What follows belongs to an exercise in optimizing a design on an open flow for small area; a production flow would make more cautious choices.
Where RTL was checked, it was by simulation tests only, not by an equivalence proof against the original.
The series may have gaps, and a smaller design here may also do less where the tests do not look.
The RTL of runs 3 and 4 was laid out without a check of its function.

==> design.v <==
module zero_det_neg #(
    parameter IA_W = 16,
    parameter IB_W = 16,
    parameter TH_W = 2
)(
    input  logic [IA_W-1:0]   	i_a,	 
	input  logic [IB_W-1:0]		i_b,	 
	input  logic [TH_W-1:0]		i_thres,         
	output  logic               o_zero_det 	     
);
logic exact_zero_det, neg_det_a, neg_det_b, neg_det;
localparam dec_bits = 2**TH_W -1;
logic [dec_bits-1:0] thres_dec;
logic [IA_W-1:1] a_neg_inputs_p, a_neg_inputs_n;     
logic [IB_W-1:1] b_neg_inputs_p, b_neg_inputs_n;
localparam a_exp_bit_max = 14;
localparam a_exp_bit_min = 10;
localparam b_exp_bit_max = 14;
localparam b_exp_bit_min = 10;
logic [a_exp_bit_max:a_exp_bit_min+1] a_exp_inputs;      
logic [b_exp_bit_max:b_exp_bit_min+1] b_exp_inputs;
always_comb begin
    if ((i_a == 0) || (i_b == 0)) begin
        exact_zero_det = 1;
    end else begin
        exact_zero_det = 0;
    end
end
    always_comb begin
        for (integer b=0; b<dec_bits; b=b+1) begin
            if (b<i_thres) begin
                thres_dec[b] = 1;
            end else begin
                thres_dec[b] = 0;
            end
        end
    end
        always_comb begin
            if (i_thres==0) begin
                a_neg_inputs_p = '1;
                a_neg_inputs_n = '0;
                b_neg_inputs_p = '1;
                b_neg_inputs_n = '0;
            end else begin
                for (integer ba=1; ba<IA_W; ba=ba+1) begin
                    if(ba<dec_bits) begin
                        if (thres_dec[ba]) begin
                            a_neg_inputs_p[ba] = 0;            
                            a_neg_inputs_n[ba] = 1;            
                        end else begin
                            a_neg_inputs_p[ba] = i_a[ba];
                            a_neg_inputs_n[ba] = i_a[ba];
                        end
                    end else begin
                        a_neg_inputs_p[ba] = i_a[ba];
                        a_neg_inputs_n[ba] = i_a[ba];
                    end
                end
                for (integer bb=1; bb<IB_W; bb=bb+1) begin
                    if(bb<dec_bits) begin
                        if (thres_dec[bb]) begin
                            b_neg_inputs_p[bb] = 0;            
                            b_neg_inputs_n[bb] = 1;            
                        end else begin
                            b_neg_inputs_p[bb] = i_b[bb];
                            b_neg_inputs_n[bb] = i_b[bb];
                        end
                    end else begin
                        b_neg_inputs_p[bb] = i_b[bb];
                        b_neg_inputs_n[bb] = i_b[bb];
                    end
                end
            end
            neg_det_a = (a_neg_inputs_p=='0) || (a_neg_inputs_n=='1);
            neg_det_b = (b_neg_inputs_p=='0) || (b_neg_inputs_n=='1);
            neg_det = neg_det_a & neg_det_b;
        end
    assign o_zero_det = exact_zero_det | neg_det;
endmodule
module multiplier_ideal #(
    parameter SIGNED = 0,
	parameter STAGES = 0,    
    parameter IA_W = 16,
    parameter IB_W = 16,
    parameter MUL_W = 32
)(
	input logic 				i_clk,
    input logic                 i_en_ff,
	input logic					i_rstn,
    input  logic [IA_W-1:0]   	i_a,	 
	input  logic [IB_W-1:0]		i_b,	 
	output logic [MUL_W-1:0]  	o_prod 	 
);
logic signed [IA_W-1:0] a;
logic signed [IB_W-1:0] b;
logic signed [MUL_W-1:0] prod_d;
logic [0:STAGES][MUL_W-1:0] buff;         
assign a = i_a;
assign b = i_b;
generate
    if (SIGNED==1) begin
        assign prod_d = a * b;
    end else begin
        assign prod_d = i_a * i_b;
    end
endgenerate
assign buff[0] = prod_d;
genvar k;
generate
    for (k=1; k < STAGES+1; k++) begin
        always_ff @(posedge i_clk or negedge i_rstn) begin : a_b_reg
            if(~i_rstn) begin
                buff[k] <= 0;
            end else begin
                if (i_en_ff) begin
                    buff[k] <= buff[k-1];
                end
            end
        end
    end
endgenerate
generate
    if (STAGES>0) begin
        assign o_prod = buff[STAGES];
    end
    else begin
        assign o_prod = prod_d;
    end
endgenerate
endmodule
module multiplier_generic #(
    parameter MUL_TYPE = 0,
    parameter STAGES = 0,
    parameter SIGNED = 0,
    parameter M_APPROX = 0,
    parameter MM_APPROX = 0,
    parameter IA_W = 16,
    parameter IB_W = 16,
    localparam MUL_W = IA_W+IB_W
)(
	input logic 				i_clk,
    input logic                 i_en_ff,
	input logic					i_rstn,
    input  logic [IA_W-1:0]   	i_a,
	input  logic [IB_W-1:0]		i_b,
	output logic [MUL_W-1:0]  	o_prod
);
generate
    if (MUL_TYPE == 0) begin
        multiplier_ideal #(
                .SIGNED(SIGNED),
                .STAGES(STAGES),
                .IA_W(IA_W),
                .IB_W(IB_W),
                .MUL_W(MUL_W)
            ) multiplier_i
                (.i_clk		(i_clk),
                .i_rstn		(i_rstn),
                .i_en_ff    (i_en_ff),
                .i_a		(i_a),
                .i_b		(i_b),
                .o_prod		(o_prod));
    end else if (MUL_TYPE == 1) begin
        multiplier_wallace #(
                .APPROX_TYPE(0),
                .SIGNED(SIGNED),
                .STAGES(STAGES),
                .IA_W(IA_W),
                .IB_W(IB_W),
                .MUL_W(MUL_W)
            ) multiplier_i
                (.i_clk		(i_clk),
                .i_rstn		(i_rstn),
                .i_en_ff    (i_en_ff),
                .i_a		(i_a),
                .i_b		(i_b),
                .o_prod		(o_prod));
    end else if (MUL_TYPE == 2) begin
        multiplier_wallace #(
                .APPROX_TYPE(1),
                .SIGNED(SIGNED),
                .STAGES(STAGES),
                .IA_W(IA_W),
                .IB_W(IB_W),
                .MUL_W(MUL_W)
            ) multiplier_i
                (.i_clk		(i_clk),
                .i_rstn		(i_rstn),
                .i_en_ff    (i_en_ff),
                .i_a		(i_a),
                .i_b		(i_b),
                .o_prod		(o_prod));
    end else if (MUL_TYPE == 3) begin
        multiplier_wallace #(
                .APPROX_TYPE(2),
                .SIGNED(SIGNED),
                .STAGES(STAGES),
                .IA_W(IA_W),
                .IB_W(IB_W),
                .MUL_W(MUL_W)
            ) multiplier_i
                (.i_clk		(i_clk),
                .i_rstn		(i_rstn),
                .i_en_ff    (i_en_ff),
                .i_a		(i_a),
                .i_b		(i_b),
                .o_prod		(o_prod));
    end else if (MUL_TYPE == 4) begin
        multiplier_booth #(
                .APPROX_TYPE(0),
                .SIGNED(SIGNED),
                .M_APPROX(M_APPROX),
                .IA_W(IA_W),
                .IB_W(IB_W),
                .MUL_W(MUL_W)
            ) multiplier_i
                (.i_clk		(i_clk),
                .i_rstn		(i_rstn),
                .i_en_ff    (i_en_ff),
                .i_a		(i_a),
                .i_b		(i_b),
                .o_prod		(o_prod));
    end else if (MUL_TYPE == 5) begin
        multiplier_booth #(
                .APPROX_TYPE(1),
                .SIGNED(SIGNED),
                .M_APPROX(M_APPROX),
                .IA_W(IA_W),
                .IB_W(IB_W),
                .MUL_W(MUL_W)
            ) multiplier_i
                (.i_clk		(i_clk),
                .i_rstn		(i_rstn),
                .i_en_ff    (i_en_ff),
                .i_a		(i_a),
                .i_b		(i_b),
                .o_prod		(o_prod));
    end else if (MUL_TYPE == 6) begin
        multiplier_booth #(
                .APPROX_TYPE(2),
                .SIGNED(SIGNED),
                .M_APPROX(M_APPROX),
                .IA_W(IA_W),
                .IB_W(IB_W),
                .MUL_W(MUL_W)
            ) multiplier_i
                (.i_clk		(i_clk),
                .i_rstn		(i_rstn),
                .i_en_ff    (i_en_ff),
                .i_a		(i_a),
                .i_b		(i_b),
                .o_prod		(o_prod));
    end else if (MUL_TYPE == 7) begin
        multiplier_log #(
                .APPROX_TYPE(0),
                .SIGNED(SIGNED),
                .M_APPROX(M_APPROX),
                .IA_W(IA_W),
                .IB_W(IB_W),
                .MUL_W(MUL_W)
            ) multiplier_i
                (.i_clk		(i_clk),
                .i_rstn		(i_rstn),
                .i_en_ff    (i_en_ff),
                .i_a		(i_a),
                .i_b		(i_b),
                .o_prod		(o_prod));
    end else if (MUL_TYPE == 8) begin
        multiplier_log #(
                .APPROX_TYPE(1),
                .SIGNED(SIGNED),
                .M_APPROX(M_APPROX),
                .IA_W(IA_W),
                .IB_W(IB_W),
                .MUL_W(MUL_W)
            ) multiplier_i
                (.i_clk		(i_clk),
                .i_rstn		(i_rstn),
                .i_en_ff    (i_en_ff),
                .i_a		(i_a),
                .i_b		(i_b),
                .o_prod		(o_prod));
    end else if (MUL_TYPE == 9) begin
        multiplier_bam #(
                .SIGNED(SIGNED),
                .VBL(M_APPROX),
                .HBL(MM_APPROX),
                .IA_W(IA_W),
                .IB_W(IB_W),
                .MUL_W(MUL_W)
            ) multiplier_i
                (.i_clk		(i_clk),
                .i_rstn		(i_rstn),
                .i_en_ff    (i_en_ff),
                .i_a		(i_a),
                .i_b		(i_b),
                .o_prod		(o_prod));
    end
endgenerate
endmodule
module adder_ideal #(
    parameter IP_W = 16,
    parameter OC_W = 16
)(
    input  logic [IP_W-1:0]   	i_p,	     
	input  logic [OC_W-1:0]		i_c,	     
    input  logic                i_carry,     
	output logic [OC_W-1:0]     o_c 	         
);
logic signed                carry;
logic signed [IP_W-1:0]     p;
logic signed [OC_W-1:0]     c, sum;
assign carry = i_carry;
assign p = i_p;
assign c = i_c;
assign sum = p + c + carry;
assign o_c = sum;
endmodule
module adder_generic #(
    parameter ADD_TYPE = 0,
    parameter A_APPROX = 0,
    parameter AA_APPROX = 0,
    parameter IP_W = 16,
    parameter OC_W = 16
)(
    input  logic [IP_W-1:0]   	i_p,
    input  logic [OC_W-1:0]		i_c,
    input  logic                i_carry,
	output logic [OC_W-1:0]  	o_c 	 
);
generate
    if (ADD_TYPE == 0) begin
        adder_ideal #(
                .IP_W(IP_W),
                .OC_W(OC_W)
            ) adder_i
                (.i_p		(i_p),
                .i_c		(i_c),
                .i_carry    (i_carry),
                .o_c		(o_c));
    end else if (ADD_TYPE == 1) begin
        adder_gear #(
                .R(A_APPROX),
                .P(AA_APPROX),
                .IP_W(IP_W),
                .OC_W(OC_W)
            ) adder_i
                (.i_p		(i_p),
                .i_c		(i_c),
                .i_carry    (i_carry),
                .o_c		(o_c));
    end else if (ADD_TYPE == 2) begin
        adder_gear_2c #(
                .R(A_APPROX),
                .P(AA_APPROX),
                .IP_W(IP_W),
                .OC_W(OC_W)
            ) adder_i
                (.i_p		(i_p),
                .i_c		(i_c),
                .i_carry    (i_carry),
                .o_c		(o_c));
    end else if (ADD_TYPE == 3) begin
        adder_trua #(
                .A_APPROX(A_APPROX),
                .IP_W(IP_W),
                .OC_W(OC_W)
            ) adder_i
                (.i_p		(i_p),
                .i_c		(i_c),
                .i_carry    (i_carry),
                .o_c		(o_c));
    end else if (ADD_TYPE == 4) begin
        adder_truah #(
                .A_APPROX(A_APPROX),
                .IP_W(IP_W),
                .OC_W(OC_W)
            ) adder_i
                (.i_p		(i_p),
                .i_c		(i_c),
                .i_carry    (i_carry),
                .o_c		(o_c));
    end else if (ADD_TYPE == 5) begin
        adder_loa #(
                .A_APPROX(A_APPROX),
                .IP_W(IP_W),
                .OC_W(OC_W)
            ) adder_i
                (.i_p		(i_p),
                .i_c		(i_c),
                .i_carry    (i_carry),
                .o_c		(o_c));
    end
endgenerate
endmodule
module sa_processing_element #(
    parameter ARITHMETIC = 0,
	parameter MUL_TYPE = 0,         
	parameter M_APPROX = 0,
	parameter MM_APPROX = 0,
	parameter ADD_TYPE = 0,         
	parameter A_APPROX = 0,       	
	parameter AA_APPROX = 0,  
    parameter IA_W = 16,
    parameter IB_W = 16,
    parameter OC_W = 48,
    parameter TH_W = 2,
	parameter STAGES_MUL = 2,
    parameter INTERMEDIATE_PIPELINE_STAGE = 1,
    parameter ZERO_GATING_MULT = 1,
    parameter ZERO_GATING_ADD = 1,
    parameter ZD_LOOKAHEAD = 1,
    parameter EXTRA_CSREG = 0
)(
	input logic 				i_clk,
	input logic					i_rstn,
    input  logic [IA_W-1:0]   	i_a,	 
	input  logic [IB_W-1:0]		i_b,	 
	input  logic [OC_W-1:0] 	i_c,	 
    input logic                 i_reg_clear,     
	input logic					i_cell_en,       
	input logic					i_cell_sc_en,    
    input logic					i_pipeline_en,   
    input logic					i_cswitch,       
    input logic					i_cscan_en,      
    input logic [TH_W-1:0]      i_thres,         
	output  logic               o_cswitch, 	 
    output  logic               o_cell_en, 	 
	output  logic [IA_W-1:0]  	o_a, 	 
    output  logic [IB_W-1:0]  	o_b, 	 
	output  logic [OC_W-1:0]  	o_c 	 
);
localparam ZERO_DETECTOR = ZERO_GATING_MULT | ZERO_GATING_ADD;
localparam MUL_W = (ARITHMETIC == 0)? (IA_W + IB_W) : OC_W;
logic pipeline_ff_en;
logic [IA_W-1:0] a_q;
logic [IB_W-1:0] b_q;
logic            cswitch_q;
logic            cell_en_q;
logic            cswitch_q_ext;
logic               mul_mux_sel;
logic [MUL_W-1:0]   mul_d, mul_q, mul_q_zd;
logic [OC_W-1:0]    mac_d, mac_q, mac_q_mux, mac_q_zd;
logic                   zero_det_d, zero_det_q0, zero_det_q1;
logic                   zd_lookahead;
logic                   acc_read_en;
logic [STAGES_MUL:0]    zero_det_q_shim;     
logic [IA_W-1:0]        a_zd_q;
logic [IB_W-1:0]        b_zd_q;
logic [OC_W-1:0]        mhold_q;
logic [OC_W-1:0]        mac_sc_d, mac_sc_q;
logic                   sc_reg_en;
assign pipeline_ff_en = i_cell_en & i_pipeline_en;
generate
    if (ARITHMETIC == 0) begin
        multiplier_generic #(
                .MUL_TYPE(MUL_TYPE),
                .M_APPROX(M_APPROX),
                .MM_APPROX(MM_APPROX),
                .SIGNED(1'b1),
                .STAGES(STAGES_MUL),
                .IA_W(IA_W),
                .IB_W(IB_W)
            ) multiplier_i
                (.i_clk		(i_clk),
                .i_rstn		(i_rstn && (!i_reg_clear)),
                .i_en_ff    (pipeline_ff_en),
                .i_a		(a_zd_q),
                .i_b		(b_zd_q),
                .o_prod		(mul_d));
        adder_generic #(
                .ADD_TYPE(ADD_TYPE),
                .A_APPROX(A_APPROX),
                .AA_APPROX(AA_APPROX),
                .IP_W(MUL_W),
                .OC_W(OC_W)
            ) adder_i
                (.i_p		(mul_q_zd),
                .i_c		(mac_q_zd),
                .i_carry    (1'b0),
                .o_c		(mac_d));
    end else begin
        fma_wrapper #(
            .MUL_TYPE(MUL_TYPE),
            .M_APPROX(M_APPROX),
            .MM_APPROX(MM_APPROX),
            .ADD_TYPE(ADD_TYPE),
            .A_APPROX(A_APPROX),
            .AA_APPROX(AA_APPROX),
            .STAGES(STAGES_MUL),
            .INTERMEDIATE_PIPELINE_STAGE(INTERMEDIATE_PIPELINE_STAGE),
            .ZERO_GATING_MULT(ZERO_GATING_MULT),
            .FP_W(IA_W)
        ) fma_i
            (.i_clk		        (i_clk),
            .i_rstn		        (i_rstn && (!i_reg_clear)),
            .i_a		        (a_zd_q),
            .i_b		        (b_zd_q),
            .i_c                (mac_q_zd),
            .i_msel             (mul_mux_sel),
            .i_pipeline_en      (pipeline_ff_en),
            .o_c		        (mac_d));
    end
endgenerate
generate
    if(EXTRA_CSREG == 1) begin
        always_ff @(posedge i_clk or negedge i_rstn) begin : prop_reg
            if(~i_rstn) begin
                cswitch_q_ext <= 0;
            end else begin
                if (i_reg_clear) begin
                    cswitch_q_ext <= 0;
                end else if(pipeline_ff_en) begin
                    cswitch_q_ext <= i_cswitch;
                end
            end
        end
    end else begin
        assign cswitch_q_ext = i_cswitch;
    end
endgenerate
generate
    if(ZERO_DETECTOR == 1) begin
        zero_det_neg #(
            .IA_W(IA_W),
            .IB_W(IB_W),
            .TH_W(TH_W)
        ) zero_det_neg_i
        (.i_a		    (i_a),
            .i_b		    (i_b),
            .i_thres	    (i_thres),
            .o_zero_det		(zero_det_d));
        always_ff @(posedge i_clk or negedge i_rstn) begin : zd_reg0
            if(~i_rstn) begin
                zero_det_q0 <= 0;
            end else begin
                if (i_reg_clear) begin
                    zero_det_q0 <= 0;
                end else if(pipeline_ff_en) begin
                    zero_det_q0 <= zero_det_d;
                end
            end
        end
    end
endgenerate
generate
    if(ZERO_GATING_MULT == 1) begin
        always_ff @(posedge i_clk or negedge i_rstn) begin : sil_reg
            if(~i_rstn) begin
                a_zd_q <= 0;
                b_zd_q <= 0;
            end else begin
                if (i_reg_clear) begin
                    a_zd_q <= 0;
                    b_zd_q <= 0;
                end else if ((pipeline_ff_en) && !(zero_det_d)) begin
                    a_zd_q <= i_a;
                    b_zd_q <= i_b;
                end
            end
        end
    end else begin
        assign a_zd_q = i_a;
        assign b_zd_q = i_b;
    end
endgenerate
genvar k;
generate
    if(ZERO_DETECTOR == 1) begin
        if (STAGES_MUL>0) begin
            for (k=1; k<STAGES_MUL+1; k=k+1) begin
                always_ff @(posedge i_clk or negedge i_rstn) begin : buff_reg
                    if(~i_rstn) begin
                        zero_det_q_shim[k] <= 0;
                    end else begin
                        if (i_reg_clear) begin
                            zero_det_q_shim[k] <= 0;
                        end else if(pipeline_ff_en) begin
                            if (k==1) begin
                                zero_det_q_shim[1] <= zero_det_q0;
                            end else begin
                                zero_det_q_shim[k] <= zero_det_q_shim[k-1];
                            end
                        end
                    end
                end
            end
        end else begin
            assign zero_det_q_shim[0] = zero_det_q0;
        end
    end
endgenerate
generate
    if(INTERMEDIATE_PIPELINE_STAGE == 1) begin
        if (ARITHMETIC == 0) begin
            always_ff @(posedge i_clk or negedge i_rstn) begin : mul_reg
                if(~i_rstn) begin
                    mul_q <= 0;
                end else begin
                    if (i_reg_clear) begin
                        mul_q <= 0;
                    end else if(pipeline_ff_en) begin
                        mul_q <= mul_d;
                    end
                end
            end
        end
        if(ZERO_DETECTOR == 1) begin
            always_ff @(posedge i_clk or negedge i_rstn) begin : zd_reg1
                if(~i_rstn) begin
                    zero_det_q1 <= 0;
                end else begin
                    if (i_reg_clear) begin
                        zero_det_q1 <= 0;
                    end else if(pipeline_ff_en) begin
                        zero_det_q1 <= zero_det_q_shim[STAGES_MUL];
                    end
                end
            end
        end
    end else begin
        assign mul_q = mul_d;
        assign zero_det_q1 = zero_det_q_shim[STAGES_MUL];
    end
endgenerate
generate
    if(ZERO_DETECTOR == 1) begin
        assign mul_mux_sel = zero_det_q1 && cswitch_q_ext;
        if (ARITHMETIC == 0) begin
            assign mul_q_zd = (mul_mux_sel) ? 0 : mul_q;
        end
        assign acc_read_en = pipeline_ff_en & (cswitch_q_ext | (~zero_det_q1));
    end else begin
        assign mul_q_zd = mul_q;
        assign acc_read_en = pipeline_ff_en;
    end
endgenerate
generate
    if(ZERO_GATING_ADD == 1) begin
        if(ZD_LOOKAHEAD == 1) begin
            if(INTERMEDIATE_PIPELINE_STAGE == 1) begin
                assign zd_lookahead = zero_det_q_shim[STAGES_MUL];
            end else begin
                if (STAGES_MUL>0) begin
                    assign zd_lookahead = zero_det_q_shim[STAGES_MUL-1];
                end else begin
                    assign zd_lookahead = zero_det_d;
                end
            end
        end else begin
            assign zd_lookahead = 1;
        end
        always_ff @(posedge i_clk or negedge i_rstn) begin : mhold_reg
            if(~i_rstn) begin
                mhold_q <= 0;
            end else begin
                if (i_reg_clear) begin
                    mhold_q <= 0;
                end else if(zd_lookahead) begin
                    mhold_q <= mac_q_zd;
                end
            end
        end
        assign mac_q_zd = (zero_det_q1 && (!cswitch_q_ext)) ? mhold_q : mac_q_mux;
    end else begin
        assign mac_q_zd = mac_q_mux;
    end
endgenerate
always_ff @(posedge i_clk or negedge i_rstn) begin : acc_reg
	if(~i_rstn) begin
		mac_q <= 0;
	end else begin
        if (i_reg_clear) begin
            mac_q <= 0;
        end else if(acc_read_en) begin
		    mac_q <= mac_d;
        end
	end
end
assign mac_q_mux = (cswitch_q_ext) ? mac_sc_q : mac_q;
assign sc_reg_en = (i_cscan_en | cswitch_q_ext ) & i_pipeline_en;
assign mac_sc_d = (cswitch_q_ext) ? mac_q : i_c;
always_ff @(posedge i_clk or negedge i_rstn) begin : sc_reg
	if(~i_rstn) begin
		mac_sc_q <= 0;
	end else begin
        if (i_reg_clear) begin
            mac_sc_q <= 0;
        end else if(sc_reg_en) begin
		    mac_sc_q <= mac_sc_d;
        end
	end
end
always_ff @(posedge i_clk or negedge i_rstn) begin : prop_reg
	if(~i_rstn) begin
		a_q <= 0;
		b_q <= 0;
        cswitch_q <= 0;
	end else begin
        if (i_reg_clear) begin
            a_q <= 0;
            b_q <= 0;
            cswitch_q <= 0;
        end else if(pipeline_ff_en) begin
		    a_q <= i_a;
		    b_q <= i_b;
            cswitch_q <= i_cswitch;
        end
	end
end
always_ff @(posedge i_clk or negedge i_rstn) begin : cell_en_reg
	if(~i_rstn) begin
		cell_en_q <= 0;
	end else begin
        if (i_reg_clear) begin
            cell_en_q <= 0;
        end else if(i_cell_sc_en) begin
		    cell_en_q <= i_cell_en;
        end
	end
end
assign o_a = a_q;
assign o_b = b_q;
assign o_c = mac_sc_q;
assign o_cswitch = cswitch_q;
assign o_cell_en = cell_en_q;
endmodule
module sa_array #(
    parameter ARITHMETIC = 0,
	parameter MUL_TYPE = 0,         
	parameter M_APPROX = 0,
	parameter MM_APPROX = 0,
	parameter ADD_TYPE = 0,         
	parameter A_APPROX = 0,       	
	parameter AA_APPROX = 0,  
    parameter X = 3,
    parameter Y = 3,
    parameter IA_W = 16,
    parameter IB_W = 16,
    parameter OC_W = 48,
    parameter TH_W = 2,
	parameter STAGES_MUL = 2,
    parameter INTERMEDIATE_PIPELINE_STAGE = 1,
    parameter ZERO_GATING_MULT = 1,
    parameter ZERO_GATING_ADD = 1,
    parameter ZD_LOOKAHEAD = 1,
    parameter EXTRA_CSREG = 0
)(
	input logic 				        i_clk,
	input logic					        i_rstn,
    input  logic [0:Y-1][IA_W-1:0]      i_a_arr,	         
	input  logic [0:X-1][IB_W-1:0]	    i_b_arr,	         
	input  logic [0:Y-1][OC_W-1:0] 	    i_c_arr,	         
    input logic                         i_reg_clear,         
    input logic					        i_pipeline_en,       
    input logic	[0:X-1]				    i_cswitch_arr,       
    input logic					        i_cscan_en,          
    input logic [TH_W-1:0]              i_thres,             
	output  logic [0:Y-1][OC_W-1:0]  	o_c_arr              
);
logic [0:Y-1][0:X][IA_W-1:0]   	mat_A;
logic [0:Y][0:X-1][IB_W-1:0]	mat_B;
logic [0:Y-1][0:X][OC_W-1:0]	mat_C;
logic [0:Y][0:X-1]              mat_cswitch;
logic [0:Y][0:X-1]              mat_cell_en;
genvar jj;
    generate
        for (jj=0; jj < Y; jj++) begin : y_ios
            assign mat_A[jj][0] = i_a_arr[jj];       
            assign mat_C[jj][X] = i_c_arr[jj];       
            assign o_c_arr[jj] = mat_C[jj][0];       
        end
    endgenerate
genvar ii;
    generate
        for (ii=0; ii < X; ii++) begin : x_ios
            assign mat_B[0][ii] = i_b_arr[ii];                   
            assign mat_cswitch[0][ii] = i_cswitch_arr[ii];       
        end
    endgenerate
genvar i,j;
    generate
        for (j=0; j < Y; j++) begin : y_axis
			for (i=0; i < X; i++) begin : x_axis
                sa_processing_element #(
                    .ARITHMETIC(ARITHMETIC),
                    .MUL_TYPE(MUL_TYPE),
                    .M_APPROX(M_APPROX),
                    .MM_APPROX(MM_APPROX),
                    .ADD_TYPE(ADD_TYPE),
                    .A_APPROX(A_APPROX),
                    .AA_APPROX(AA_APPROX),
                    .IA_W(IA_W),
                    .IB_W(IB_W),
                    .OC_W(OC_W),
                    .TH_W(TH_W),
                    .STAGES_MUL(STAGES_MUL),
                    .INTERMEDIATE_PIPELINE_STAGE(INTERMEDIATE_PIPELINE_STAGE),
                    .ZERO_GATING_MULT(ZERO_GATING_MULT),
                    .ZERO_GATING_ADD(ZERO_GATING_ADD),
                    .ZD_LOOKAHEAD(ZD_LOOKAHEAD),
                    .EXTRA_CSREG(EXTRA_CSREG)
                ) sa_processing_element_i (
                    .i_clk		    (i_clk),
                    .i_rstn		    (i_rstn),
                    .i_a		    (mat_A[j][i]),          
                    .i_b		    (mat_B[j][i]),
                    .i_c		    (mat_C[j][i+1]),         
                    .i_thres        (i_thres),
                    .i_reg_clear    (i_reg_clear),
                    .i_cell_en		(1'b1),                  
                    .i_cell_sc_en   (1'b1),                  
                    .i_pipeline_en	(i_pipeline_en),
                    .i_cswitch		(mat_cswitch[j][i]),
                    .i_cscan_en		(i_cscan_en),
                    .o_cswitch		(mat_cswitch[j+1][i]),   
                    .o_cell_en		(),                      
                    .o_a		    (mat_A[j][i+1]),         
                    .o_b		    (mat_B[j+1][i]),         
                    .o_c		    (mat_C[j][i]));          
            end
        end
    endgenerate
endmodule
module sauria_sa_top #(
    parameter X = 4,
    parameter Y = 4,
    parameter IA_W = 8,
    parameter IB_W = 8,
    parameter OC_W = 32,
    parameter TH_W = 2
)(
    input  logic                 i_clk,
    input  logic                 i_rstn,
    input  logic [Y*IA_W-1:0]    i_a,
    input  logic [X*IB_W-1:0]    i_b,
    input  logic [Y*OC_W-1:0]    i_c,
    input  logic                 i_reg_clear,
    input  logic                 i_pipeline_en,
    input  logic [X-1:0]         i_cswitch,
    input  logic                 i_cscan_en,
    input  logic [TH_W-1:0]      i_thres,
    output logic [Y*OC_W-1:0]    o_c
);
logic [0:Y-1][IA_W-1:0] a_arr;
logic [0:X-1][IB_W-1:0] b_arr;
logic [0:Y-1][OC_W-1:0] c_arr, oc_arr;
logic [0:X-1]           cs_arr;
genvar j, i;
generate
    for (j = 0; j < Y; j++) begin : rows
        assign a_arr[j] = i_a[IA_W*j +: IA_W];
        assign c_arr[j] = i_c[OC_W*j +: OC_W];
        assign o_c[OC_W*j +: OC_W] = oc_arr[j];
    end
    for (i = 0; i < X; i++) begin : cols
        assign b_arr[i]  = i_b[IB_W*i +: IB_W];
        assign cs_arr[i] = i_cswitch[i];
    end
endgenerate
sa_array #(
    .X                           (X),
    .Y                           (Y),
    .ARITHMETIC                  (0),
    .MUL_TYPE                    (0),
    .M_APPROX                    (0),
    .MM_APPROX                   (0),
    .ADD_TYPE                    (0),
    .A_APPROX                    (0),
    .AA_APPROX                   (0),
    .STAGES_MUL                  (0),
    .INTERMEDIATE_PIPELINE_STAGE (1),
    .ZERO_GATING_MULT            (1),
    .ZERO_GATING_ADD             (0),
    .ZD_LOOKAHEAD                (1),
    .EXTRA_CSREG                 (1),
    .IA_W                        (IA_W),
    .IB_W                        (IB_W),
    .OC_W                        (OC_W),
    .TH_W                        (TH_W)
) sa_array_i (
    .i_clk         (i_clk),
    .i_rstn        (i_rstn),
    .i_a_arr       (a_arr),
    .i_b_arr       (b_arr),
    .i_c_arr       (c_arr),
    .i_reg_clear   (i_reg_clear),
    .i_pipeline_en (i_pipeline_en),
    .i_cswitch_arr (cs_arr),
    .i_cscan_en    (i_cscan_en),
    .i_thres       (i_thres),
    .o_c_arr       (oc_arr)
);
endmodule
==> run.sh <==
#!/bin/bash
# synth_recipe.tcl (not shown) runs the flow's synth.tcl, then flattens the netlist and writes it again
# the make line also repeats each setting of config.mk as NAME=value (left out here)
make -C /OpenROAD-flow-scripts/flow DESIGN_CONFIG=/design/flow/config.mk WORK_HOME=/design/flow/orfs CLKGATE_MAP_FILE= SYNTH_SCRIPT=/design/flow/synth_recipe.tcl finish
==> config.mk <==
export PLATFORM = sky130hd
export DESIGN_NAME = sauria_sa_top
export DESIGN_NICKNAME = sauria_sa_top
export VERILOG_FILES = /design/flow/design.v
export SDC_FILE = /design/flow/constraint.sdc
export NUM_CORES = 4
export LEC_CHECK = 0
export CAP_MARGIN = 20
export CORE_MARGIN = 2
export CORE_UTILIZATION = 40
export PLACE_DENSITY = 0.6
export SLEW_MARGIN = 20
==> constraint.sdc <==
create_clock -name core_clock -period 5.5 [get_ports {i_clk}]
set_input_delay 1.1000 -clock core_clock [delete_from_list [all_inputs] [get_ports {i_clk}]]
set_output_delay 1.1000 -clock core_clock [all_outputs]
set_load 0.01 [all_outputs]
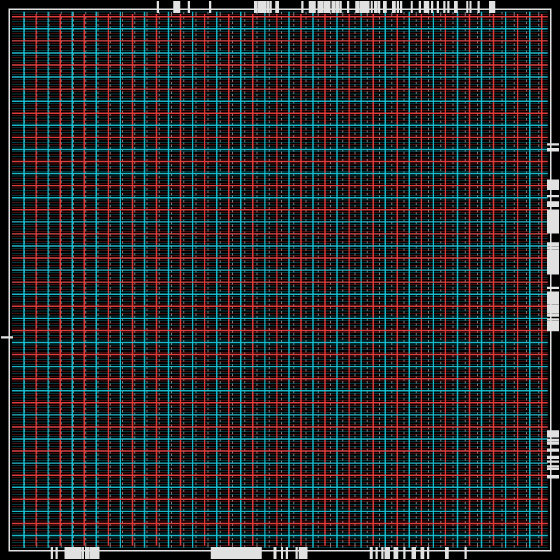
Figure 1: run 1, power grid.
Pins as bars on the die edge. Tap cells in gray.
legend:
  red:
    net: VDD
  cyan:
    net: VSS
signal pins: 331
tap cells: 4,816
met5 straps: 44
met1 rails: 223

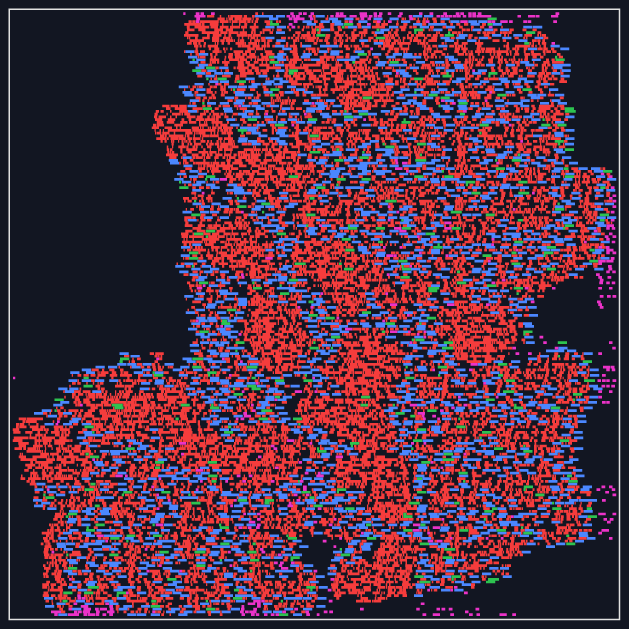
Figure 2: run 1, placed cells, one color a class.
Drawn at 1 px/um.
legend:
  magenta:
    class: other buffers and delay cells
    cells: 490
  red:
    class: all other logic
    cells: 12,925
  blue:
    class: flip-flops
    cells: 1,776
  green:
    class: clock drivers and dummy loads
    cells: 391

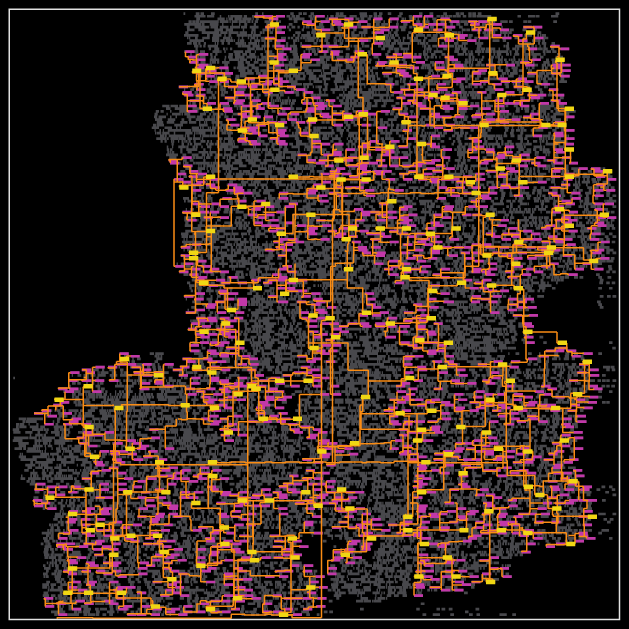
Figure 3: run 1, clock wires, drivers and flops.
Drawn at 1 px/um.
legend:
  yellow:
    item: cells driving clock nets
    count: 214
  magenta:
    item: flip-flops
    count: 1,776
  orange:
    item: clock wires
    length: 28.4 mm
routed clock nets: 215

run 1: worst max-delay path: stages (launching register included):
cell                       delay (ns)
sky130_fd_sc_hd__dfrtp_1         0.49
sky130_fd_sc_hd__and2_1          0.21
sky130_fd_sc_hd__fa_1            0.53
sky130_fd_sc_hd__inv_1           0.05
sky130_fd_sc_hd__fa_1            0.57
sky130_fd_sc_hd__inv_1           0.06
sky130_fd_sc_hd__fa_1            0.48
sky130_fd_sc_hd__inv_1           0.05
sky130_fd_sc_hd__fa_1            0.47
sky130_fd_sc_hd__inv_1           0.04
sky130_fd_sc_hd__ha_1            0.31
sky130_fd_sc_hd__inv_1           0.07
sky130_fd_sc_hd__o21bai_1        0.09
sky130_fd_sc_hd__a211o_1         0.29
sky130_fd_sc_hd__a31oi_1         0.25
sky130_fd_sc_hd__nor2b_1         0.08
sky130_fd_sc_hd__o21a_1          0.18
sky130_fd_sc_hd__o41ai_1         0.32
sky130_fd_sc_hd__xnor2_1         0.12
sky130_fd_sc_hd__a211oi_1        0.23
run 1: state kept, by name (all words and copies together) (netlist names), named ones only:
name,cells
sa_array_i.y_axis.x_axis.sa_processing_element_i.zero_det_q1,16
sa_array_i.y_axis.x_axis.sa_processing_element_i.a_zd_q,128
sa_array_i.y_axis.x_axis.sa_processing_element_i.a_q,96
sa_array_i.y_axis.x_axis.sa_processing_element_i.zero_det_q0,16
sa_array_i.y_axis.x_axis.sa_processing_element_i.mac_q,512
sa_array_i.y_axis.x_axis.sa_processing_element_i.b_q,96
sa_array_i.y_axis.x_axis.sa_processing_element_i.mac_sc_q,512
sa_array_i.y_axis.x_axis.sa_processing_element_i.b_zd_q,128
sa_array_i.y_axis.x_axis.sa_processing_element_i.cswitch_q,3
sa_array_i.y_axis.x_axis.sa_processing_element_i.mul_q,256
run 1: how the worst max path moves through the flow:
stage / startpoint / end / slack (ns) / cells past startpoint
3_3_place_gp: flop / flop / 0.59 / 19
3_5_place_dp: flop / flop / 0.50 / 19
5_1_grt: flop / flop / 0.13 / 19
4_1_cts: flop / flop / 0.48 / 19
6_report: flop / flop / 0.48 / 19
2_1_floorplan: flop / flop / 0.80 / 20
run 1: stage by stage:
stage	cell area [um^2]	util
CTS	161000	0.442
global placement	154000	0.423
global route	161000	0.442
floorplan	146000	-
detailed placement	154000	0.423
finish	161000	0.443
run 1: per-layer routing:
layer / up-vias / GRT usage / share of wire
met5: - / 0 / 0.000073
met4: 4 / 0.0735 / 0.036
met3: 514 / 0.0222 / 0.041
met2: 2061 / 0.349 / 0.45
met1: 53759 / 0.314 / 0.47
li1: 52310 / - / -
run 1: synthesized netlist by cell type, types with 49 or more instances:
cell	count
sky130_fd_sc_hd__buf_1	80
sky130_fd_sc_hd__o21ai_0	742
sky130_fd_sc_hd__a211oi_1	120
sky130_fd_sc_hd__xnor2_1	431
sky130_fd_sc_hd__xor2_1	273
sky130_fd_sc_hd__fa_1	896
sky130_fd_sc_hd__o31ai_1	563
sky130_fd_sc_hd__clkbuf_1	538
sky130_fd_sc_hd__nand2b_1	158
sky130_fd_sc_hd__nand4_1	49
sky130_fd_sc_hd__nand3_1	146
sky130_fd_sc_hd__nor3_1	132
sky130_fd_sc_hd__and2_1	950
sky130_fd_sc_hd__inv_1	1498
sky130_fd_sc_hd__o21a_1	115
sky130_fd_sc_hd__buf_4	128
sky130_fd_sc_hd__mux2_2	515
sky130_fd_sc_hd__nor2b_1	170
sky130_fd_sc_hd__nor2_1	1009
sky130_fd_sc_hd__mux2i_1	1162
sky130_fd_sc_hd__a31oi_1	62
sky130_fd_sc_hd__a22o_1	69
sky130_fd_sc_hd__ha_1	960
sky130_fd_sc_hd__dfrtp_1	1776
sky130_fd_sc_hd__o21bai_1	97
sky130_fd_sc_hd__a21o_1	232
sky130_fd_sc_hd__nand2_1	1455
sky130_fd_sc_hd__a21oi_1	618
sky130_fd_sc_hd__and3_1	51
==> metrics.log, run 1 <==
INFO  metric io_pins = between 300 and 400
INFO  metric grt_pass1_wl = about 650 mm
INFO  metric reg2reg_setup_slack = ~0.48 ns
INFO  metric setup_viol = 0
INFO  metric multi_input_comb_area = a little over 90,000 um^2
INFO  metric n_all_inverters = 1,498
INFO  metric outcome = finished clean
INFO  metric routed-via-count = 108,648
INFO  metric fin_worst_hold_slack = 0.0335 ns
INFO  metric detailed_route_iter0_violations = between 7,000 and 8,000
INFO  metric post_synth_and_or_nand_nor_area_fraction = 0.138
INFO  metric clk_transition_reported_paths = roughly 0.06 ns
INFO  metric synth.distinct_cells = a little over 90
INFO  metric measured_slew_at_the_worst_slew_check_pin = approximately 1.1 ns
INFO  metric wirelength = around 410 mm
INFO  metric tritoncts_clock_tree = done
INFO  metric io_buffer_count = between 300 and 400
INFO  metric place.detailed.instances = around 20,000
INFO  metric timing.final.max_slew_violations = 0
INFO  metric post_synth.cell_area_avg = 9.45 um^2
INFO  metric worst_setup_path_start_kind = flop
INFO  metric final.fill_count = roughly 35,000
INFO  metric setup_ws = roughly 0.48 ns
INFO  metric layout-drive-gt1-share = 0.0748
INFO  metric grt_overflow = 0
INFO  metric worst-r2r-cell-count = 19
INFO  metric mostFrequentLayoutCell = sky130_fd_sc_hd__dfrtp_1
INFO  metric number_of_synthesized_flops_with_an_enable_pin = 0
INFO  metric synth-main-ff-cell = sky130_fd_sc_hd__dfrtp_1
INFO  metric yosys.area.top_type = sky130_fd_sc_hd__dfrtp_1
INFO  metric synth-xor-area-share = 0.0422
INFO  metric syn_area = ~150,000 um^2
INFO  metric die-width = 609 um
INFO  metric clock-skew-final = 0.102 ns
--- run 2 (changed files replaced; the others as in run 1) ---
==> design.v <==
module sauria_sa_top #(
    parameter X = 4,
    parameter Y = 4,
    parameter IA_W = 8,
    parameter IB_W = 8,
    parameter OC_W = 32,
    parameter TH_W = 2
)(
    input  logic                 i_clk,
    input  logic                 i_rstn,
    input  logic [Y*IA_W-1:0]    i_a,
    input  logic [X*IB_W-1:0]    i_b,
    input  logic [Y*OC_W-1:0]    i_c,
    input  logic                 i_reg_clear,
    input  logic                 i_pipeline_en,
    input  logic [X-1:0]         i_cswitch,
    input  logic                 i_cscan_en,
    input  logic [TH_W-1:0]      i_thres,
    output logic [Y*OC_W-1:0]    o_c
);
logic en, clr;
assign en  = i_pipeline_en;
assign clr = i_reg_clear;
logic [TH_W-1:0] thr1_q, thr2_q;
always_ff @(posedge i_clk or negedge i_rstn) begin
    if (!i_rstn) begin
        thr1_q <= '0;
        thr2_q <= '0;
    end else if (clr) begin
        thr1_q <= '0;
        thr2_q <= '0;
    end else if (en) begin
        thr1_q <= i_thres;
        thr2_q <= thr1_q;
    end
end
logic [Y*(X+1)*IA_W-1:0] a_w;
logic [(Y+1)*X*IB_W-1:0] b_w;
logic [Y*X-1:0]          cs_w;
logic [Y*(X+1)*OC_W-1:0] sc_w;
genvar j, i;
generate
    for (j = 0; j < Y; j++) begin : rows
        assign sc_w[((j)*(X+1)+(X))*OC_W +: OC_W] = i_c[OC_W*j +: OC_W];
        assign o_c[OC_W*j +: OC_W] = sc_w[((j)*(X+1)+(0))*OC_W +: OC_W];
        for (i = 0; i <= X; i++) begin : a_chain
            logic [IA_W-1:0] a_q, a_d;
            if (i == 0) begin : in
                assign a_d = i_a[IA_W*j +: IA_W];
            end else begin : prev
                assign a_d = a_w[((j)*(X+1)+(i-1))*IA_W +: IA_W];
            end
            always_ff @(posedge i_clk or negedge i_rstn) begin
                if (!i_rstn)  a_q <= '0;
                else if (clr) a_q <= '0;
                else if (en)  a_q <= a_d;
            end
            assign a_w[((j)*(X+1)+(i))*IA_W +: IA_W] = a_q;
        end
    end
    for (j = 0; j <= Y; j++) begin : b_rows
        for (i = 0; i < X; i++) begin : b_chain
            logic [IB_W-1:0] b_q, b_d;
            if (j == 0) begin : in
                assign b_d = i_b[IB_W*i +: IB_W];
            end else begin : prev
                assign b_d = b_w[((j-1)*X+(i))*IB_W +: IB_W];
            end
            always_ff @(posedge i_clk or negedge i_rstn) begin
                if (!i_rstn)  b_q <= '0;
                else if (clr) b_q <= '0;
                else if (en)  b_q <= b_d;
            end
            assign b_w[((j)*X+(i))*IB_W +: IB_W] = b_q;
        end
    end
    for (j = 0; j < Y; j++) begin : pe_rows
        for (i = 0; i < X; i++) begin : pe
            logic            cs_q, cs_d;
            logic [OC_W-1:0] acc_q, sc_q;
            logic [IA_W-1:0] opa;
            logic [IB_W-1:0] opb;
            logic            small_a, small_b, negl, kill;
            logic [IA_W-1:0] opa_g;
            logic signed [IA_W-1:0] mul_a;
            logic signed [IB_W-1:0] mul_b;
            logic signed [IA_W+IB_W-1:0] prod;
            logic [OC_W-1:0] addend, acc_d;
            logic            swap;
            if (j == 0) begin : in
                assign cs_d = i_cswitch[i];
            end else begin : prev
                assign cs_d = cs_w[(j-1)*X+(i)];
            end
            always_ff @(posedge i_clk or negedge i_rstn) begin
                if (!i_rstn)  cs_q <= 1'b0;
                else if (clr) cs_q <= 1'b0;
                else if (en)  cs_q <= cs_d;
            end
            assign cs_w[(j)*X+(i)] = cs_q;
            assign opa = a_w[((j)*(X+1)+(i+1))*IA_W +: IA_W];
            assign opb = b_w[((j+1)*X+(i))*IB_W +: IB_W];
            always_comb begin
                case (thr2_q)
                    2'd1:    begin small_a = &opa[7:1] | ~|opa[7:1]; small_b = &opb[7:1] | ~|opb[7:1]; end
                    2'd2:    begin small_a = &opa[7:2] | ~|opa[7:2]; small_b = &opb[7:2] | ~|opb[7:2]; end
                    2'd3:    begin small_a = &opa[7:3] | ~|opa[7:3]; small_b = &opb[7:3] | ~|opb[7:3]; end
                    default: begin small_a = 1'b0;                   small_b = 1'b0;                   end
                endcase
            end
            assign negl = small_a & small_b;
            assign kill  = negl | ~en | clr;
            assign opa_g = kill ? '0 : opa;
            assign mul_a = opa_g;
            assign mul_b = opb;
            assign prod  = mul_a * mul_b;
            assign swap   = en & cs_q;
            assign addend = clr ? '0 : (swap ? sc_q : acc_q);
            assign acc_d  = addend + {{(OC_W-IA_W-IB_W){prod[IA_W+IB_W-1]}}, prod};
            always_ff @(posedge i_clk or negedge i_rstn) begin
                if (!i_rstn) acc_q <= '0;
                else         acc_q <= acc_d;
            end
            always_ff @(posedge i_clk or negedge i_rstn) begin
                if (!i_rstn)              sc_q <= '0;
                else if (clr)             sc_q <= '0;
                else if (swap)            sc_q <= acc_q;
                else if (en & i_cscan_en) sc_q <= sc_w[((j)*(X+1)+(i+1))*OC_W +: OC_W];
            end
            assign sc_w[((j)*(X+1)+(i))*OC_W +: OC_W] = sc_q;
        end
    end
endgenerate
endmodule
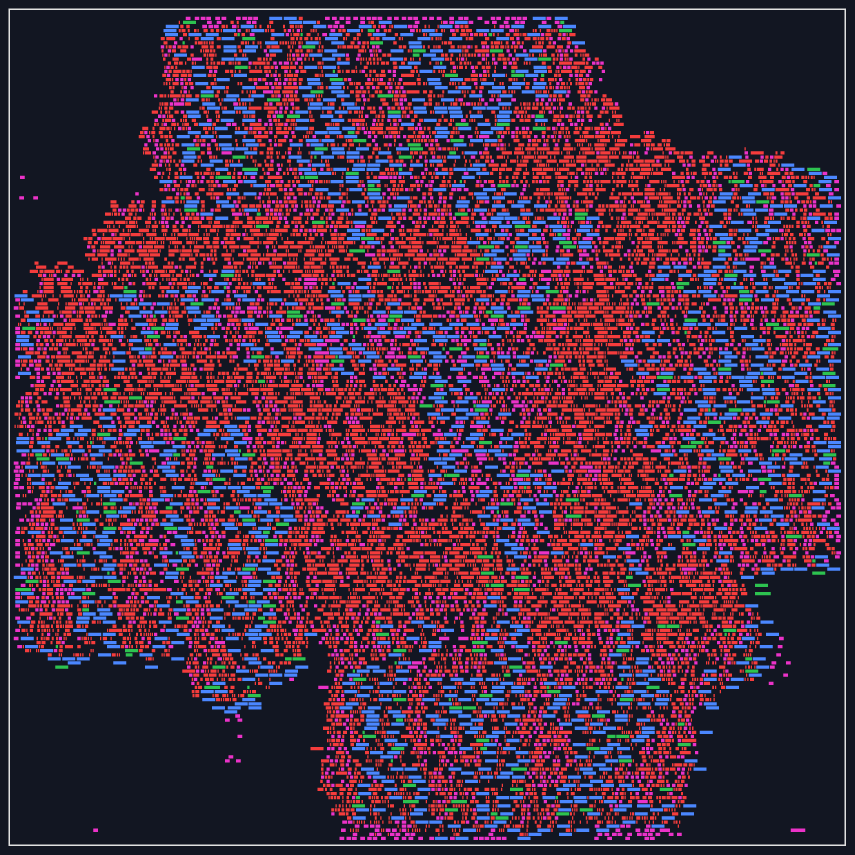
Figure 4: run 2, placed cells, one color a class.
Drawn at 1.5 px/um.
legend:
  blue:
    class: flip-flops
    cells: 1,364
  green:
    class: clock drivers and dummy loads
    cells: 312
  red:
    class: all other logic
    cells: 11,662
  magenta:
    class: other buffers and delay cells
    cells: 3,032

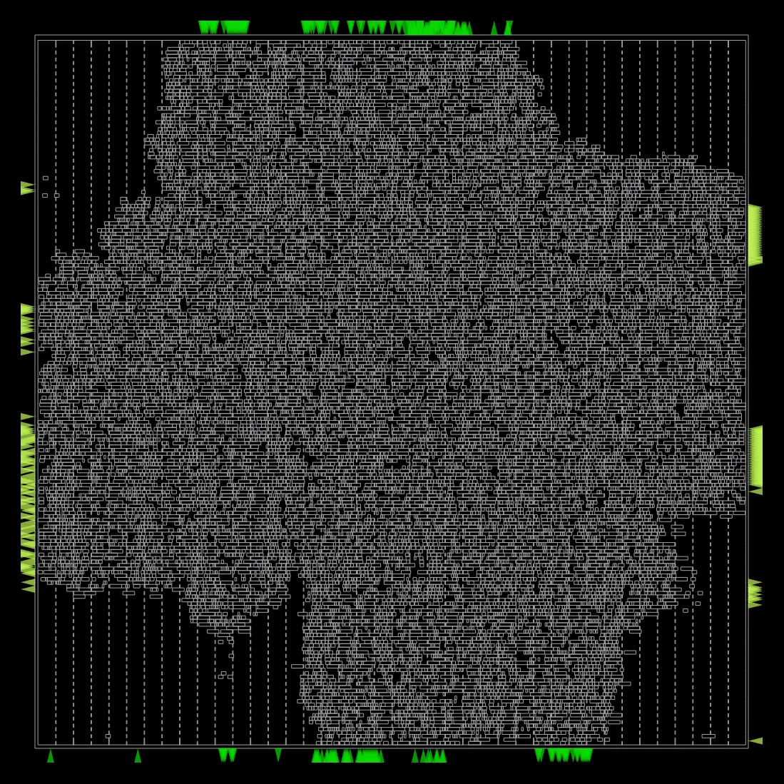
Figure 5: run 2, placed standard cells.
count of filler cells inserted in the layout: 27,672
sequential portion of the cell area: 0.212
non-filler cells, final: 20,361
number of standard-cell rows in the floorplan: 202
final core area utilization: 0.530

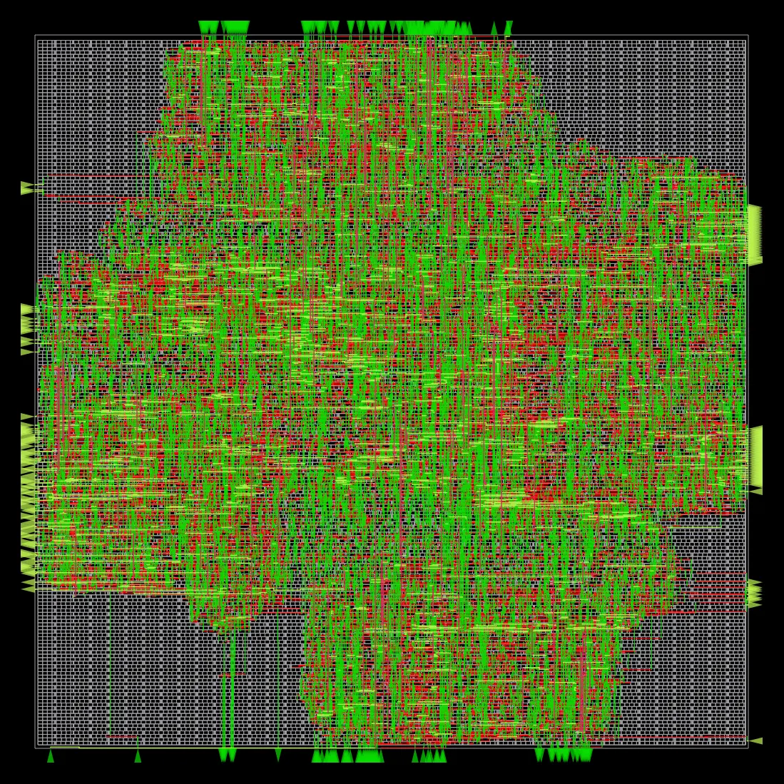
Figure 6: run 2, the routed nets.
All-Layer GR Usage: 0.238
highest routing layer actually used: met4
Total Wirelength: 374 mm
Met3 Wirelength: 16.4 mm

==> metrics.log, run 2 <==
INFO  metric synth_most_common_cell = sky130_fd_sc_hd__nand2_1
INFO  metric violatedChecks = setup timing
INFO  metric drc = 0
INFO  metric grt_start_max_net_pins = 157
INFO  metric floorplan.initialDensity = 0.402
INFO  metric synth_commonest_cells = 1,508 x sky130_fd_sc_hd__nand2_1, 1,488 x sky130_fd_sc_hd__inv_1, 1,364 x sky130_fd_sc_hd__dfrtp_1
INFO  metric fin_worst_hold_slack = 0.109 ns (+0.0755 ns)
INFO  metric clock-skew-final = 0.0613 ns (-0.0402 ns)
INFO  metric cell_mode_on_critical_path = sky130_fd_sc_hd__fa_1
INFO  metric timing.critical_path.buf_inv = 10 (+5)
INFO  metric layout-drive-gt1-share = 0.243 (+0.168)
INFO  metric ctsHtreeMaxLevel = 4
INFO  metric measured_slew_at_the_worst_slew_check_pin = 1.01 ns (-0.0861 ns)
INFO  metric worst_path_largest_cell_delay = 0.56 ns (about the same)
INFO  metric multi_input_comb_area = 84,900 um^2 (-8.8%)
INFO  metric syn_area = 122,000 um^2 (-17%)
INFO  metric critPathSlowestCell = sky130_fd_sc_hd__fa_1
INFO  metric yosys.area.top_type = sky130_fd_sc_hd__dfrtp_1
INFO  metric place_hpwl = around 290 mm
INFO  metric grt_overflow = 0 (unchanged)
INFO  metric number_of_synthesized_flops_with_an_enable_pin = 0 (unchanged)
INFO  metric cts_root_buffer = sky130_fd_sc_hd__clkbuf_16
INFO  metric setup_viol = 399 (+399)
INFO  metric io_pins = 331 (unchanged)
INFO  metric finish.net_count = between 15,000 and 20,000
INFO  metric detailed_route_iter0_violations = 7,308 (-1.3%)
INFO  metric synth-xor-area-share = 0.0573 (+0.0152)
INFO  metric routed-via-count = 107,844 (-0.74%)
INFO  metric timing.final.crit_period = 7.95 ns
INFO  metric post_synth.cell_area_avg = 8.87 um^2 (-6.1%)
INFO  metric cpLargestDelayFamily = adder cells
INFO  metric timing.setup.critical_path_class = reg -> reg
INFO  metric via_per_instance_ratio = around 5.3
INFO  metric die-width = 556 um (-8.6%)
INFO  metric synth.distinct_cells = 88 (-4.3%)
INFO  metric worst_setup_path_start_kind = flop
INFO  metric floorplan.die_area = 310,000 um^2
INFO  metric io_buffer_count = 330 (unchanged)
INFO  metric grt_pass1_wl = 594 mm (-8.4%)
INFO  metric synth-main-ff-cell = sky130_fd_sc_hd__dfrtp_1
INFO  metric timing.final.max_slew_violations = 0 (unchanged)
INFO  metric largestRegisters = pe_rows.pe.acc_q (512), pe_rows.pe.sc_q (512)
INFO  metric outcome = failed layout checks
INFO  metric clk_transition_reported_paths = 0.06 ns (about the same)
INFO  metric mostFrequentLayoutCell = sky130_fd_sc_hd__buf_4
INFO  metric tritoncts_clock_tree = done
INFO  metric setup_ws = -2.45 ns (-2.92 ns)
run 2: changes by cell type in the layout (fill, tap and decap cells not counted), moves of 398 or more:
cell                      change
sky130_fd_sc_hd__mux2i_1    -786
sky130_fd_sc_hd__buf_4     +2436
sky130_fd_sc_hd__and3_1     +624
sky130_fd_sc_hd__mux2_2     -513
sky130_fd_sc_hd__dfrtp_1    -398
sky130_fd_sc_hd__and2_1     -834
sky130_fd_sc_hd__o31ai_1    -551
run 2: worst register-to-register path, delay by kind of cell (launching register included):
kind | cells | cell delay (ns)
XOR/XNOR | 2 | 0.38
AND/OR/NAND/NOR | 7 | 1.50
AO/OA/AOI/OAI | 11 | 2.14
buffers and inverters | 10 | 0.92
flip-flops | 1 | 0.42
adder cells (fa/ha/maj) | 6 | 2.49
run 2: cells by family (layout without fill, tap and decap cells):
logic type,count (synthesis),count (layout)
compound gates,3115,3117
xor+xnor,782,782
fa+ha+maj,1780,1780
buf+inv,2241,4849
flops,1364,1364
mux,382,382
other cells,0,13
simple gates,4095,4096
run 2: path summary, 6_finish.rpt:
path                                      startpoint                    endpoint  slack, ns  depth (start not counted)
min                                           i_rstn   pe_rows[3].pe[0].acc_q[6]       0.11                          1
min reg2reg                rows[1].a_chain[0].a_q[7]   rows[1].a_chain[1].a_q[7]       0.50                          2
max reg2reg                                thr2_q[0]  pe_rows[1].pe[2].acc_q[26]      -2.45                         36
max                                        thr2_q[0]  pe_rows[1].pe[2].acc_q[26]      -2.45                         36
min in group core_clock    rows[1].a_chain[0].a_q[7]   rows[1].a_chain[1].a_q[7]       0.50                          2
max in group asynchronous                     i_rstn   pe_rows[2].pe[0].sc_q[30]       3.81                          3
run 2: cell type report:
class                      instances  area share
clock buffer                     250      0.0315
inverter                        1505      0.0354
timing repair buffer            3032       0.155
tap                             3978      0.0310
multi-input combinational      10157       0.528
antenna                           13    0.000202
sequential                      1364       0.212
clock inverter                    62     0.00636
run 2: what timing repair did:
| item | 4_1_cts | 5_1_grt |
|---|---|---|
| gates cloned | 10 | 12 |
| pin swaps | 198 | 258 |
| endpoints found under the setup margin | 406 | 412 |
| setup buffers | 79 | 92 |
| endpoints found under the hold margin | 0 | 0 |
| gates resized for setup | 395 | 331 |
run 2: through the flow:
| step | std cells | setup WS [ns] | instance area, um^2 |
|---|---|---|---|
| floorplan | 13759 | -2.63 | 125000 |
| global placement | 19846 | -2.72 | 150000 |
| detailed placement | 19849 | -2.90 | 150000 |
| CTS | 20250 | -2.30 | 158000 |
| global route | 20355 | -2.77 | 161000 |
| finish | 20361 | -2.45 | 161000 |
run 2: per-layer routing:
metal	GRT usage	routed length, um	vias to the layer above
met4	0.0674	11100	0
met2	0.389	175000	2351
met5	0	0	-
met3	0.0232	16400	442
li1	-	-	52004
met1	0.333	172000	53047
==> run 3: a larger rewrite; changed files in full <==
==> design.v <==
module sa_mac (
    input  logic [7:0]  a,
    input  logic [7:0]  b,
    input  logic        kill,
    input  logic [31:0] x,
    output logic [31:0] y
);
logic nk;
assign nk = ~kill;
logic pp1;
logic pp2;
logic pp3;
logic pp4;
logic pp5;
logic pp6;
logic pp7;
logic pp8;
logic pp9;
logic pp10;
logic pp11;
logic pp12;
logic pp13;
logic pp14;
logic pp15;
logic pp16;
logic pp17;
logic pp18;
logic pp19;
logic pp20;
logic pp21;
logic pp22;
logic pp23;
logic pp24;
logic pp25;
logic pp26;
logic pp27;
logic pp28;
logic pp29;
logic pp30;
logic pp31;
logic pp32;
logic pp33;
logic pp34;
logic pp35;
logic pp36;
logic pp37;
logic pp38;
logic pp39;
logic pp40;
logic pp41;
logic pp42;
logic pp43;
logic pp44;
logic pp45;
logic pp46;
logic pp47;
logic pp48;
logic pp49;
logic pp50;
logic pp51;
logic pp52;
logic pp53;
logic pp54;
logic pp55;
logic pp56;
logic pp57;
logic pp58;
logic pp59;
logic pp60;
logic pp61;
logic pp62;
logic pp63;
logic pp64;
logic s65;
logic c66;
logic s67;
logic c68;
logic s69;
logic c70;
logic s71;
logic c72;
logic s73;
logic c74;
logic s75;
logic c76;
logic s77;
logic c78;
logic s79;
logic c80;
logic s81;
logic c82;
logic s83;
logic c84;
logic s85;
logic c86;
logic s87;
logic c88;
logic s89;
logic c90;
logic s91;
logic c92;
logic s93;
logic c94;
logic s95;
logic c96;
logic s97;
logic c98;
logic s99;
logic c100;
logic s101;
logic c102;
logic s103;
logic c104;
logic s105;
logic c106;
logic s107;
logic c108;
logic s109;
logic c110;
logic s111;
logic c112;
logic s113;
logic c114;
logic s115;
logic c116;
logic s117;
logic c118;
logic s119;
logic c120;
logic s121;
logic c122;
logic s123;
logic c124;
logic s125;
logic c126;
logic s127;
logic c128;
logic s129;
logic c130;
logic s131;
logic c132;
logic s133;
logic c134;
logic s135;
logic c136;
logic s137;
logic c138;
logic s139;
logic c140;
logic s141;
logic c142;
logic s143;
logic c144;
logic s145;
logic c146;
logic s147;
logic c148;
logic s149;
logic c150;
logic s151;
logic c152;
logic s153;
logic c154;
logic s155;
logic c156;
logic s157;
logic c158;
logic s159;
logic c160;
logic s161;
logic c162;
logic s163;
logic c164;
logic s165;
logic c166;
logic s167;
logic c168;
logic s169;
logic c170;
logic s171;
logic c172;
logic s173;
logic c174;
logic s175;
logic c176;
logic s177;
assign pp1 = a[0] & b[0] & nk;
assign pp2 = a[1] & b[0] & nk;
assign pp3 = a[2] & b[0] & nk;
assign pp4 = a[3] & b[0] & nk;
assign pp5 = a[4] & b[0] & nk;
assign pp6 = a[5] & b[0] & nk;
assign pp7 = a[6] & b[0] & nk;
assign pp8 = ~(a[7] & b[0] & nk);
assign pp9 = a[0] & b[1] & nk;
assign pp10 = a[1] & b[1] & nk;
assign pp11 = a[2] & b[1] & nk;
assign pp12 = a[3] & b[1] & nk;
assign pp13 = a[4] & b[1] & nk;
assign pp14 = a[5] & b[1] & nk;
assign pp15 = a[6] & b[1] & nk;
assign pp16 = ~(a[7] & b[1] & nk);
assign pp17 = a[0] & b[2] & nk;
assign pp18 = a[1] & b[2] & nk;
assign pp19 = a[2] & b[2] & nk;
assign pp20 = a[3] & b[2] & nk;
assign pp21 = a[4] & b[2] & nk;
assign pp22 = a[5] & b[2] & nk;
assign pp23 = a[6] & b[2] & nk;
assign pp24 = ~(a[7] & b[2] & nk);
assign pp25 = a[0] & b[3] & nk;
assign pp26 = a[1] & b[3] & nk;
assign pp27 = a[2] & b[3] & nk;
assign pp28 = a[3] & b[3] & nk;
assign pp29 = a[4] & b[3] & nk;
assign pp30 = a[5] & b[3] & nk;
assign pp31 = a[6] & b[3] & nk;
assign pp32 = ~(a[7] & b[3] & nk);
assign pp33 = a[0] & b[4] & nk;
assign pp34 = a[1] & b[4] & nk;
assign pp35 = a[2] & b[4] & nk;
assign pp36 = a[3] & b[4] & nk;
assign pp37 = a[4] & b[4] & nk;
assign pp38 = a[5] & b[4] & nk;
assign pp39 = a[6] & b[4] & nk;
assign pp40 = ~(a[7] & b[4] & nk);
assign pp41 = a[0] & b[5] & nk;
assign pp42 = a[1] & b[5] & nk;
assign pp43 = a[2] & b[5] & nk;
assign pp44 = a[3] & b[5] & nk;
assign pp45 = a[4] & b[5] & nk;
assign pp46 = a[5] & b[5] & nk;
assign pp47 = a[6] & b[5] & nk;
assign pp48 = ~(a[7] & b[5] & nk);
assign pp49 = a[0] & b[6] & nk;
assign pp50 = a[1] & b[6] & nk;
assign pp51 = a[2] & b[6] & nk;
assign pp52 = a[3] & b[6] & nk;
assign pp53 = a[4] & b[6] & nk;
assign pp54 = a[5] & b[6] & nk;
assign pp55 = a[6] & b[6] & nk;
assign pp56 = ~(a[7] & b[6] & nk);
assign pp57 = ~(a[0] & b[7] & nk);
assign pp58 = ~(a[1] & b[7] & nk);
assign pp59 = ~(a[2] & b[7] & nk);
assign pp60 = ~(a[3] & b[7] & nk);
assign pp61 = ~(a[4] & b[7] & nk);
assign pp62 = ~(a[5] & b[7] & nk);
assign pp63 = ~(a[6] & b[7] & nk);
assign pp64 = a[7] & b[7] & nk;
assign s65 = pp13 ^ pp20;
assign c66 = pp13 & pp20;
assign s67 = pp14 ^ pp21 ^ pp28;
assign c68 = (pp14 & pp21) | (pp28 & (pp14 ^ pp21));
assign s69 = pp35 ^ pp42;
assign c70 = pp35 & pp42;
assign s71 = pp15 ^ pp22 ^ pp29;
assign c72 = (pp15 & pp22) | (pp29 & (pp15 ^ pp22));
assign s73 = pp36 ^ pp43 ^ pp50;
assign c74 = (pp36 & pp43) | (pp50 & (pp36 ^ pp43));
assign s75 = pp57 ^ pp8;
assign c76 = pp57 & pp8;
assign s77 = ~(pp16 ^ pp23);
assign c78 = pp16 | pp23;
assign s79 = pp30 ^ pp37 ^ pp44;
assign c80 = (pp30 & pp37) | (pp44 & (pp30 ^ pp37));
assign s81 = pp51 ^ pp58 ^ x[8];
assign c82 = (pp51 & pp58) | (x[8] & (pp51 ^ pp58));
assign s83 = pp24 ^ pp31 ^ pp38;
assign c84 = (pp24 & pp31) | (pp38 & (pp24 ^ pp31));
assign s85 = pp45 ^ pp52 ^ pp59;
assign c86 = (pp45 & pp52) | (pp59 & (pp45 ^ pp52));
assign s87 = pp32 ^ pp39 ^ pp46;
assign c88 = (pp32 & pp39) | (pp46 & (pp32 ^ pp39));
assign s89 = pp11 ^ pp18;
assign c90 = pp11 & pp18;
assign s91 = pp12 ^ pp19 ^ pp26;
assign c92 = (pp12 & pp19) | (pp26 & (pp12 ^ pp19));
assign s93 = pp33 ^ pp5;
assign c94 = pp33 & pp5;
assign s95 = pp27 ^ pp34 ^ pp41;
assign c96 = (pp27 & pp34) | (pp41 & (pp27 ^ pp34));
assign s97 = pp6 ^ x[5] ^ s65;
assign c98 = (pp6 & x[5]) | (s65 & (pp6 ^ x[5]));
assign s99 = pp49 ^ pp7 ^ x[6];
assign c100 = (pp49 & pp7) | (x[6] & (pp49 ^ pp7));
assign s101 = c66 ^ s69 ^ s67;
assign c102 = (c66 & s69) | (s67 & (c66 ^ s69));
assign s103 = x[7] ^ c70 ^ s75;
assign c104 = (x[7] & c70) | (s75 & (x[7] ^ c70));
assign s105 = c68 ^ s71 ^ s73;
assign c106 = (c68 & s71) | (s73 & (c68 ^ s71));
assign s107 = c76 ^ s77 ^ c72;
assign c108 = (c76 & s77) | (c72 & (c76 ^ s77));
assign s109 = c74 ^ s79 ^ s81;
assign c110 = (c74 & s79) | (s81 & (c74 ^ s79));
assign s111 = x[9] ^ c78 ^ c80;
assign c112 = (x[9] & c78) | (c80 & (x[9] ^ c78));
assign s113 = c82 ^ s83 ^ s85;
assign c114 = (c82 & s83) | (s85 & (c82 ^ s83));
assign s115 = pp53 ^ pp60 ^ x[10];
assign c116 = (pp53 & pp60) | (x[10] & (pp53 ^ pp60));
assign s117 = c84 ^ c86 ^ s87;
assign c118 = (c84 & c86) | (s87 & (c84 ^ c86));
assign s119 = pp40 ^ pp47 ^ pp54;
assign c120 = (pp40 & pp47) | (pp54 & (pp40 ^ pp47));
assign s121 = pp61 ^ x[11] ^ c88;
assign c122 = (pp61 & x[11]) | (c88 & (pp61 ^ x[11]));
assign s123 = pp48 ^ pp55 ^ pp62;
assign c124 = (pp48 & pp55) | (pp62 & (pp48 ^ pp55));
assign s125 = pp10 ^ pp17;
assign c126 = pp10 & pp17;
assign s127 = pp25 ^ pp4 ^ x[3];
assign c128 = (pp25 & pp4) | (x[3] & (pp25 ^ pp4));
assign s129 = x[4] ^ c90 ^ s93;
assign c130 = (x[4] & c90) | (s93 & (x[4] ^ c90));
assign s131 = c94 ^ c92 ^ s95;
assign c132 = (c94 & c92) | (s95 & (c94 ^ c92));
assign s133 = c96 ^ s99 ^ c98;
assign c134 = (c96 & s99) | (c98 & (c96 ^ s99));
assign s135 = c100 ^ s103 ^ c102;
assign c136 = (c100 & s103) | (c102 & (c100 ^ s103));
assign s137 = c104 ^ c106 ^ s107;
assign c138 = (c104 & c106) | (s107 & (c104 ^ c106));
assign s139 = c108 ^ c110 ^ s111;
assign c140 = (c108 & c110) | (s111 & (c108 ^ c110));
assign s141 = s115 ^ c112 ^ c114;
assign c142 = (s115 & c112) | (c114 & (s115 ^ c112));
assign s143 = c116 ^ s119 ^ c118;
assign c144 = (c116 & s119) | (c118 & (c116 ^ s119));
assign s145 = x[12] ^ c120 ^ s123;
assign c146 = (x[12] & c120) | (s123 & (x[12] ^ c120));
assign s147 = pp56 ^ pp63 ^ x[13];
assign c148 = (pp56 & pp63) | (x[13] & (pp56 ^ pp63));
assign s149 = pp2 ^ pp9;
assign c150 = pp2 & pp9;
assign s151 = pp3 ^ x[2] ^ s125;
assign c152 = (pp3 & x[2]) | (s125 & (pp3 ^ x[2]));
assign s153 = c126 ^ s89 ^ s127;
assign c154 = (c126 & s89) | (s127 & (c126 ^ s89));
assign s155 = c128 ^ s91 ^ s129;
assign c156 = (c128 & s91) | (s129 & (c128 ^ s91));
assign s157 = c130 ^ s97 ^ s131;
assign c158 = (c130 & s97) | (s131 & (c130 ^ s97));
assign s159 = c132 ^ s101 ^ s133;
assign c160 = (c132 & s101) | (s133 & (c132 ^ s101));
assign s161 = s105 ^ c134 ^ s135;
assign c162 = (s105 & c134) | (s135 & (s105 ^ c134));
assign s163 = s109 ^ c136 ^ s137;
assign c164 = (s109 & c136) | (s137 & (s109 ^ c136));
assign s165 = s113 ^ c138 ^ s139;
assign c166 = (s113 & c138) | (s139 & (s113 ^ c138));
assign s167 = s117 ^ c140 ^ s141;
assign c168 = (s117 & c140) | (s141 & (s117 ^ c140));
assign s169 = s121 ^ c142 ^ s143;
assign c170 = (s121 & c142) | (s143 & (s121 ^ c142));
assign s171 = c122 ^ s145 ^ c144;
assign c172 = (c122 & s145) | (c144 & (c122 ^ s145));
assign s173 = c124 ^ s147 ^ c146;
assign c174 = (c124 & s147) | (c146 & (c124 ^ s147));
assign s175 = pp64 ^ x[14] ^ c148;
assign c176 = (pp64 & x[14]) | (c148 & (pp64 ^ x[14]));
assign s177 = ~x[15];
logic [17:0] r0, r1;
logic [15:0] g, p, t;
logic [16:0] c;
assign r0[0] = pp1;
assign r1[0] = x[0];
assign r0[1] = s149;
assign r1[1] = x[1];
assign r0[2] = c150;
assign r1[2] = s151;
assign r0[3] = c152;
assign r1[3] = s153;
assign r0[4] = c154;
assign r1[4] = s155;
assign r0[5] = c156;
assign r1[5] = s157;
assign r0[6] = c158;
assign r1[6] = s159;
assign r0[7] = c160;
assign r1[7] = s161;
assign r0[8] = c162;
assign r1[8] = s163;
assign r0[9] = c164;
assign r1[9] = s165;
assign r0[10] = c166;
assign r1[10] = s167;
assign r0[11] = c168;
assign r1[11] = s169;
assign r0[12] = c170;
assign r1[12] = s171;
assign r0[13] = c172;
assign r1[13] = s173;
assign r0[14] = c174;
assign r1[14] = s175;
assign r0[15] = c176;
assign r1[15] = s177;
assign r0[16] = x[15];
assign r1[16] = 1'b0;
assign r0[17] = 1'b0;
assign r1[17] = 1'b0;
assign g = r0[15:0] & r1[15:0];
assign p = r0[15:0] ^ r1[15:0];
assign c[0] = 1'b0;
assign c[1] = g[0] | (p[0] & c[0]);
assign c[2] = g[1] | (p[1] & c[1]);
logic gg_0_0; assign gg_0_0 = g[2] | (p[2] & c[2]);
logic gg_0_1; assign gg_0_1 = g[3] | (p[3] & gg_0_0);
logic gg_2_3, pp_2_3; assign gg_2_3 = g[5] | (p[5] & g[4]); assign pp_2_3 = p[5] & p[4];
logic gg_0_2; assign gg_0_2 = g[4] | (p[4] & gg_0_1);
logic gg_0_3; assign gg_0_3 = gg_2_3 | (pp_2_3 & gg_0_1);
logic gg_4_5, pp_4_5; assign gg_4_5 = g[7] | (p[7] & g[6]); assign pp_4_5 = p[7] & p[6];
logic gg_4_6, pp_4_6; assign gg_4_6 = g[8] | (p[8] & gg_4_5); assign pp_4_6 = p[8] & pp_4_5;
logic gg_0_4; assign gg_0_4 = g[6] | (p[6] & gg_0_3);
logic gg_0_5; assign gg_0_5 = gg_4_5 | (pp_4_5 & gg_0_3);
logic gg_0_6; assign gg_0_6 = gg_4_6 | (pp_4_6 & gg_0_3);
logic gg_7_8, pp_7_8; assign gg_7_8 = g[10] | (p[10] & g[9]); assign pp_7_8 = p[10] & p[9];
logic gg_9_10, pp_9_10; assign gg_9_10 = g[12] | (p[12] & g[11]); assign pp_9_10 = p[12] & p[11];
logic gg_7_9, pp_7_9; assign gg_7_9 = g[11] | (p[11] & gg_7_8); assign pp_7_9 = p[11] & pp_7_8;
logic gg_7_10, pp_7_10; assign gg_7_10 = gg_9_10 | (pp_9_10 & gg_7_8); assign pp_7_10 = pp_9_10 & pp_7_8;
logic gg_11_12, pp_11_12; assign gg_11_12 = g[14] | (p[14] & g[13]); assign pp_11_12 = p[14] & p[13];
logic gg_11_13, pp_11_13; assign gg_11_13 = g[15] | (p[15] & gg_11_12); assign pp_11_13 = p[15] & pp_11_12;
logic gg_7_11, pp_7_11; assign gg_7_11 = g[13] | (p[13] & gg_7_10); assign pp_7_11 = p[13] & pp_7_10;
logic gg_7_12, pp_7_12; assign gg_7_12 = gg_11_12 | (pp_11_12 & gg_7_10); assign pp_7_12 = pp_11_12 & pp_7_10;
logic gg_7_13, pp_7_13; assign gg_7_13 = gg_11_13 | (pp_11_13 & gg_7_10); assign pp_7_13 = pp_11_13 & pp_7_10;
logic gg_0_7; assign gg_0_7 = g[9] | (p[9] & gg_0_6);
logic gg_0_8; assign gg_0_8 = gg_7_8 | (pp_7_8 & gg_0_6);
logic gg_0_9; assign gg_0_9 = gg_7_9 | (pp_7_9 & gg_0_6);
logic gg_0_10; assign gg_0_10 = gg_7_10 | (pp_7_10 & gg_0_6);
logic gg_0_11; assign gg_0_11 = gg_7_11 | (pp_7_11 & gg_0_6);
logic gg_0_12; assign gg_0_12 = gg_7_12 | (pp_7_12 & gg_0_6);
logic gg_0_13; assign gg_0_13 = gg_7_13 | (pp_7_13 & gg_0_6);
assign c[3] = gg_0_0;
assign c[4] = gg_0_1;
assign c[5] = gg_0_2;
assign c[6] = gg_0_3;
assign c[7] = gg_0_4;
assign c[8] = gg_0_5;
assign c[9] = gg_0_6;
assign c[10] = gg_0_7;
assign c[11] = gg_0_8;
assign c[12] = gg_0_9;
assign c[13] = gg_0_10;
assign c[14] = gg_0_11;
assign c[15] = gg_0_12;
assign c[16] = gg_0_13;
assign t = p ^ c[15:0];
logic [1:0] rh;
logic inc, dec;
assign rh = r0[17:16] + r1[17:16];
assign inc = rh[1] | (rh[0] & c[16]);
assign dec = ~rh[1] & ~rh[0] & ~c[16];
logic [15:0] xh, an, on;
assign xh = x[31:16];
assign an[0] = 1'b1;
assign on[0] = 1'b1;
assign an[1] = an[0] & xh[0];
assign on[1] = on[0] & ~xh[0];
assign an[2] = an[1] & xh[1];
assign on[2] = on[1] & ~xh[1];
assign an[3] = an[2] & xh[2];
assign on[3] = on[2] & ~xh[2];
assign an[4] = an[3] & xh[3];
assign on[4] = on[3] & ~xh[3];
assign an[5] = an[4] & xh[4];
assign on[5] = on[4] & ~xh[4];
assign an[6] = an[5] & xh[5];
assign on[6] = on[5] & ~xh[5];
assign an[7] = an[6] & xh[6];
assign on[7] = on[6] & ~xh[6];
assign an[8] = an[7] & xh[7];
assign on[8] = on[7] & ~xh[7];
assign an[9] = an[8] & xh[8];
assign on[9] = on[8] & ~xh[8];
assign an[10] = an[9] & xh[9];
assign on[10] = on[9] & ~xh[9];
assign an[11] = an[10] & xh[10];
assign on[11] = on[10] & ~xh[10];
assign an[12] = an[11] & xh[11];
assign on[12] = on[11] & ~xh[11];
assign an[13] = an[12] & xh[12];
assign on[13] = on[12] & ~xh[12];
assign an[14] = an[13] & xh[13];
assign on[14] = on[13] & ~xh[13];
assign an[15] = an[14] & xh[14];
assign on[15] = on[14] & ~xh[14];
assign y[15:0] = t;
assign y[31:16] = xh ^ (({16{inc}} & an) | ({16{dec}} & on));
endmodule
module sauria_sa_top #(
    parameter X = 4,
    parameter Y = 4,
    parameter IA_W = 8,
    parameter IB_W = 8,
    parameter OC_W = 32,
    parameter TH_W = 2
)(
    input  logic                 i_clk,
    input  logic                 i_rstn,
    input  logic [Y*IA_W-1:0]    i_a,
    input  logic [X*IB_W-1:0]    i_b,
    input  logic [Y*OC_W-1:0]    i_c,
    input  logic                 i_reg_clear,
    input  logic                 i_pipeline_en,
    input  logic [X-1:0]         i_cswitch,
    input  logic                 i_cscan_en,
    input  logic [TH_W-1:0]      i_thres,
    output logic [Y*OC_W-1:0]    o_c
);
logic en, clr;
assign en  = i_pipeline_en;
assign clr = i_reg_clear;
logic [TH_W-1:0] thr_q;
always_ff @(posedge i_clk or negedge i_rstn) begin
    if (!i_rstn)  thr_q <= '0;
    else if (clr) thr_q <= '0;
    else if (en)  thr_q <= i_thres;
end
logic [Y*(X+1)*IA_W-1:0] a_w;
logic [(Y+1)*X*IB_W-1:0] b_w;
logic [Y*X-1:0]          cs_w;
logic [Y*(X+1)*OC_W-1:0] sc_w;
genvar j, i;
generate
    for (j = 0; j < Y; j++) begin : rows
        assign sc_w[((j)*(X+1)+(X))*OC_W +: OC_W] = i_c[OC_W*j +: OC_W];
        assign o_c[OC_W*j +: OC_W] = sc_w[((j)*(X+1)+(0))*OC_W +: OC_W];
        for (i = 0; i <= X; i++) begin : a_chain
            logic [IA_W-1:0] a_q, a_d;
            if (i == 0) begin : in
                assign a_d = i_a[IA_W*j +: IA_W];
            end else begin : prev
                assign a_d = a_w[((j)*(X+1)+(i-1))*IA_W +: IA_W];
            end
            always_ff @(posedge i_clk or negedge i_rstn) begin
                if (!i_rstn)  a_q <= '0;
                else if (clr) a_q <= '0;
                else if (en)  a_q <= a_d;
            end
            assign a_w[((j)*(X+1)+(i))*IA_W +: IA_W] = a_q;
        end
    end
    for (j = 0; j <= Y; j++) begin : b_rows
        for (i = 0; i < X; i++) begin : b_chain
            logic [IB_W-1:0] b_q, b_d;
            if (j == 0) begin : in
                assign b_d = i_b[IB_W*i +: IB_W];
            end else begin : prev
                assign b_d = b_w[((j-1)*X+(i))*IB_W +: IB_W];
            end
            always_ff @(posedge i_clk or negedge i_rstn) begin
                if (!i_rstn)  b_q <= '0;
                else if (clr) b_q <= '0;
                else if (en)  b_q <= b_d;
            end
            assign b_w[((j)*X+(i))*IB_W +: IB_W] = b_q;
        end
    end
    for (j = 0; j < Y; j++) begin : pe_rows
        for (i = 0; i < X; i++) begin : pe
            logic            cs_q, cs_d;
            logic            negl_q, negl_d;
            logic [IA_W-1:0] za;
            logic [IB_W-1:0] zb;
            logic            small_a, small_b;
            logic [OC_W-1:0] acc_q, sc_q, sc_in, addend, acc_d;
            logic            swap, kill;
            if (j == 0) begin : in
                assign cs_d = i_cswitch[i];
            end else begin : prev
                assign cs_d = cs_w[(j-1)*X+(i)];
            end
            always_ff @(posedge i_clk or negedge i_rstn) begin
                if (!i_rstn)  cs_q <= 1'b0;
                else if (clr) cs_q <= 1'b0;
                else if (en)  cs_q <= cs_d;
            end
            assign cs_w[(j)*X+(i)] = cs_q;
            assign za = a_w[((j)*(X+1)+(i))*IA_W +: IA_W];
            assign zb = b_w[((j)*X+(i))*IB_W +: IB_W];
            always_comb begin
                case (thr_q)
                    2'd1:    begin small_a = &za[7:1] | ~|za[7:1]; small_b = &zb[7:1] | ~|zb[7:1]; end
                    2'd2:    begin small_a = &za[7:2] | ~|za[7:2]; small_b = &zb[7:2] | ~|zb[7:2]; end
                    2'd3:    begin small_a = &za[7:3] | ~|za[7:3]; small_b = &zb[7:3] | ~|zb[7:3]; end
                    default: begin small_a = 1'b0;                 small_b = 1'b0;                 end
                endcase
            end
            assign negl_d = small_a & small_b;
            always_ff @(posedge i_clk or negedge i_rstn) begin
                if (!i_rstn)  negl_q <= 1'b0;
                else if (clr) negl_q <= 1'b0;
                else if (en)  negl_q <= negl_d;
            end
            assign swap   = en & cs_q;
            assign kill   = negl_q | ~en | clr;
            assign addend = clr ? '0 : (swap ? sc_q : acc_q);
            sa_mac mac (
                .a    (a_w[((j)*(X+1)+(i+1))*IA_W +: IA_W]),
                .b    (b_w[((j+1)*X+(i))*IB_W +: IB_W]),
                .kill (kill),
                .x    (addend),
                .y    (acc_d)
            );
            always_ff @(posedge i_clk or negedge i_rstn) begin
                if (!i_rstn) acc_q <= '0;
                else         acc_q <= acc_d;
            end
            assign sc_in = sc_w[((j)*(X+1)+(i+1))*OC_W +: OC_W];
            always_ff @(posedge i_clk or negedge i_rstn) begin
                if (!i_rstn)              sc_q <= '0;
                else if (clr)             sc_q <= '0;
                else if (swap)            sc_q <= acc_q;
                else if (en & i_cscan_en) sc_q <= sc_in;
            end
            assign sc_w[((j)*(X+1)+(i))*OC_W +: OC_W] = sc_q;
        end
    end
endgenerate
endmodule
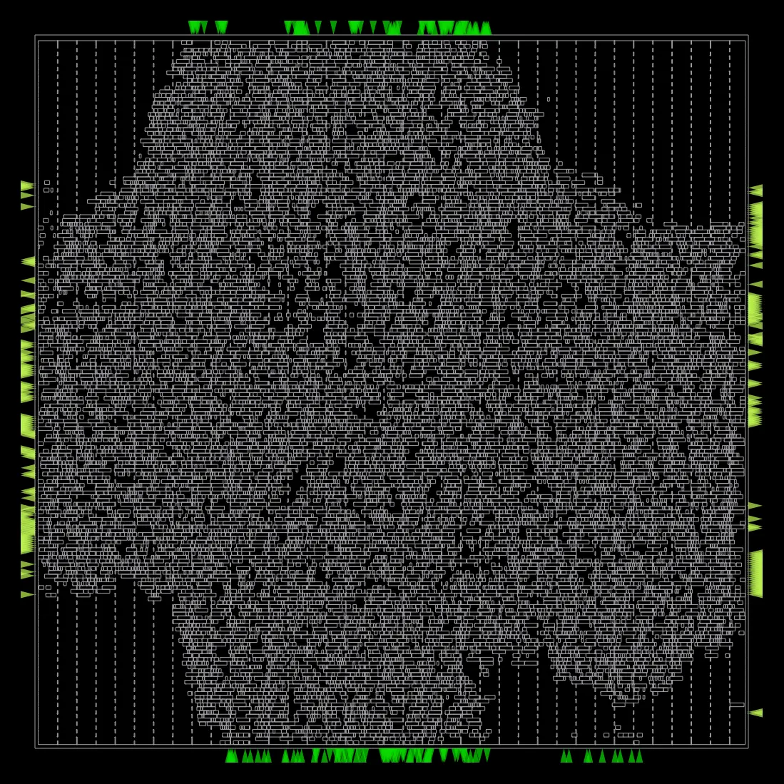
Figure 7: run 3, placed standard cells.
count of filler cells inserted in the layout: 23,397
number of sequential cells in the layout: 1,378
non-filler cells, final: 16,267
count of inserted tapcells: 3,384

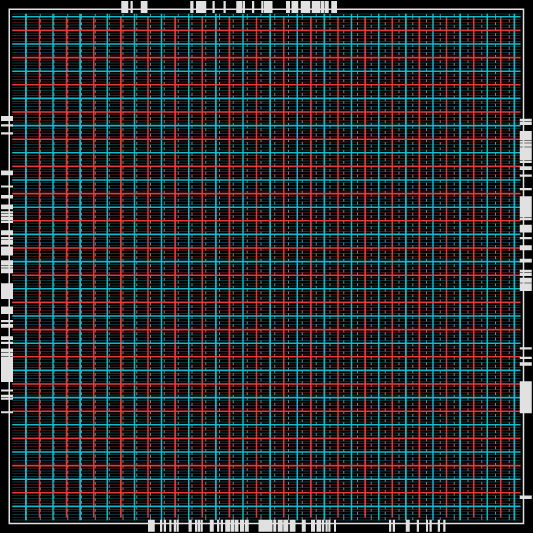
Figure 8: run 3, power grid.
Drawn at 1 px/um. Pins as bars on the die edge. Tap cells in gray.
legend:
  cyan:
    net: VSS
  red:
    net: VDD
met5 straps: 37
signal pins: 331
met4 straps: 37

==> metrics.log, run 3 <==
INFO  metric largestRegisters = pe_rows.pe.acc_q (512), pe_rows.pe.sc_q (512)
INFO  metric synth_most_common_cell = sky130_fd_sc_hd__nand2_1
INFO  metric tritoncts_clock_tree = done
INFO  metric io_pins = 331 (unchanged)
INFO  metric floorplan.die_area = 263,000 um^2 (-15%)
INFO  metric io_buffer_count = 330 (unchanged)
INFO  metric ctsHtreeMaxLevel = 4 (unchanged)
INFO  metric finish.net_count = 14,190 (-22%)
INFO  metric measured_slew_at_the_worst_slew_check_pin = 1.08 ns (+0.0712 ns)
INFO  metric wirelength = 361 mm (-3.5%)
INFO  metric setup_viol = 253 (-37%)
INFO  metric gr-usage-met3 = 0.0363 (+0.0131)
INFO  metric synth.distinct_cells = 90 (+2.3%)
INFO  metric syn_area = 104,000 um^2 (-15%)
INFO  metric clock-skew-final = 0.0657 ns (+0.00435 ns)
INFO  metric grt_overflow = 0 (unchanged)
INFO  metric number_of_synthesized_flops_with_an_enable_pin = 0 (unchanged)
INFO  metric violatedChecks = setup timing
INFO  metric fin_worst_hold_slack = 0.211 ns (+0.102 ns)
INFO  metric post_synth.cell_area_avg = 9.13 um^2 (+2.9%)
INFO  metric worst_path_largest_cell_delay = 0.59 ns (+0.03 ns)
INFO  metric number_of_standard_cell_rows_in_the_floorplan = 186 (-7.9%)
INFO  metric setup.worst_path.end_class = flop
INFO  metric outcome = failed layout checks
INFO  metric timing.setup.critical_path_class = in -> reg
INFO  metric slew_headroom = 0.280
INFO  metric die-width = 513 um (-7.8%)
INFO  metric floorplan.initialDensity = 0.403 (about the same)
INFO  metric synth_commonest_cells = 1,589 x sky130_fd_sc_hd__nand2_1, 1,378 x sky130_fd_sc_hd__dfrtp_1, 1,189 x sky130_fd_sc_hd__inv_1
INFO  metric routed-via-count = 89,639 (-17%)
INFO  metric mostFrequentLayoutCell = sky130_fd_sc_hd__nand2_1
INFO  metric top_usage_layer = met2
INFO  metric synth-main-ff-cell = sky130_fd_sc_hd__dfrtp_1
INFO  metric critPathSlowestCell = sky130_fd_sc_hd__fa_2
INFO  metric finish.utilization = 0.512 (-0.0182)
INFO  metric layout-drive-gt1-share = 0.222 (-0.0202)
INFO  metric grt_start_max_net_pins = 160 (+1.9%)
INFO  metric place_hpwl = 269 mm (-5.9%)
INFO  metric grt_pass1_wl = 558 mm (-6.1%)
INFO  metric setup_ws = -1.25 ns (+1.20 ns)
INFO  metric cts_root_buffer = sky130_fd_sc_hd__clkbuf_16
INFO  metric timing.final.crit_period = 6.75 ns (-1.20 ns)
INFO  metric yosys.area.top_type = sky130_fd_sc_hd__dfrtp_1
INFO  metric timing.final.max_slew_violations = 0 (unchanged)
INFO  metric via_per_instance_ratio = 5.51 (+4.0%)
INFO  metric worstHoldPathType = in -> async
INFO  metric worst_setup_path_start_kind = input port
INFO  metric detailed_route_iter0_violations = 7,408 (+1.4%)
INFO  metric gpl.final_weighted_congestion = around 0.9
INFO  metric use_met1 = 0.369 (+0.0361)
INFO  metric place.detailed.instances = 15,693 (-21%)
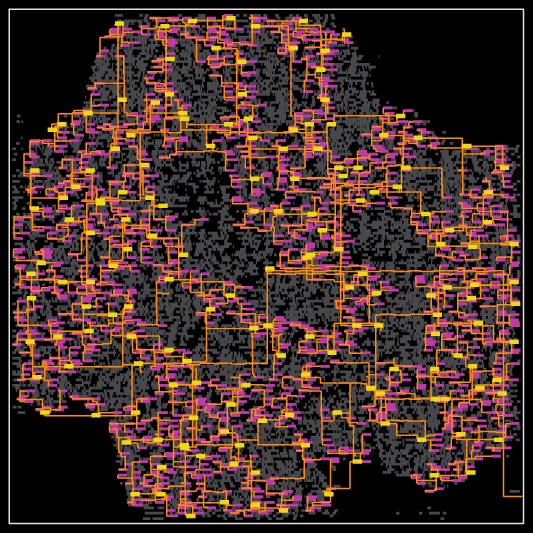
Figure 9: run 3, clock wires, drivers and flops.
Drawn at 1 px/um.
legend:
  magenta:
    item: flip-flops
    count: 1,378
  orange:
    item: clock wires
    length: 22.0 mm
  yellow:
    item: cells driving clock nets
    count: 169
routed clock nets: 170
flops lie: widely spread

[run 3: cell types whose count changed after synthesis, sizes merged, moves of 269 or more]
| cell | delta |
|---|---|
| inv | -302 |
| nand3 | +415 |
| a21oi | -412 |
| xnor2 | -426 |
| o21ai | -269 |
| ha | -496 |
[run 3: stage by stage]
| stage | setup WS (ns) | cell area, um^2 |
|---|---|---|
| after CTS | -1.21 | 130000 |
| after floorplan | -2.52 | 104000 |
| after global routing | -1.43 | 132000 |
| after detailed placement | -2.44 | 120000 |
| final | -1.25 | 132000 |
| after global placement | -2.33 | 120000 |
[run 3: final timing paths]
check | slack, ns | end | cells after the start | start
setup reg to reg | -1.20 | pe_rows[1].pe[0].acc_q[30] | 22 | pe_rows[1].pe[0].negl_q
hold / removal | 0.21 | pe_rows[3].pe[3].sc_q[5] | 1 | i_rstn
max in group asynchronous | 3.86 | pe_rows[3].pe[0].acc_q[28] | 3 | i_rstn
min in group core_clock | 0.51 | pe_rows[1].pe[1].sc_q[14] | 2 | pe_rows[1].pe[1].sc_q[14]
hold reg to reg | 0.51 | pe_rows[1].pe[1].sc_q[14] | 2 | pe_rows[1].pe[1].sc_q[14]
setup / recovery | -1.25 | pe_rows[0].pe[3].acc_q[28] | 29 | i_reg_clear
[run 3: layer usage]
metal / part of all wire / up-vias / wire length (um)
met4: 0.048 / 12 / 17300
met1: 0.43 / 45461 / 156000
li1: - / 40786 / -
met3: 0.055 / 595 / 19900
met2: 0.46 / 2785 / 168000
met5: 0.00021 / - / 74
[run 3: what timing repair did]
item,4_1_cts,5_1_grt
gates resized for setup,613,322
pin swaps,341,287
setup endpoints to repair,261,277
gates cloned,17,2
buffers inserted,191,89
[run 3: logic make-up after synthesis]
family / after synthesis / share of synthesized area
muxes: 416 / 0.0402
xor gates and xnor gates: 353 / 0.0299
DFF: 1378 / 0.333
buffers and inverters: 2016 / 0.0753
adders and majority gates: 1248 / 0.213
and+or+nand+nor: 4041 / 0.178
AOI/OAI and AO/OA: 1887 / 0.130
[run 3: area by class of cell]
class / count / area [um^2] / area share
Antenna cell: 9 / 22.5 / 0.000171
Inverter: 1190 / 4480 / 0.0341
Sequential cell: 1378 / 34500 / 0.262
Clock inverter: 67 / 885 / 0.00672
Multi-Input combinational cell: 7945 / 64700 / 0.492
Timing Repair Buffer: 2055 / 17900 / 0.136
Tap cell: 3384 / 4230 / 0.0322
Clock buffer: 239 / 4850 / 0.0369
[run 3: critical path: cells and delay by family]
family | cells | cell delay [ns]
compound gates | 7 | 1.16
xor+xnor | 1 | 0.17
fa+ha+maj | 6 | 2.36
buf+inv | 8 | 0.76
simple gates | 7 | 1.92
Figure 10. The routed nets (run 3).
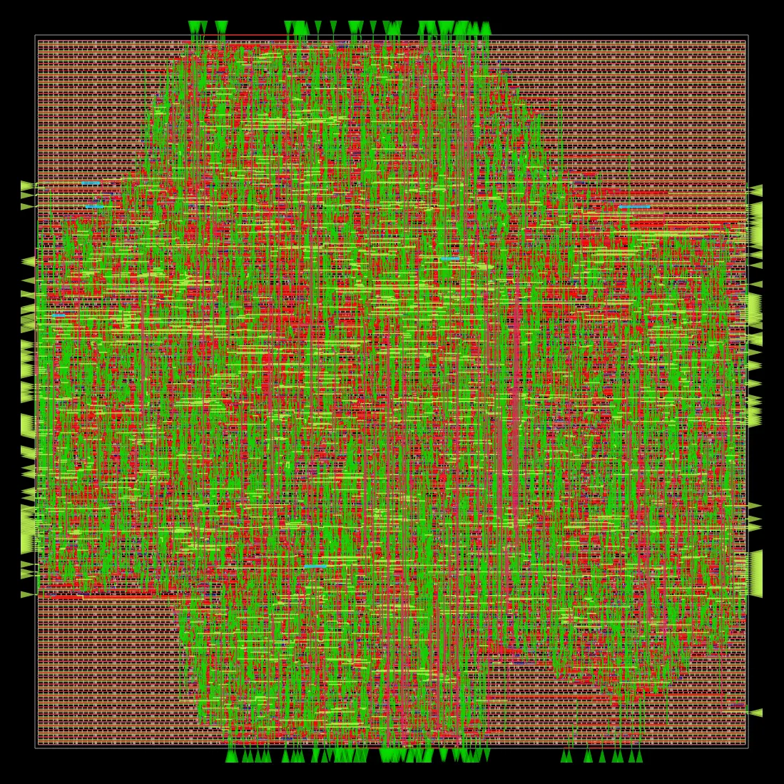

## Run 4: large edit since run 3, in outline
design.v: 621 -> 664 lines; modules unchanged: 0
  sa_mac: edited, 490 -> 491 lines
  sa_fa: new, 4 lines
  sa_ha: new, 4 lines
  sa_ao21: new, 3 lines
  sa_hsel: new, 3 lines
  sauria_sa_top: edited, 131 -> 128 lines
  sa_ld_hd: new, 9 lines
  sa_pe_sel: new, 22 lines
==> module sauria_sa_top as of run 4 <==
module sauria_sa_top #(
    parameter X = 4,
    parameter Y = 4,
    parameter IA_W = 8,
    parameter IB_W = 8,
    parameter OC_W = 32,
    parameter TH_W = 2
)(
    input  logic                 i_clk,
    input  logic                 i_rstn,
    input  logic [Y*IA_W-1:0]    i_a,
    input  logic [X*IB_W-1:0]    i_b,
    input  logic [Y*OC_W-1:0]    i_c,
    input  logic                 i_reg_clear,
    input  logic                 i_pipeline_en,
    input  logic [X-1:0]         i_cswitch,
    input  logic                 i_cscan_en,
    input  logic [TH_W-1:0]      i_thres,
    output logic [Y*OC_W-1:0]    o_c
);
logic en, clr;
assign en  = i_pipeline_en;
assign clr = i_reg_clear;
logic ld, hd;
sa_ld_hd u_ld_hd (.en(en), .clr(clr), .ld(ld), .hd(hd));
logic [TH_W-1:0] thr_q;
always_ff @(posedge i_clk or negedge i_rstn) begin
    if (!i_rstn) thr_q <= '0;
    else         thr_q <= ({TH_W{ld}} & i_thres) | ({TH_W{hd}} & thr_q);
end
logic [Y*(X+1)*IA_W-1:0] a_w;
logic [(Y+1)*X*IB_W-1:0] b_w;
logic [Y*X-1:0]          cs_w;
logic [Y*(X+1)*OC_W-1:0] sc_w;
genvar j, i;
generate
    for (j = 0; j < Y; j++) begin : rows
        assign sc_w[((j)*(X+1)+(X))*OC_W +: OC_W] = i_c[OC_W*j +: OC_W];
        assign o_c[OC_W*j +: OC_W] = sc_w[((j)*(X+1)+(0))*OC_W +: OC_W];
        for (i = 0; i <= X; i++) begin : a_chain
            logic [IA_W-1:0] a_q, a_d;
            if (i == 0) begin : in
                assign a_d = i_a[IA_W*j +: IA_W];
            end else begin : prev
                assign a_d = a_w[((j)*(X+1)+(i-1))*IA_W +: IA_W];
            end
            always_ff @(posedge i_clk or negedge i_rstn) begin
                if (!i_rstn) a_q <= '0;
                else         a_q <= ({IA_W{ld}} & a_d) | ({IA_W{hd}} & a_q);
            end
            assign a_w[((j)*(X+1)+(i))*IA_W +: IA_W] = a_q;
        end
    end
    for (j = 0; j <= Y; j++) begin : b_rows
        for (i = 0; i < X; i++) begin : b_chain
            logic [IB_W-1:0] b_q, b_d;
            if (j == 0) begin : in
                assign b_d = i_b[IB_W*i +: IB_W];
            end else begin : prev
                assign b_d = b_w[((j-1)*X+(i))*IB_W +: IB_W];
            end
            always_ff @(posedge i_clk or negedge i_rstn) begin
                if (!i_rstn) b_q <= '0;
                else         b_q <= ({IB_W{ld}} & b_d) | ({IB_W{hd}} & b_q);
            end
            assign b_w[((j)*X+(i))*IB_W +: IB_W] = b_q;
        end
    end
    for (j = 0; j < Y; j++) begin : pe_rows
        for (i = 0; i < X; i++) begin : pe
            logic            cs_q, cs_d;
            logic            negl_q, negl_d;
            logic [IA_W-1:0] za;
            logic [IB_W-1:0] zb;
            logic            small_a, small_b;
            logic [OC_W-1:0] acc_q, sc_q, sc_in, addend, acc_d;
            logic            kill, x_sc, x_acc, s_acc, s_in, s_hold;
            if (j == 0) begin : in
                assign cs_d = i_cswitch[i];
            end else begin : prev
                assign cs_d = cs_w[(j-1)*X+(i)];
            end
            always_ff @(posedge i_clk or negedge i_rstn) begin
                if (!i_rstn) cs_q <= 1'b0;
                else         cs_q <= (ld & cs_d) | (hd & cs_q);
            end
            assign cs_w[(j)*X+(i)] = cs_q;
            assign za = a_w[((j)*(X+1)+(i))*IA_W +: IA_W];
            assign zb = b_w[((j)*X+(i))*IB_W +: IB_W];
            always_comb begin
                case (thr_q)
                    2'd1:    begin small_a = &za[7:1] | ~|za[7:1]; small_b = &zb[7:1] | ~|zb[7:1]; end
                    2'd2:    begin small_a = &za[7:2] | ~|za[7:2]; small_b = &zb[7:2] | ~|zb[7:2]; end
                    2'd3:    begin small_a = &za[7:3] | ~|za[7:3]; small_b = &zb[7:3] | ~|zb[7:3]; end
                    default: begin small_a = 1'b0;                 small_b = 1'b0;                 end
                endcase
            end
            assign negl_d = small_a & small_b;
            always_ff @(posedge i_clk or negedge i_rstn) begin
                if (!i_rstn) negl_q <= 1'b0;
                else         negl_q <= (ld & negl_d) | (hd & negl_q);
            end
            sa_pe_sel u_sel (
                .en(en), .clr(clr), .cscan(i_cscan_en), .cs(cs_q), .negl(negl_q),
                .kill(kill), .x_sc(x_sc), .x_acc(x_acc), .s_acc(s_acc), .s_in(s_in), .s_hold(s_hold)
            );
            assign addend = ({OC_W{x_sc}} & sc_q) | ({OC_W{x_acc}} & acc_q);
            sa_mac mac (
                .a    (a_w[((j)*(X+1)+(i+1))*IA_W +: IA_W]),
                .b    (b_w[((j+1)*X+(i))*IB_W +: IB_W]),
                .kill (kill),
                .x    (addend),
                .y    (acc_d)
            );
            always_ff @(posedge i_clk or negedge i_rstn) begin
                if (!i_rstn) acc_q <= '0;
                else         acc_q <= acc_d;
            end
            assign sc_in = sc_w[((j)*(X+1)+(i+1))*OC_W +: OC_W];
            always_ff @(posedge i_clk or negedge i_rstn) begin
                if (!i_rstn) sc_q <= '0;
                else         sc_q <= ({OC_W{s_acc}} & acc_q) | ({OC_W{s_in}} & sc_in) | ({OC_W{s_hold}} & sc_q);
            end
            assign sc_w[((j)*(X+1)+(i))*OC_W +: OC_W] = sc_q;
        end
    end
endgenerate
endmodule
==> module sa_ld_hd as of run 4 <==
module sa_ld_hd (
    input  logic en,
    input  logic clr,
    output logic ld,
    output logic hd
);
assign ld = en & ~clr;
assign hd = ~en & ~clr;
endmodule
==> module sa_pe_sel as of run 4 <==
module sa_pe_sel (
    input  logic en,
    input  logic clr,
    input  logic cscan,
    input  logic cs,
    input  logic negl,
    output logic kill,
    output logic x_sc,
    output logic x_acc,
    output logic s_acc,
    output logic s_in,
    output logic s_hold
);
logic swap;
assign swap   = en & cs;
assign kill   = negl | ~en | clr;
assign x_sc   = swap & ~clr;
assign x_acc  = ~swap & ~clr;
assign s_acc  = swap & ~clr;
assign s_in   = ~swap & en & cscan & ~clr;
assign s_hold = ~swap & ~(en & cscan) & ~clr;
endmodule
==> module sa_ha as of run 4 <==
module sa_ha (input logic a, b, output logic s, co);
assign s  = a ^ b;
assign co = a & b;
endmodule
==> module sa_fa as of run 4 <==
module sa_fa (input logic a, b, ci, output logic s, co);
assign s  = a ^ b ^ ci;
assign co = (a & b) | (ci & (a ^ b));
endmodule
==> module sa_hsel as of run 4 <==
module sa_hsel (input logic x, an, on, inc, dec, output logic y);
assign y = x ^ ((inc & an) | (dec & on));
endmodule
==> module sa_ao21 as of run 4 <==
module sa_ao21 (input logic a1, a2, b1, output logic x);
assign x = (a1 & a2) | b1;
endmodule
--- a/config.mk
+++ b/config.mk
@@ -11,2 +11,3 @@
 export PLACE_DENSITY = 0.6
 export SLEW_MARGIN = 20
+export SYNTH_HIERARCHICAL = 1
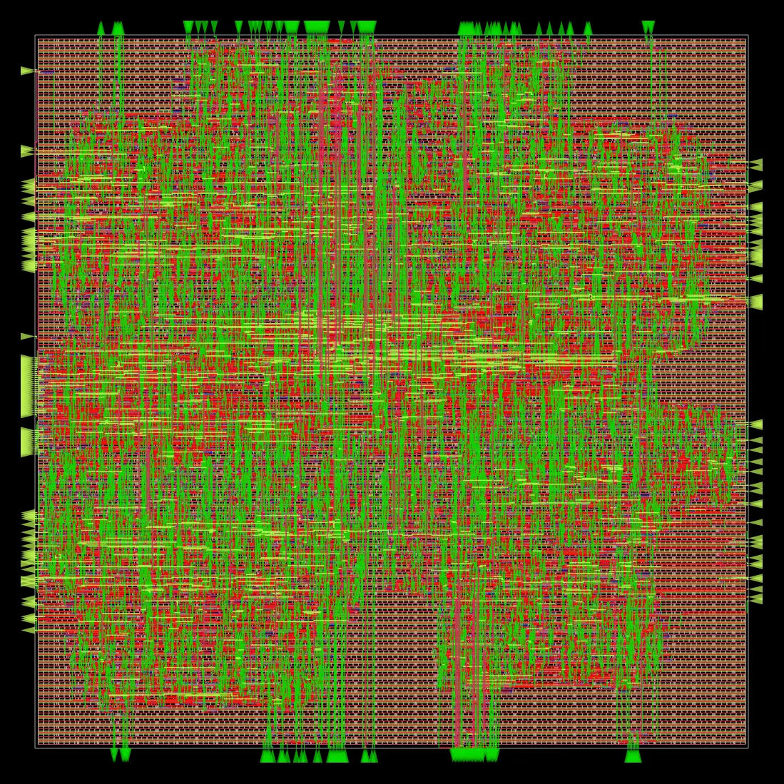
Figure 11: run 4, the routed nets.
Via Count: 73,314
Total Wirelength: 288 mm
All-Layer GR Usage: 0.234
Met3 Wirelength: 15.2 mm
per-cell routed wire length: 22.4 um

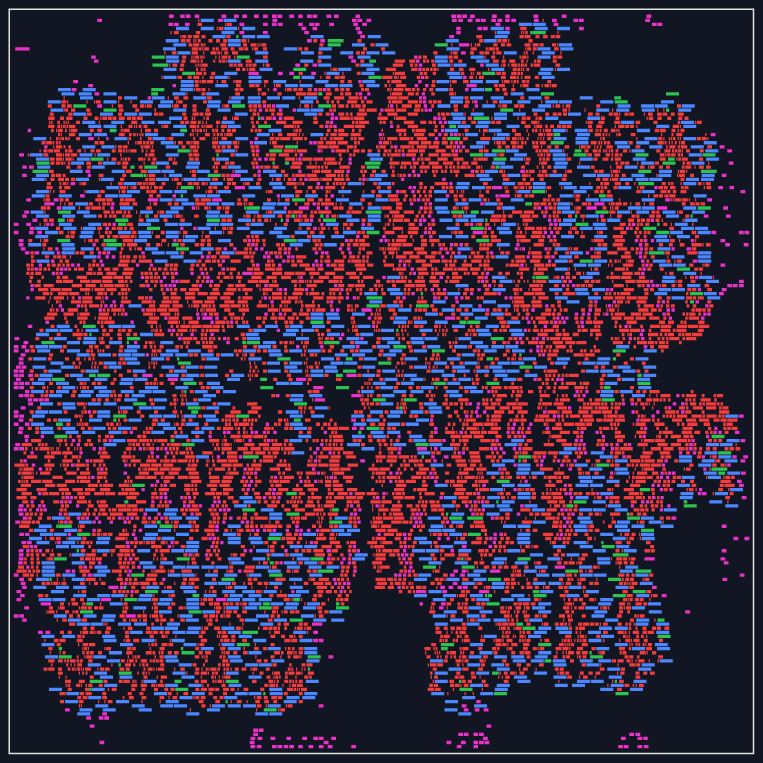
Figure 12: run 4, placed cells, one color a class.
Drawn at 1.5 px/um.
legend:
  blue:
    class: flip-flops
    cells: 1,378
  red:
    class: all other logic
    cells: 6,820
  magenta:
    class: other buffers and delay cells
    cells: 1,144
  green:
    class: clock drivers and dummy loads
    cells: 289

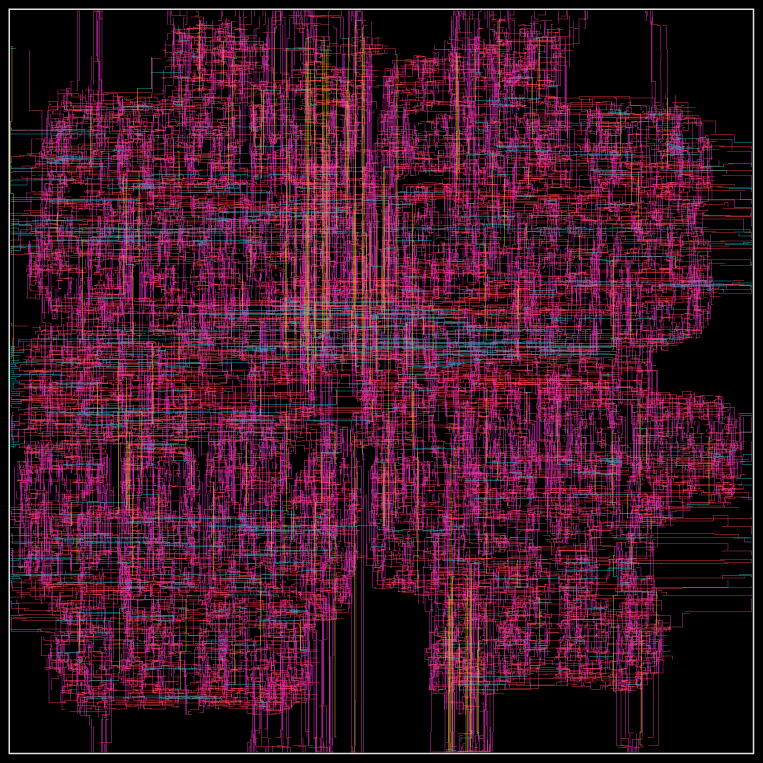
Figure 13: run 4, routed metal, one color a layer.
Drawn at 1.5 px/um.
legend:
  magenta:
    layer: met2
    wire_length: 139 mm
  yellow:
    layer: met4
    wire_length: 10,300 um
  red:
    layer: met1
    wire_length: 123 mm
  cyan:
    layer: met3
    wire_length: 15,200 um

==> metrics.log, run 4 <==
INFO  metric io_buffer_count = 330 (unchanged)
INFO  metric measured_slew_at_the_worst_slew_check_pin = 1.14 ns (+0.0562 ns)
INFO  metric slew_headroom = 0.241 (-0.0393)
INFO  metric gpl.final_weighted_congestion = 0.896 (-3.0%)
INFO  metric cts_resized = 0 (-100%)
INFO  metric place.detailed.instances = 12,527 (-20%)
INFO  metric reg2reg_setup_slack = 0.36 ns (+1.56 ns)
INFO  metric cts_root_buffer = sky130_fd_sc_hd__clkbuf_16
INFO  metric timing.setup.critical_path_class = in -> reg
INFO  metric finish.net_count = 10,860 (-23%)
INFO  metric number_of_synthesized_flops_with_an_enable_pin = 0 (unchanged)
INFO  metric synth-main-ff-cell = sky130_fd_sc_hd__dfrtp_1
INFO  metric finish.utilization = 0.480 (-0.0317)
INFO  metric drc = 0
INFO  metric critPathSlowestCell = sky130_fd_sc_hd__fa_1
INFO  metric worst_setup_path_start_kind = input port
INFO  metric clock-skew-final = 0.0470 ns (-0.0187 ns)
INFO  metric die-width = 495 um (-3.4%)
INFO  metric outcome = finished clean
INFO  metric detailed_route_iter0_violations = 7,034 (-5.0%)
INFO  metric yosys.area.top_type = sky130_fd_sc_hd__dfrtp_1
INFO  metric worst_path_largest_cell_delay = 0.52 ns (-0.07 ns)
INFO  metric synth_commonest_cells = 1,378 x sky130_fd_sc_hd__dfrtp_1, 945 x sky130_fd_sc_hd__and2_1, 850 x sky130_fd_sc_hd__a22o_1
INFO  metric via_per_instance_ratio = 5.72 (+3.8%)
INFO  metric finalNonFillerCells = 12,821 (-21%)
INFO  metric r2r_start = pe_rows[1].pe[3].negl_q
INFO  metric post_synth.cell_area_avg = 11.3 um^2 (+23%)
INFO  metric post-cts-setup-buffers = 0 (-100%)
INFO  metric grt_start_max_net_pins = 171 (+6.9%)
INFO  metric number_of_standard_cell_rows_in_the_floorplan = 180 (-3.2%)
INFO  metric timing.final.max_slew_violations = 0 (unchanged)
INFO  metric tritoncts_clock_tree = done
INFO  metric mostFrequentLayoutCell = sky130_fd_sc_hd__dfrtp_1
INFO  metric synth_most_common_cell = sky130_fd_sc_hd__dfrtp_1
INFO  metric setup.worst_path.end_class = flop
INFO  metric fin_worst_hold_slack = 0.281 ns (+0.0694 ns)
INFO  metric crit-reg2reg-capture = pe_rows[1].pe[3].acc_q[25]
INFO  metric timing.final.crit_period = 5.35 ns (-1.40 ns)
INFO  metric place_hpwl = 214 mm (-20%)
INFO  metric grt_pass1_wl = 450 mm (-19%)
INFO  metric worst-r2r-cell-count = 15 (-32%)
INFO  metric dpl-instance-area = 110,000 um^2 (-8.6%)
INFO  metric io_pins = 331 (unchanged)
INFO  metric worstHoldPathType = in -> async
INFO  metric grt_overflow = 0 (unchanged)
INFO  metric crit_path_end = pe_rows[1].pe[3].acc_q[25]
INFO  metric worstSetupStartpoint = i_pipeline_en
-- run 4: cell types whose count changed in the layout (fill, tap and decap cells not counted), sizes merged, moves of 380 or more --
cell | before | now
nand2 | 1590 | 306
nand3 | 537 | 33
and3 | 539 | 159
a22o | 150 | 850
buf | 1718 | 818
inv | 1193 | 701
and2 | 98 | 961
mux2i | 414 | 0
a222oi | 2 | 512
nor2 | 931 | 265
-- run 4: worst min-delay path by stage --
stage                          startpoint  slack, ns                         end  cells after the start
6_report                           i_rstn       0.28   pe_rows[1].pe[2].sc_q[26]                      1
5_1_grt                            i_rstn       0.28   pe_rows[1].pe[2].sc_q[27]                      1
4_1_cts                            i_rstn       0.26  pe_rows[1].pe[2].acc_q[31]                      1
3_5_place_dp   pe_rows[3].pe[0].acc_q[17]       0.47   pe_rows[3].pe[0].sc_q[17]                      2
3_3_place_gp   pe_rows[1].pe[2].acc_q[16]       0.46   pe_rows[1].pe[2].sc_q[16]                      2
2_1_floorplan     pe_rows[0].pe[0].negl_q       0.45     pe_rows[0].pe[0].negl_q                      2
-- run 4: critical path, delay by kind of cell --
kind            cells  cell delay (ns)
simple gates        4             1.16
compound gates      5             1.01
fa+ha+maj           5             2.21
buf+inv             2             0.42
xor+xnor            1             0.15
-- run 4: kinds of logic (layout without fill, tap and decap cells) --
kind of cell	count (synthesis)	in the layout	share of synthesized area
flops	1378	1378	0.357
xor+xnor	480	480	0.0436
other cells	32	53	0.00124
simple gates	2241	2241	0.136
fa+ha+maj	1152	1152	0.212
compound gates	2209	2209	0.207
buf+inv	1068	2123	0.0424
-- run 4: final cells by class --
type | count | area (um^2)
clock inverter | 63 | 912
tap | 3185 | 3990
timing repair buffer | 1144 | 9900
fill | 21728 | 125000
antenna | 5 | 12.5
inverter | 690 | 2590
multi-input combinational | 6130 | 58800
clock buffer | 226 | 4660
sequential | 1378 | 34500
-- run 4: metal layers --
metal	routed length (um)	GRT usage	up-vias
met5	0	0	-
met4	10300	0.0812	0
met3	15200	0.0333	395
met2	139000	0.387	1903
met1	123000	0.314	38009
li1	-	-	33007
-- run 4: Yosys stat by module, one instance, submodules excluded, excerpt --
module,copies in the design,flip-flops and latches,cells
sauria_sa_top,1,1378,3902
sa_mac,16,0,155
sa_pe_sel,16,0,7
sa_ld_hd,1,0,2
sa_ha,336,0,1
sa_ao21,416,0,1
-- run 4: per-stage QoR --
step | setup slack [ns]
after floorplan | 0.0201
after global placement | -0.726
after detailed placement | -0.758
after CTS | 0.118
after global routing | 0.000191
final | 0.151
==> run 4 -> run 5 <==
--- a/design.v
+++ b/design.v
@@ -607,5 +607,6 @@
             end
+            assign kill   = negl_q;
             sa_pe_sel u_sel (
-                .en(en), .clr(clr), .cscan(i_cscan_en), .cs(cs_q), .negl(negl_q),
-                .kill(kill), .x_sc(x_sc), .x_acc(x_acc), .s_acc(s_acc), .s_in(s_in), .s_hold(s_hold)
+                .en(en), .clr(clr), .cscan(i_cscan_en), .cs(cs_q),
+                .x_sc(x_sc), .x_acc(x_acc), .s_acc(s_acc), .s_in(s_in), .s_hold(s_hold)
             );
@@ -621,3 +622,3 @@
                 if (!i_rstn) acc_q <= '0;
-                else         acc_q <= acc_d;
+                else         acc_q <= ({OC_W{ld}} & acc_d) | ({OC_W{hd}} & acc_q);
             end
@@ -647,4 +648,2 @@
     input  logic cs,
-    input  logic negl,
-    output logic kill,
     output logic x_sc,
@@ -657,5 +656,4 @@
 assign swap   = en & cs;
-assign kill   = negl | ~en | clr;
-assign x_sc   = swap & ~clr;
-assign x_acc  = ~swap & ~clr;
+assign x_sc   = cs;
+assign x_acc  = ~cs;
 assign s_acc  = swap & ~clr;
--- a/config.mk
+++ b/config.mk
@@ -10,2 +10,4 @@
 export CORE_UTILIZATION = 40
+export CTS_BUF_LIST = sky130_fd_sc_hd__clkbuf_8
+export CTS_CLUSTER_SIZE = 20
 export PLACE_DENSITY = 0.6
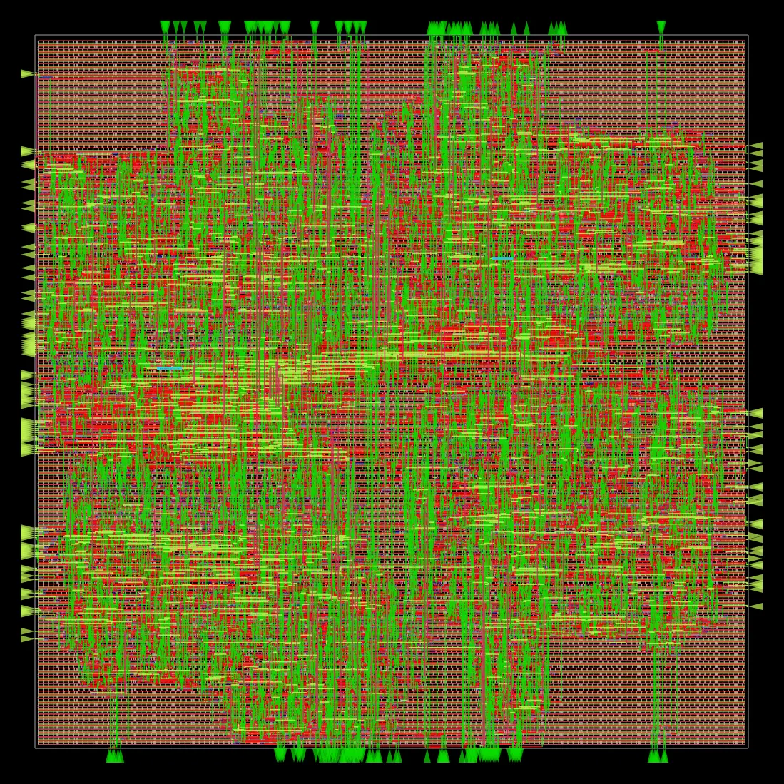
Figure 14: run 5, the routed nets.
Met1 Wirelength: 136 mm
Total Wirelength: 319 mm

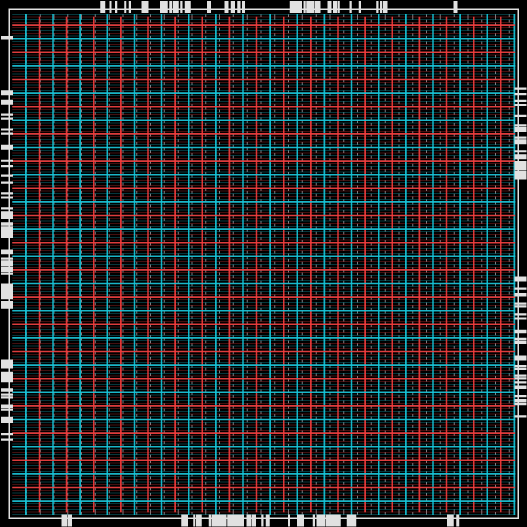
Figure 15: run 5, power grid.
Drawn at 1 px/um. Pins as bars on the die edge. Tap cells in gray.
legend:
  red:
    net: VDD
  cyan:
    net: VSS
rows: 184
tap cells: 3,348
signal pins: 331
met1 rails: 185

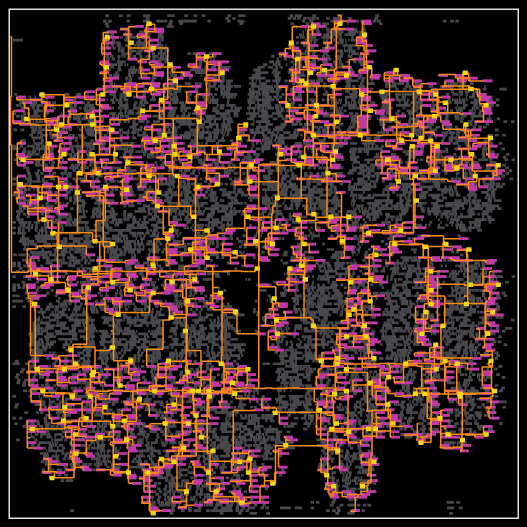
Figure 16: run 5, clock wires, drivers and flops.
Drawn at 1 px/um.
legend:
  magenta:
    item: flip-flops
    count: 1,378
  orange:
    item: clock wires
    length: 23.0 mm
  yellow:
    item: cells driving clock nets
    count: 281
routed clock nets: 282
flops lie: widely spread

==> metrics.log, run 5 <==
INFO  metric die-width = 507 um (+2.5%)
INFO  metric synth-main-ff-cell = sky130_fd_sc_hd__dfrtp_1
INFO  metric finalNonFillerCells = 13,137 (+2.5%)
INFO  metric wire_per_inst = 24.3 um (+8.1%)
INFO  metric cts_root_buffer = sky130_fd_sc_hd__clkbuf_8
INFO  metric worst_setup_path_start_kind = flop
INFO  metric crit-reg2reg-capture = pe_rows[3].pe[3].acc_q[25]
INFO  metric outcome = finished clean
INFO  metric finish.net_count = 10,946 (+0.79%)
INFO  metric final.fill_count = 23,182 (+6.7%)
INFO  metric grt_start_max_net_pins = 173 (+1.2%)
INFO  metric timing.setup.critical_path_class = reg -> reg
INFO  metric drc = 0 (unchanged)
INFO  metric r2r_start = pe_rows[3].pe[3].negl_q
INFO  metric timing.final.crit_period = 5.24 ns (-0.106 ns)
INFO  metric fin_worst_hold_slack = 0.0898 ns (-0.191 ns)
INFO  metric worstHoldPathType = in -> async
INFO  metric die_outline_height = a little over 500 um
INFO  metric critPathSlowestCell = sky130_fd_sc_hd__nor2b_1
INFO  metric setup.worst_path.end_class = flop
INFO  metric timing.critical_path.buf_inv = 0 (-2)
INFO  metric place.detailed.instances = 12,656 (+1.0%)
INFO  metric post-cts-setup-buffers = 0 (unchanged)
INFO  metric io_buffer_count = 330 (unchanged)
INFO  metric number_of_standard_cell_rows_in_the_floorplan = 184 (+2.2%)
INFO  metric place_ws = -0.000879 ns (+0.757 ns)
INFO  metric area.sequential = 34,500 um^2 (unchanged)
INFO  metric synth_most_common_cell = sky130_fd_sc_hd__dfrtp_1
INFO  metric routed-via-count = 78,890 (+7.6%)
INFO  metric layout-drive-gt1-share = 0.118
INFO  metric tritoncts_clock_tree = done
INFO  metric detailed_route_iter0_violations = 8,556 (+22%)
INFO  metric io_pins = 331 (unchanged)
INFO  metric mostFrequentLayoutCell = sky130_fd_sc_hd__dfrtp_1
INFO  metric timing.final.max_slew_violations = 0 (unchanged)
INFO  metric grt_overflow = 0 (unchanged)
INFO  metric reg2reg_setup_slack = 0.26 ns (-0.10 ns)
INFO  metric cts.path.max_buffers = 4
INFO  metric synth_commonest_cells = 1,378 x sky130_fd_sc_hd__dfrtp_1, 1,362 x sky130_fd_sc_hd__a22o_1, 944 x sky130_fd_sc_hd__and2_1
INFO  metric gpl.final_weighted_congestion = 0.891 (-0.49%)
INFO  metric worst_path_largest_cell_delay = 0.59 ns (+0.07 ns)
INFO  metric measured_slew_at_the_worst_slew_check_pin = 1.11 ns (-0.0240 ns)
INFO  metric layout.cells.most_common_list = 1,376 x sky130_fd_sc_hd__dfrtp_1, 1,362 x sky130_fd_sc_hd__a22o_1, 929 x sky130_fd_sc_hd__and2_1
INFO  metric post_synth.cell_area_avg = 11.1 um^2 (-1.9%)
INFO  metric clock-skew-final = 0.0635 ns (+0.0165 ns)
INFO  metric number_of_synthesized_flops_with_an_enable_pin = 0 (unchanged)
INFO  metric timing.final.hold_violations = 0
INFO  metric place_hpwl = 227 mm (+6.1%)
INFO  metric setup_ws = 0.257 ns (+0.106 ns)
INFO  metric slew_headroom = 0.257 (+0.0160)
INFO  metric via_per_instance_ratio = 6.01 (+5.0%)
INFO  metric largestRegisters = pe_rows.pe.acc_q (512), pe_rows.pe.sc_q (512)
INFO  metric global_route.usage.total = 0.244 (+0.00991)
INFO  metric multi_input_comb_area = 62,500 um^2 (+6.3%)
INFO  metric worst-r2r-cell-count = 15 (unchanged)
INFO  metric cpLargestDelayFamily = adder cells
-- run 5: changes by cell type in the layout (fill, tap and decap cells not counted), moves of 18 or more --
cell / previous run / this run
sky130_fd_sc_hd__buf_4: 777 / 263
sky130_fd_sc_hd__nor2_1: 216 / 234
sky130_fd_sc_hd__nor2b_1: 58 / 130
sky130_fd_sc_hd__inv_1: 690 / 771
sky130_fd_sc_hd__clkbuf_1: 26 / 0
sky130_fd_sc_hd__clkinv_2: 19 / 38
sky130_fd_sc_hd__a22o_1: 850 / 1362
sky130_fd_sc_hd__clkbuf_16: 161 / 0
sky130_fd_sc_hd__nor2b_2: 58 / 0
sky130_fd_sc_hd__clkbuf_8: 39 / 349
-- run 5: cell families (layout without fill, tap and decap cells) --
family,Yosys count,in the layout,synth area share
other cells,32,52,0.00118
simple gates,2224,2224,0.129
fa+ha+maj,1152,1152,0.201
buf+inv,1197,1798,0.0458
compound gates,2705,2705,0.241
flops,1378,1378,0.340
xor+xnor,480,480,0.0415
-- run 5: worst max path at each step --
stage | end | cells after the start | slack, ns | from
6_report | pe_rows[3].pe[3].acc_q[25] | 15 | 0.26 | pe_rows[3].pe[3].negl_q
5_1_grt | pe_rows[1].pe[3].acc_q[24] | 15 | 0.02 | pe_rows[1].pe[3].negl_q
4_1_cts | pe_rows[2].pe[0].acc_q[21] | 15 | 0.005 | rows[2].a_chain[1].a_q[3]
3_5_place_dp | pe_rows[0].pe[3].acc_q[17] | 15 | -0.0009 | pe_rows[0].pe[3].negl_q
3_3_place_gp | pe_rows[1].pe[1].acc_q[24] | 15 | 0.08 | pe_rows[1].pe[1].negl_q
2_1_floorplan | pe_rows[3].pe[3].acc_q[30] | 16 | 0.25 | pe_rows[3].pe[3].cs_q
-- run 5: area by class of cell --
class,instances,area share
Inverter,706,0.0230
Timing Repair Buffer,615,0.0499
Clock inverter,128,0.00715
Tap cell,3348,0.0364
Clock buffer,349,0.0417
Sequential cell,1378,0.299
Multi-Input combinational cell,6609,0.542
Antenna cell,4,0.0000869
-- run 5: metrics by stage --
stage	utilization	area, um^2
2_1_floorplan	-	101000
3_3_place_gp	0.435	110000
3_5_place_dp	0.435	110000
4_1_cts	0.458	115000
5_1_grt	0.458	115000
6_report	0.458	115000
-- run 5: repair_timing --
item / in CTS / in global routing
pin swaps: 0 / 0
resized for setup: 1 / 14
setup endpoints to repair: 1 / 224
cloned: 0 / 0
-- run 5: per-layer routing --
metal,GRT usage,vias to the layer above,wire length (um)
li1,-,34677,-
met1,0.333,40915,136000
met2,0.391,2754,150000
met3,0.0413,540,21800
met4,0.0854,4,11400
met5,0,-,28
-- run 5: per-module statistics from Yosys, one instance, submodules excluded, a selection --
module         flops+latches  cells inside  cell area, um^2
sa_fa                      0             1             20.0
sa_pe_sel                  0             6             47.5
sa_ao21                    0             1             7.51
sa_hsel                    0             2             21.3
sauria_sa_top           1378          4526            57000
sa_ld_hd                   0             2             17.5
sa_mac                     0           155              926

==> layout pictures side by side <==
Placed standard cells.
Plate I
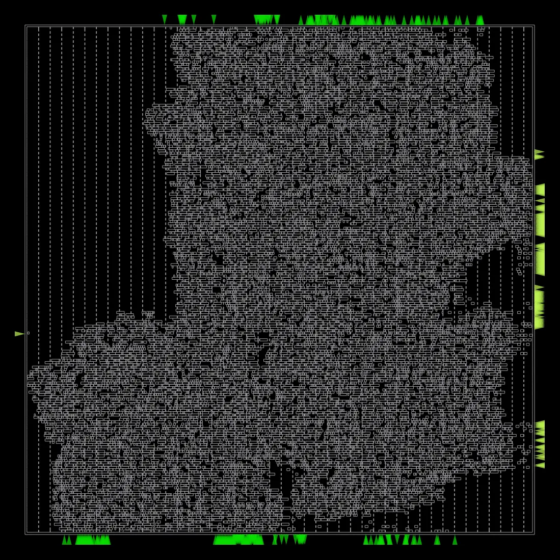
Plate II
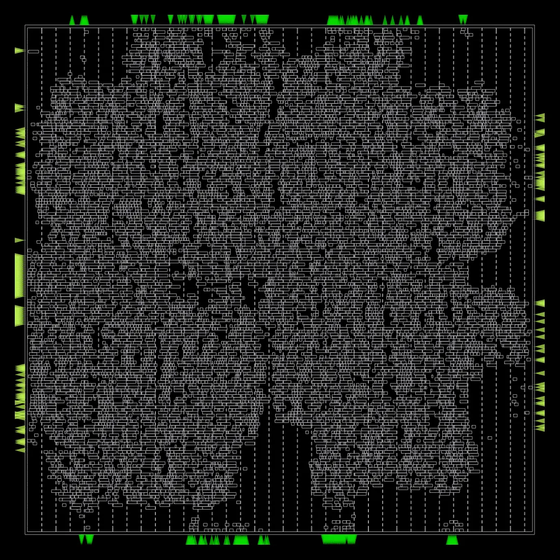
Plate III
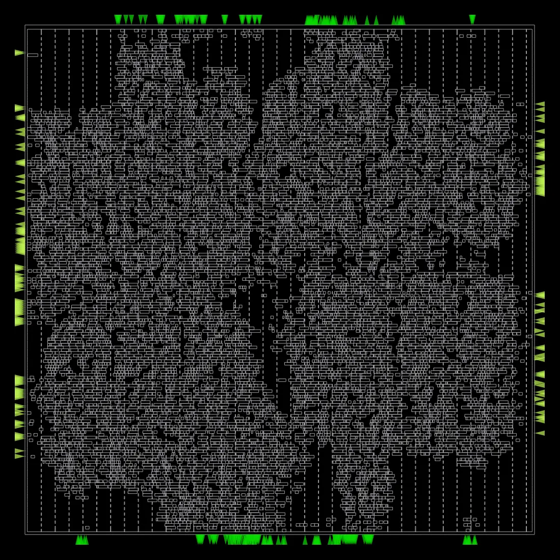
Plate III comes from run 5.
Plate II comes from run 4.
Plate I comes from run 1.


==> gallery <==
Routed metal, one color a layer.
panel A
Drawn at 1 px/um.
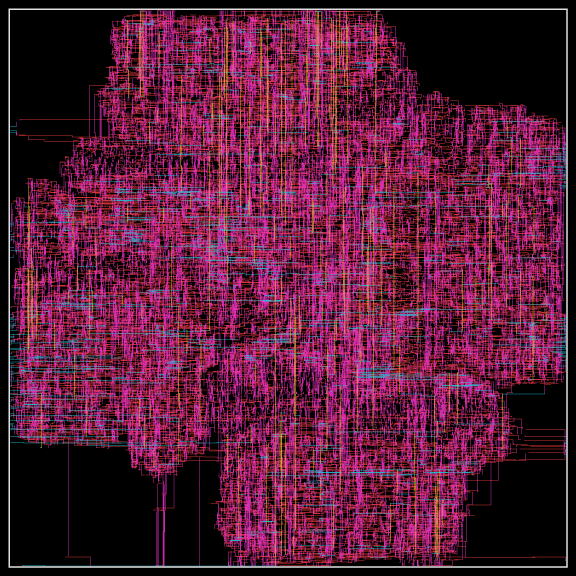
panel B
Drawn at 1 px/um.
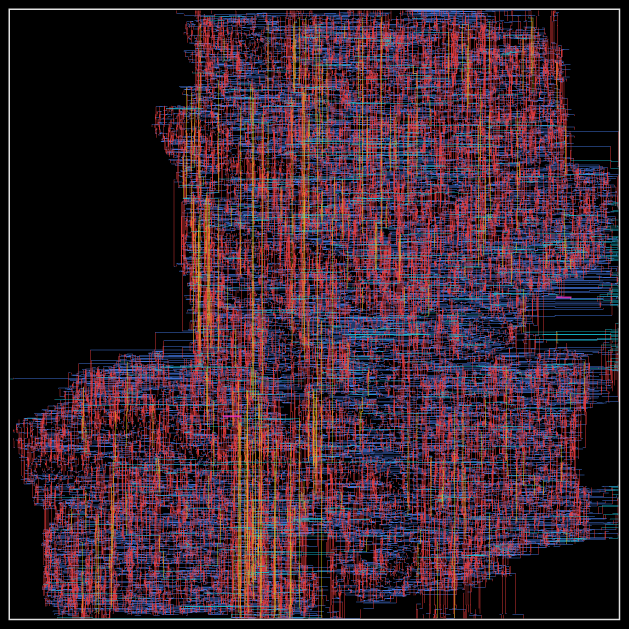
panel C
Drawn at 1.5 px/um.
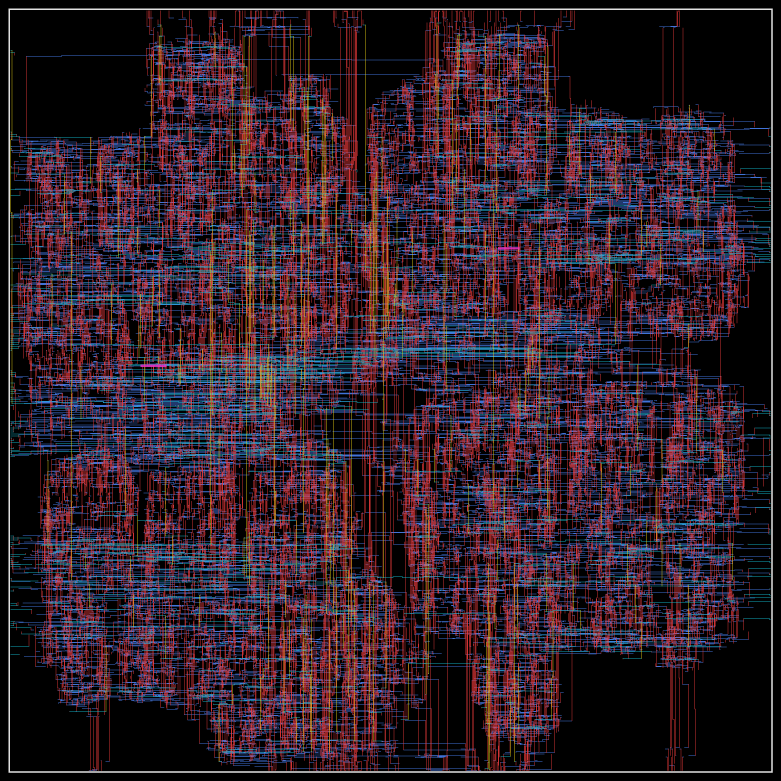
panel D
Drawn at 1 px/um.
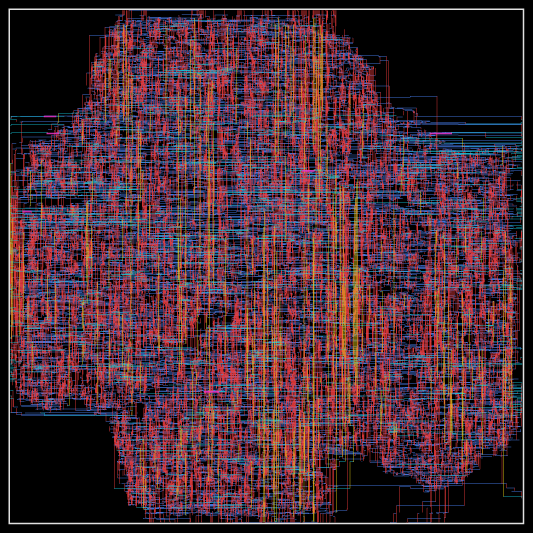
Run 5 is panel C.
Run 1 is panel B.
Run 2 is panel A.
Run 3 is panel D.

-- re-timing with driven ports --
The flow's constraints put no driver on any port. The routed layouts listed below were extracted and timed again, unchanged, in two steps.
Step 1 assumes that a clkbuf_16 drives the clock port and a buf_2 every other input.
Step 2 also shifts input and output timing later by t, the mid clock arrival at the registers, as if the neighbouring blocks saw the same clock.
Slacks: no drivers / after step 1 / after step 2; pairs: no drivers / after step 1.
run | t, ns | setup slack, ns | worst setup path after step 2 | clock arrival spread, ns | slew at the worst register clock pin (ns)
run 1 | 1.017 | 0.475 / 0.475 / 0.475 | register to register | 0.108 / 0.108 | 0.07 / 0.07
run 2 | 0.953 | -2.449 / -2.449 / -2.823 | input to register | 0.064 / 0.064 | 0.07 / 0.07
run 3 | 0.965 | -1.249 / -1.250 / -2.215 | input to register | 0.075 / 0.074 | 0.07 / 0.07
run 4 | 0.922 | 0.151 / 0.214 / -0.708 | input to register | 0.053 / 0.053 | 0.07 / 0.07
run 5 | 1.109 | 0.257 / 0.257 / 0.257 | register to register | 0.071 / 0.070 | 0.07 / 0.07
Met with ideal ports but missed after step 2: setup timing in run 4. The setup slack of run 3, which loses most, moves by -0.001 ns with the drivers and by -0.966 ns with both steps.
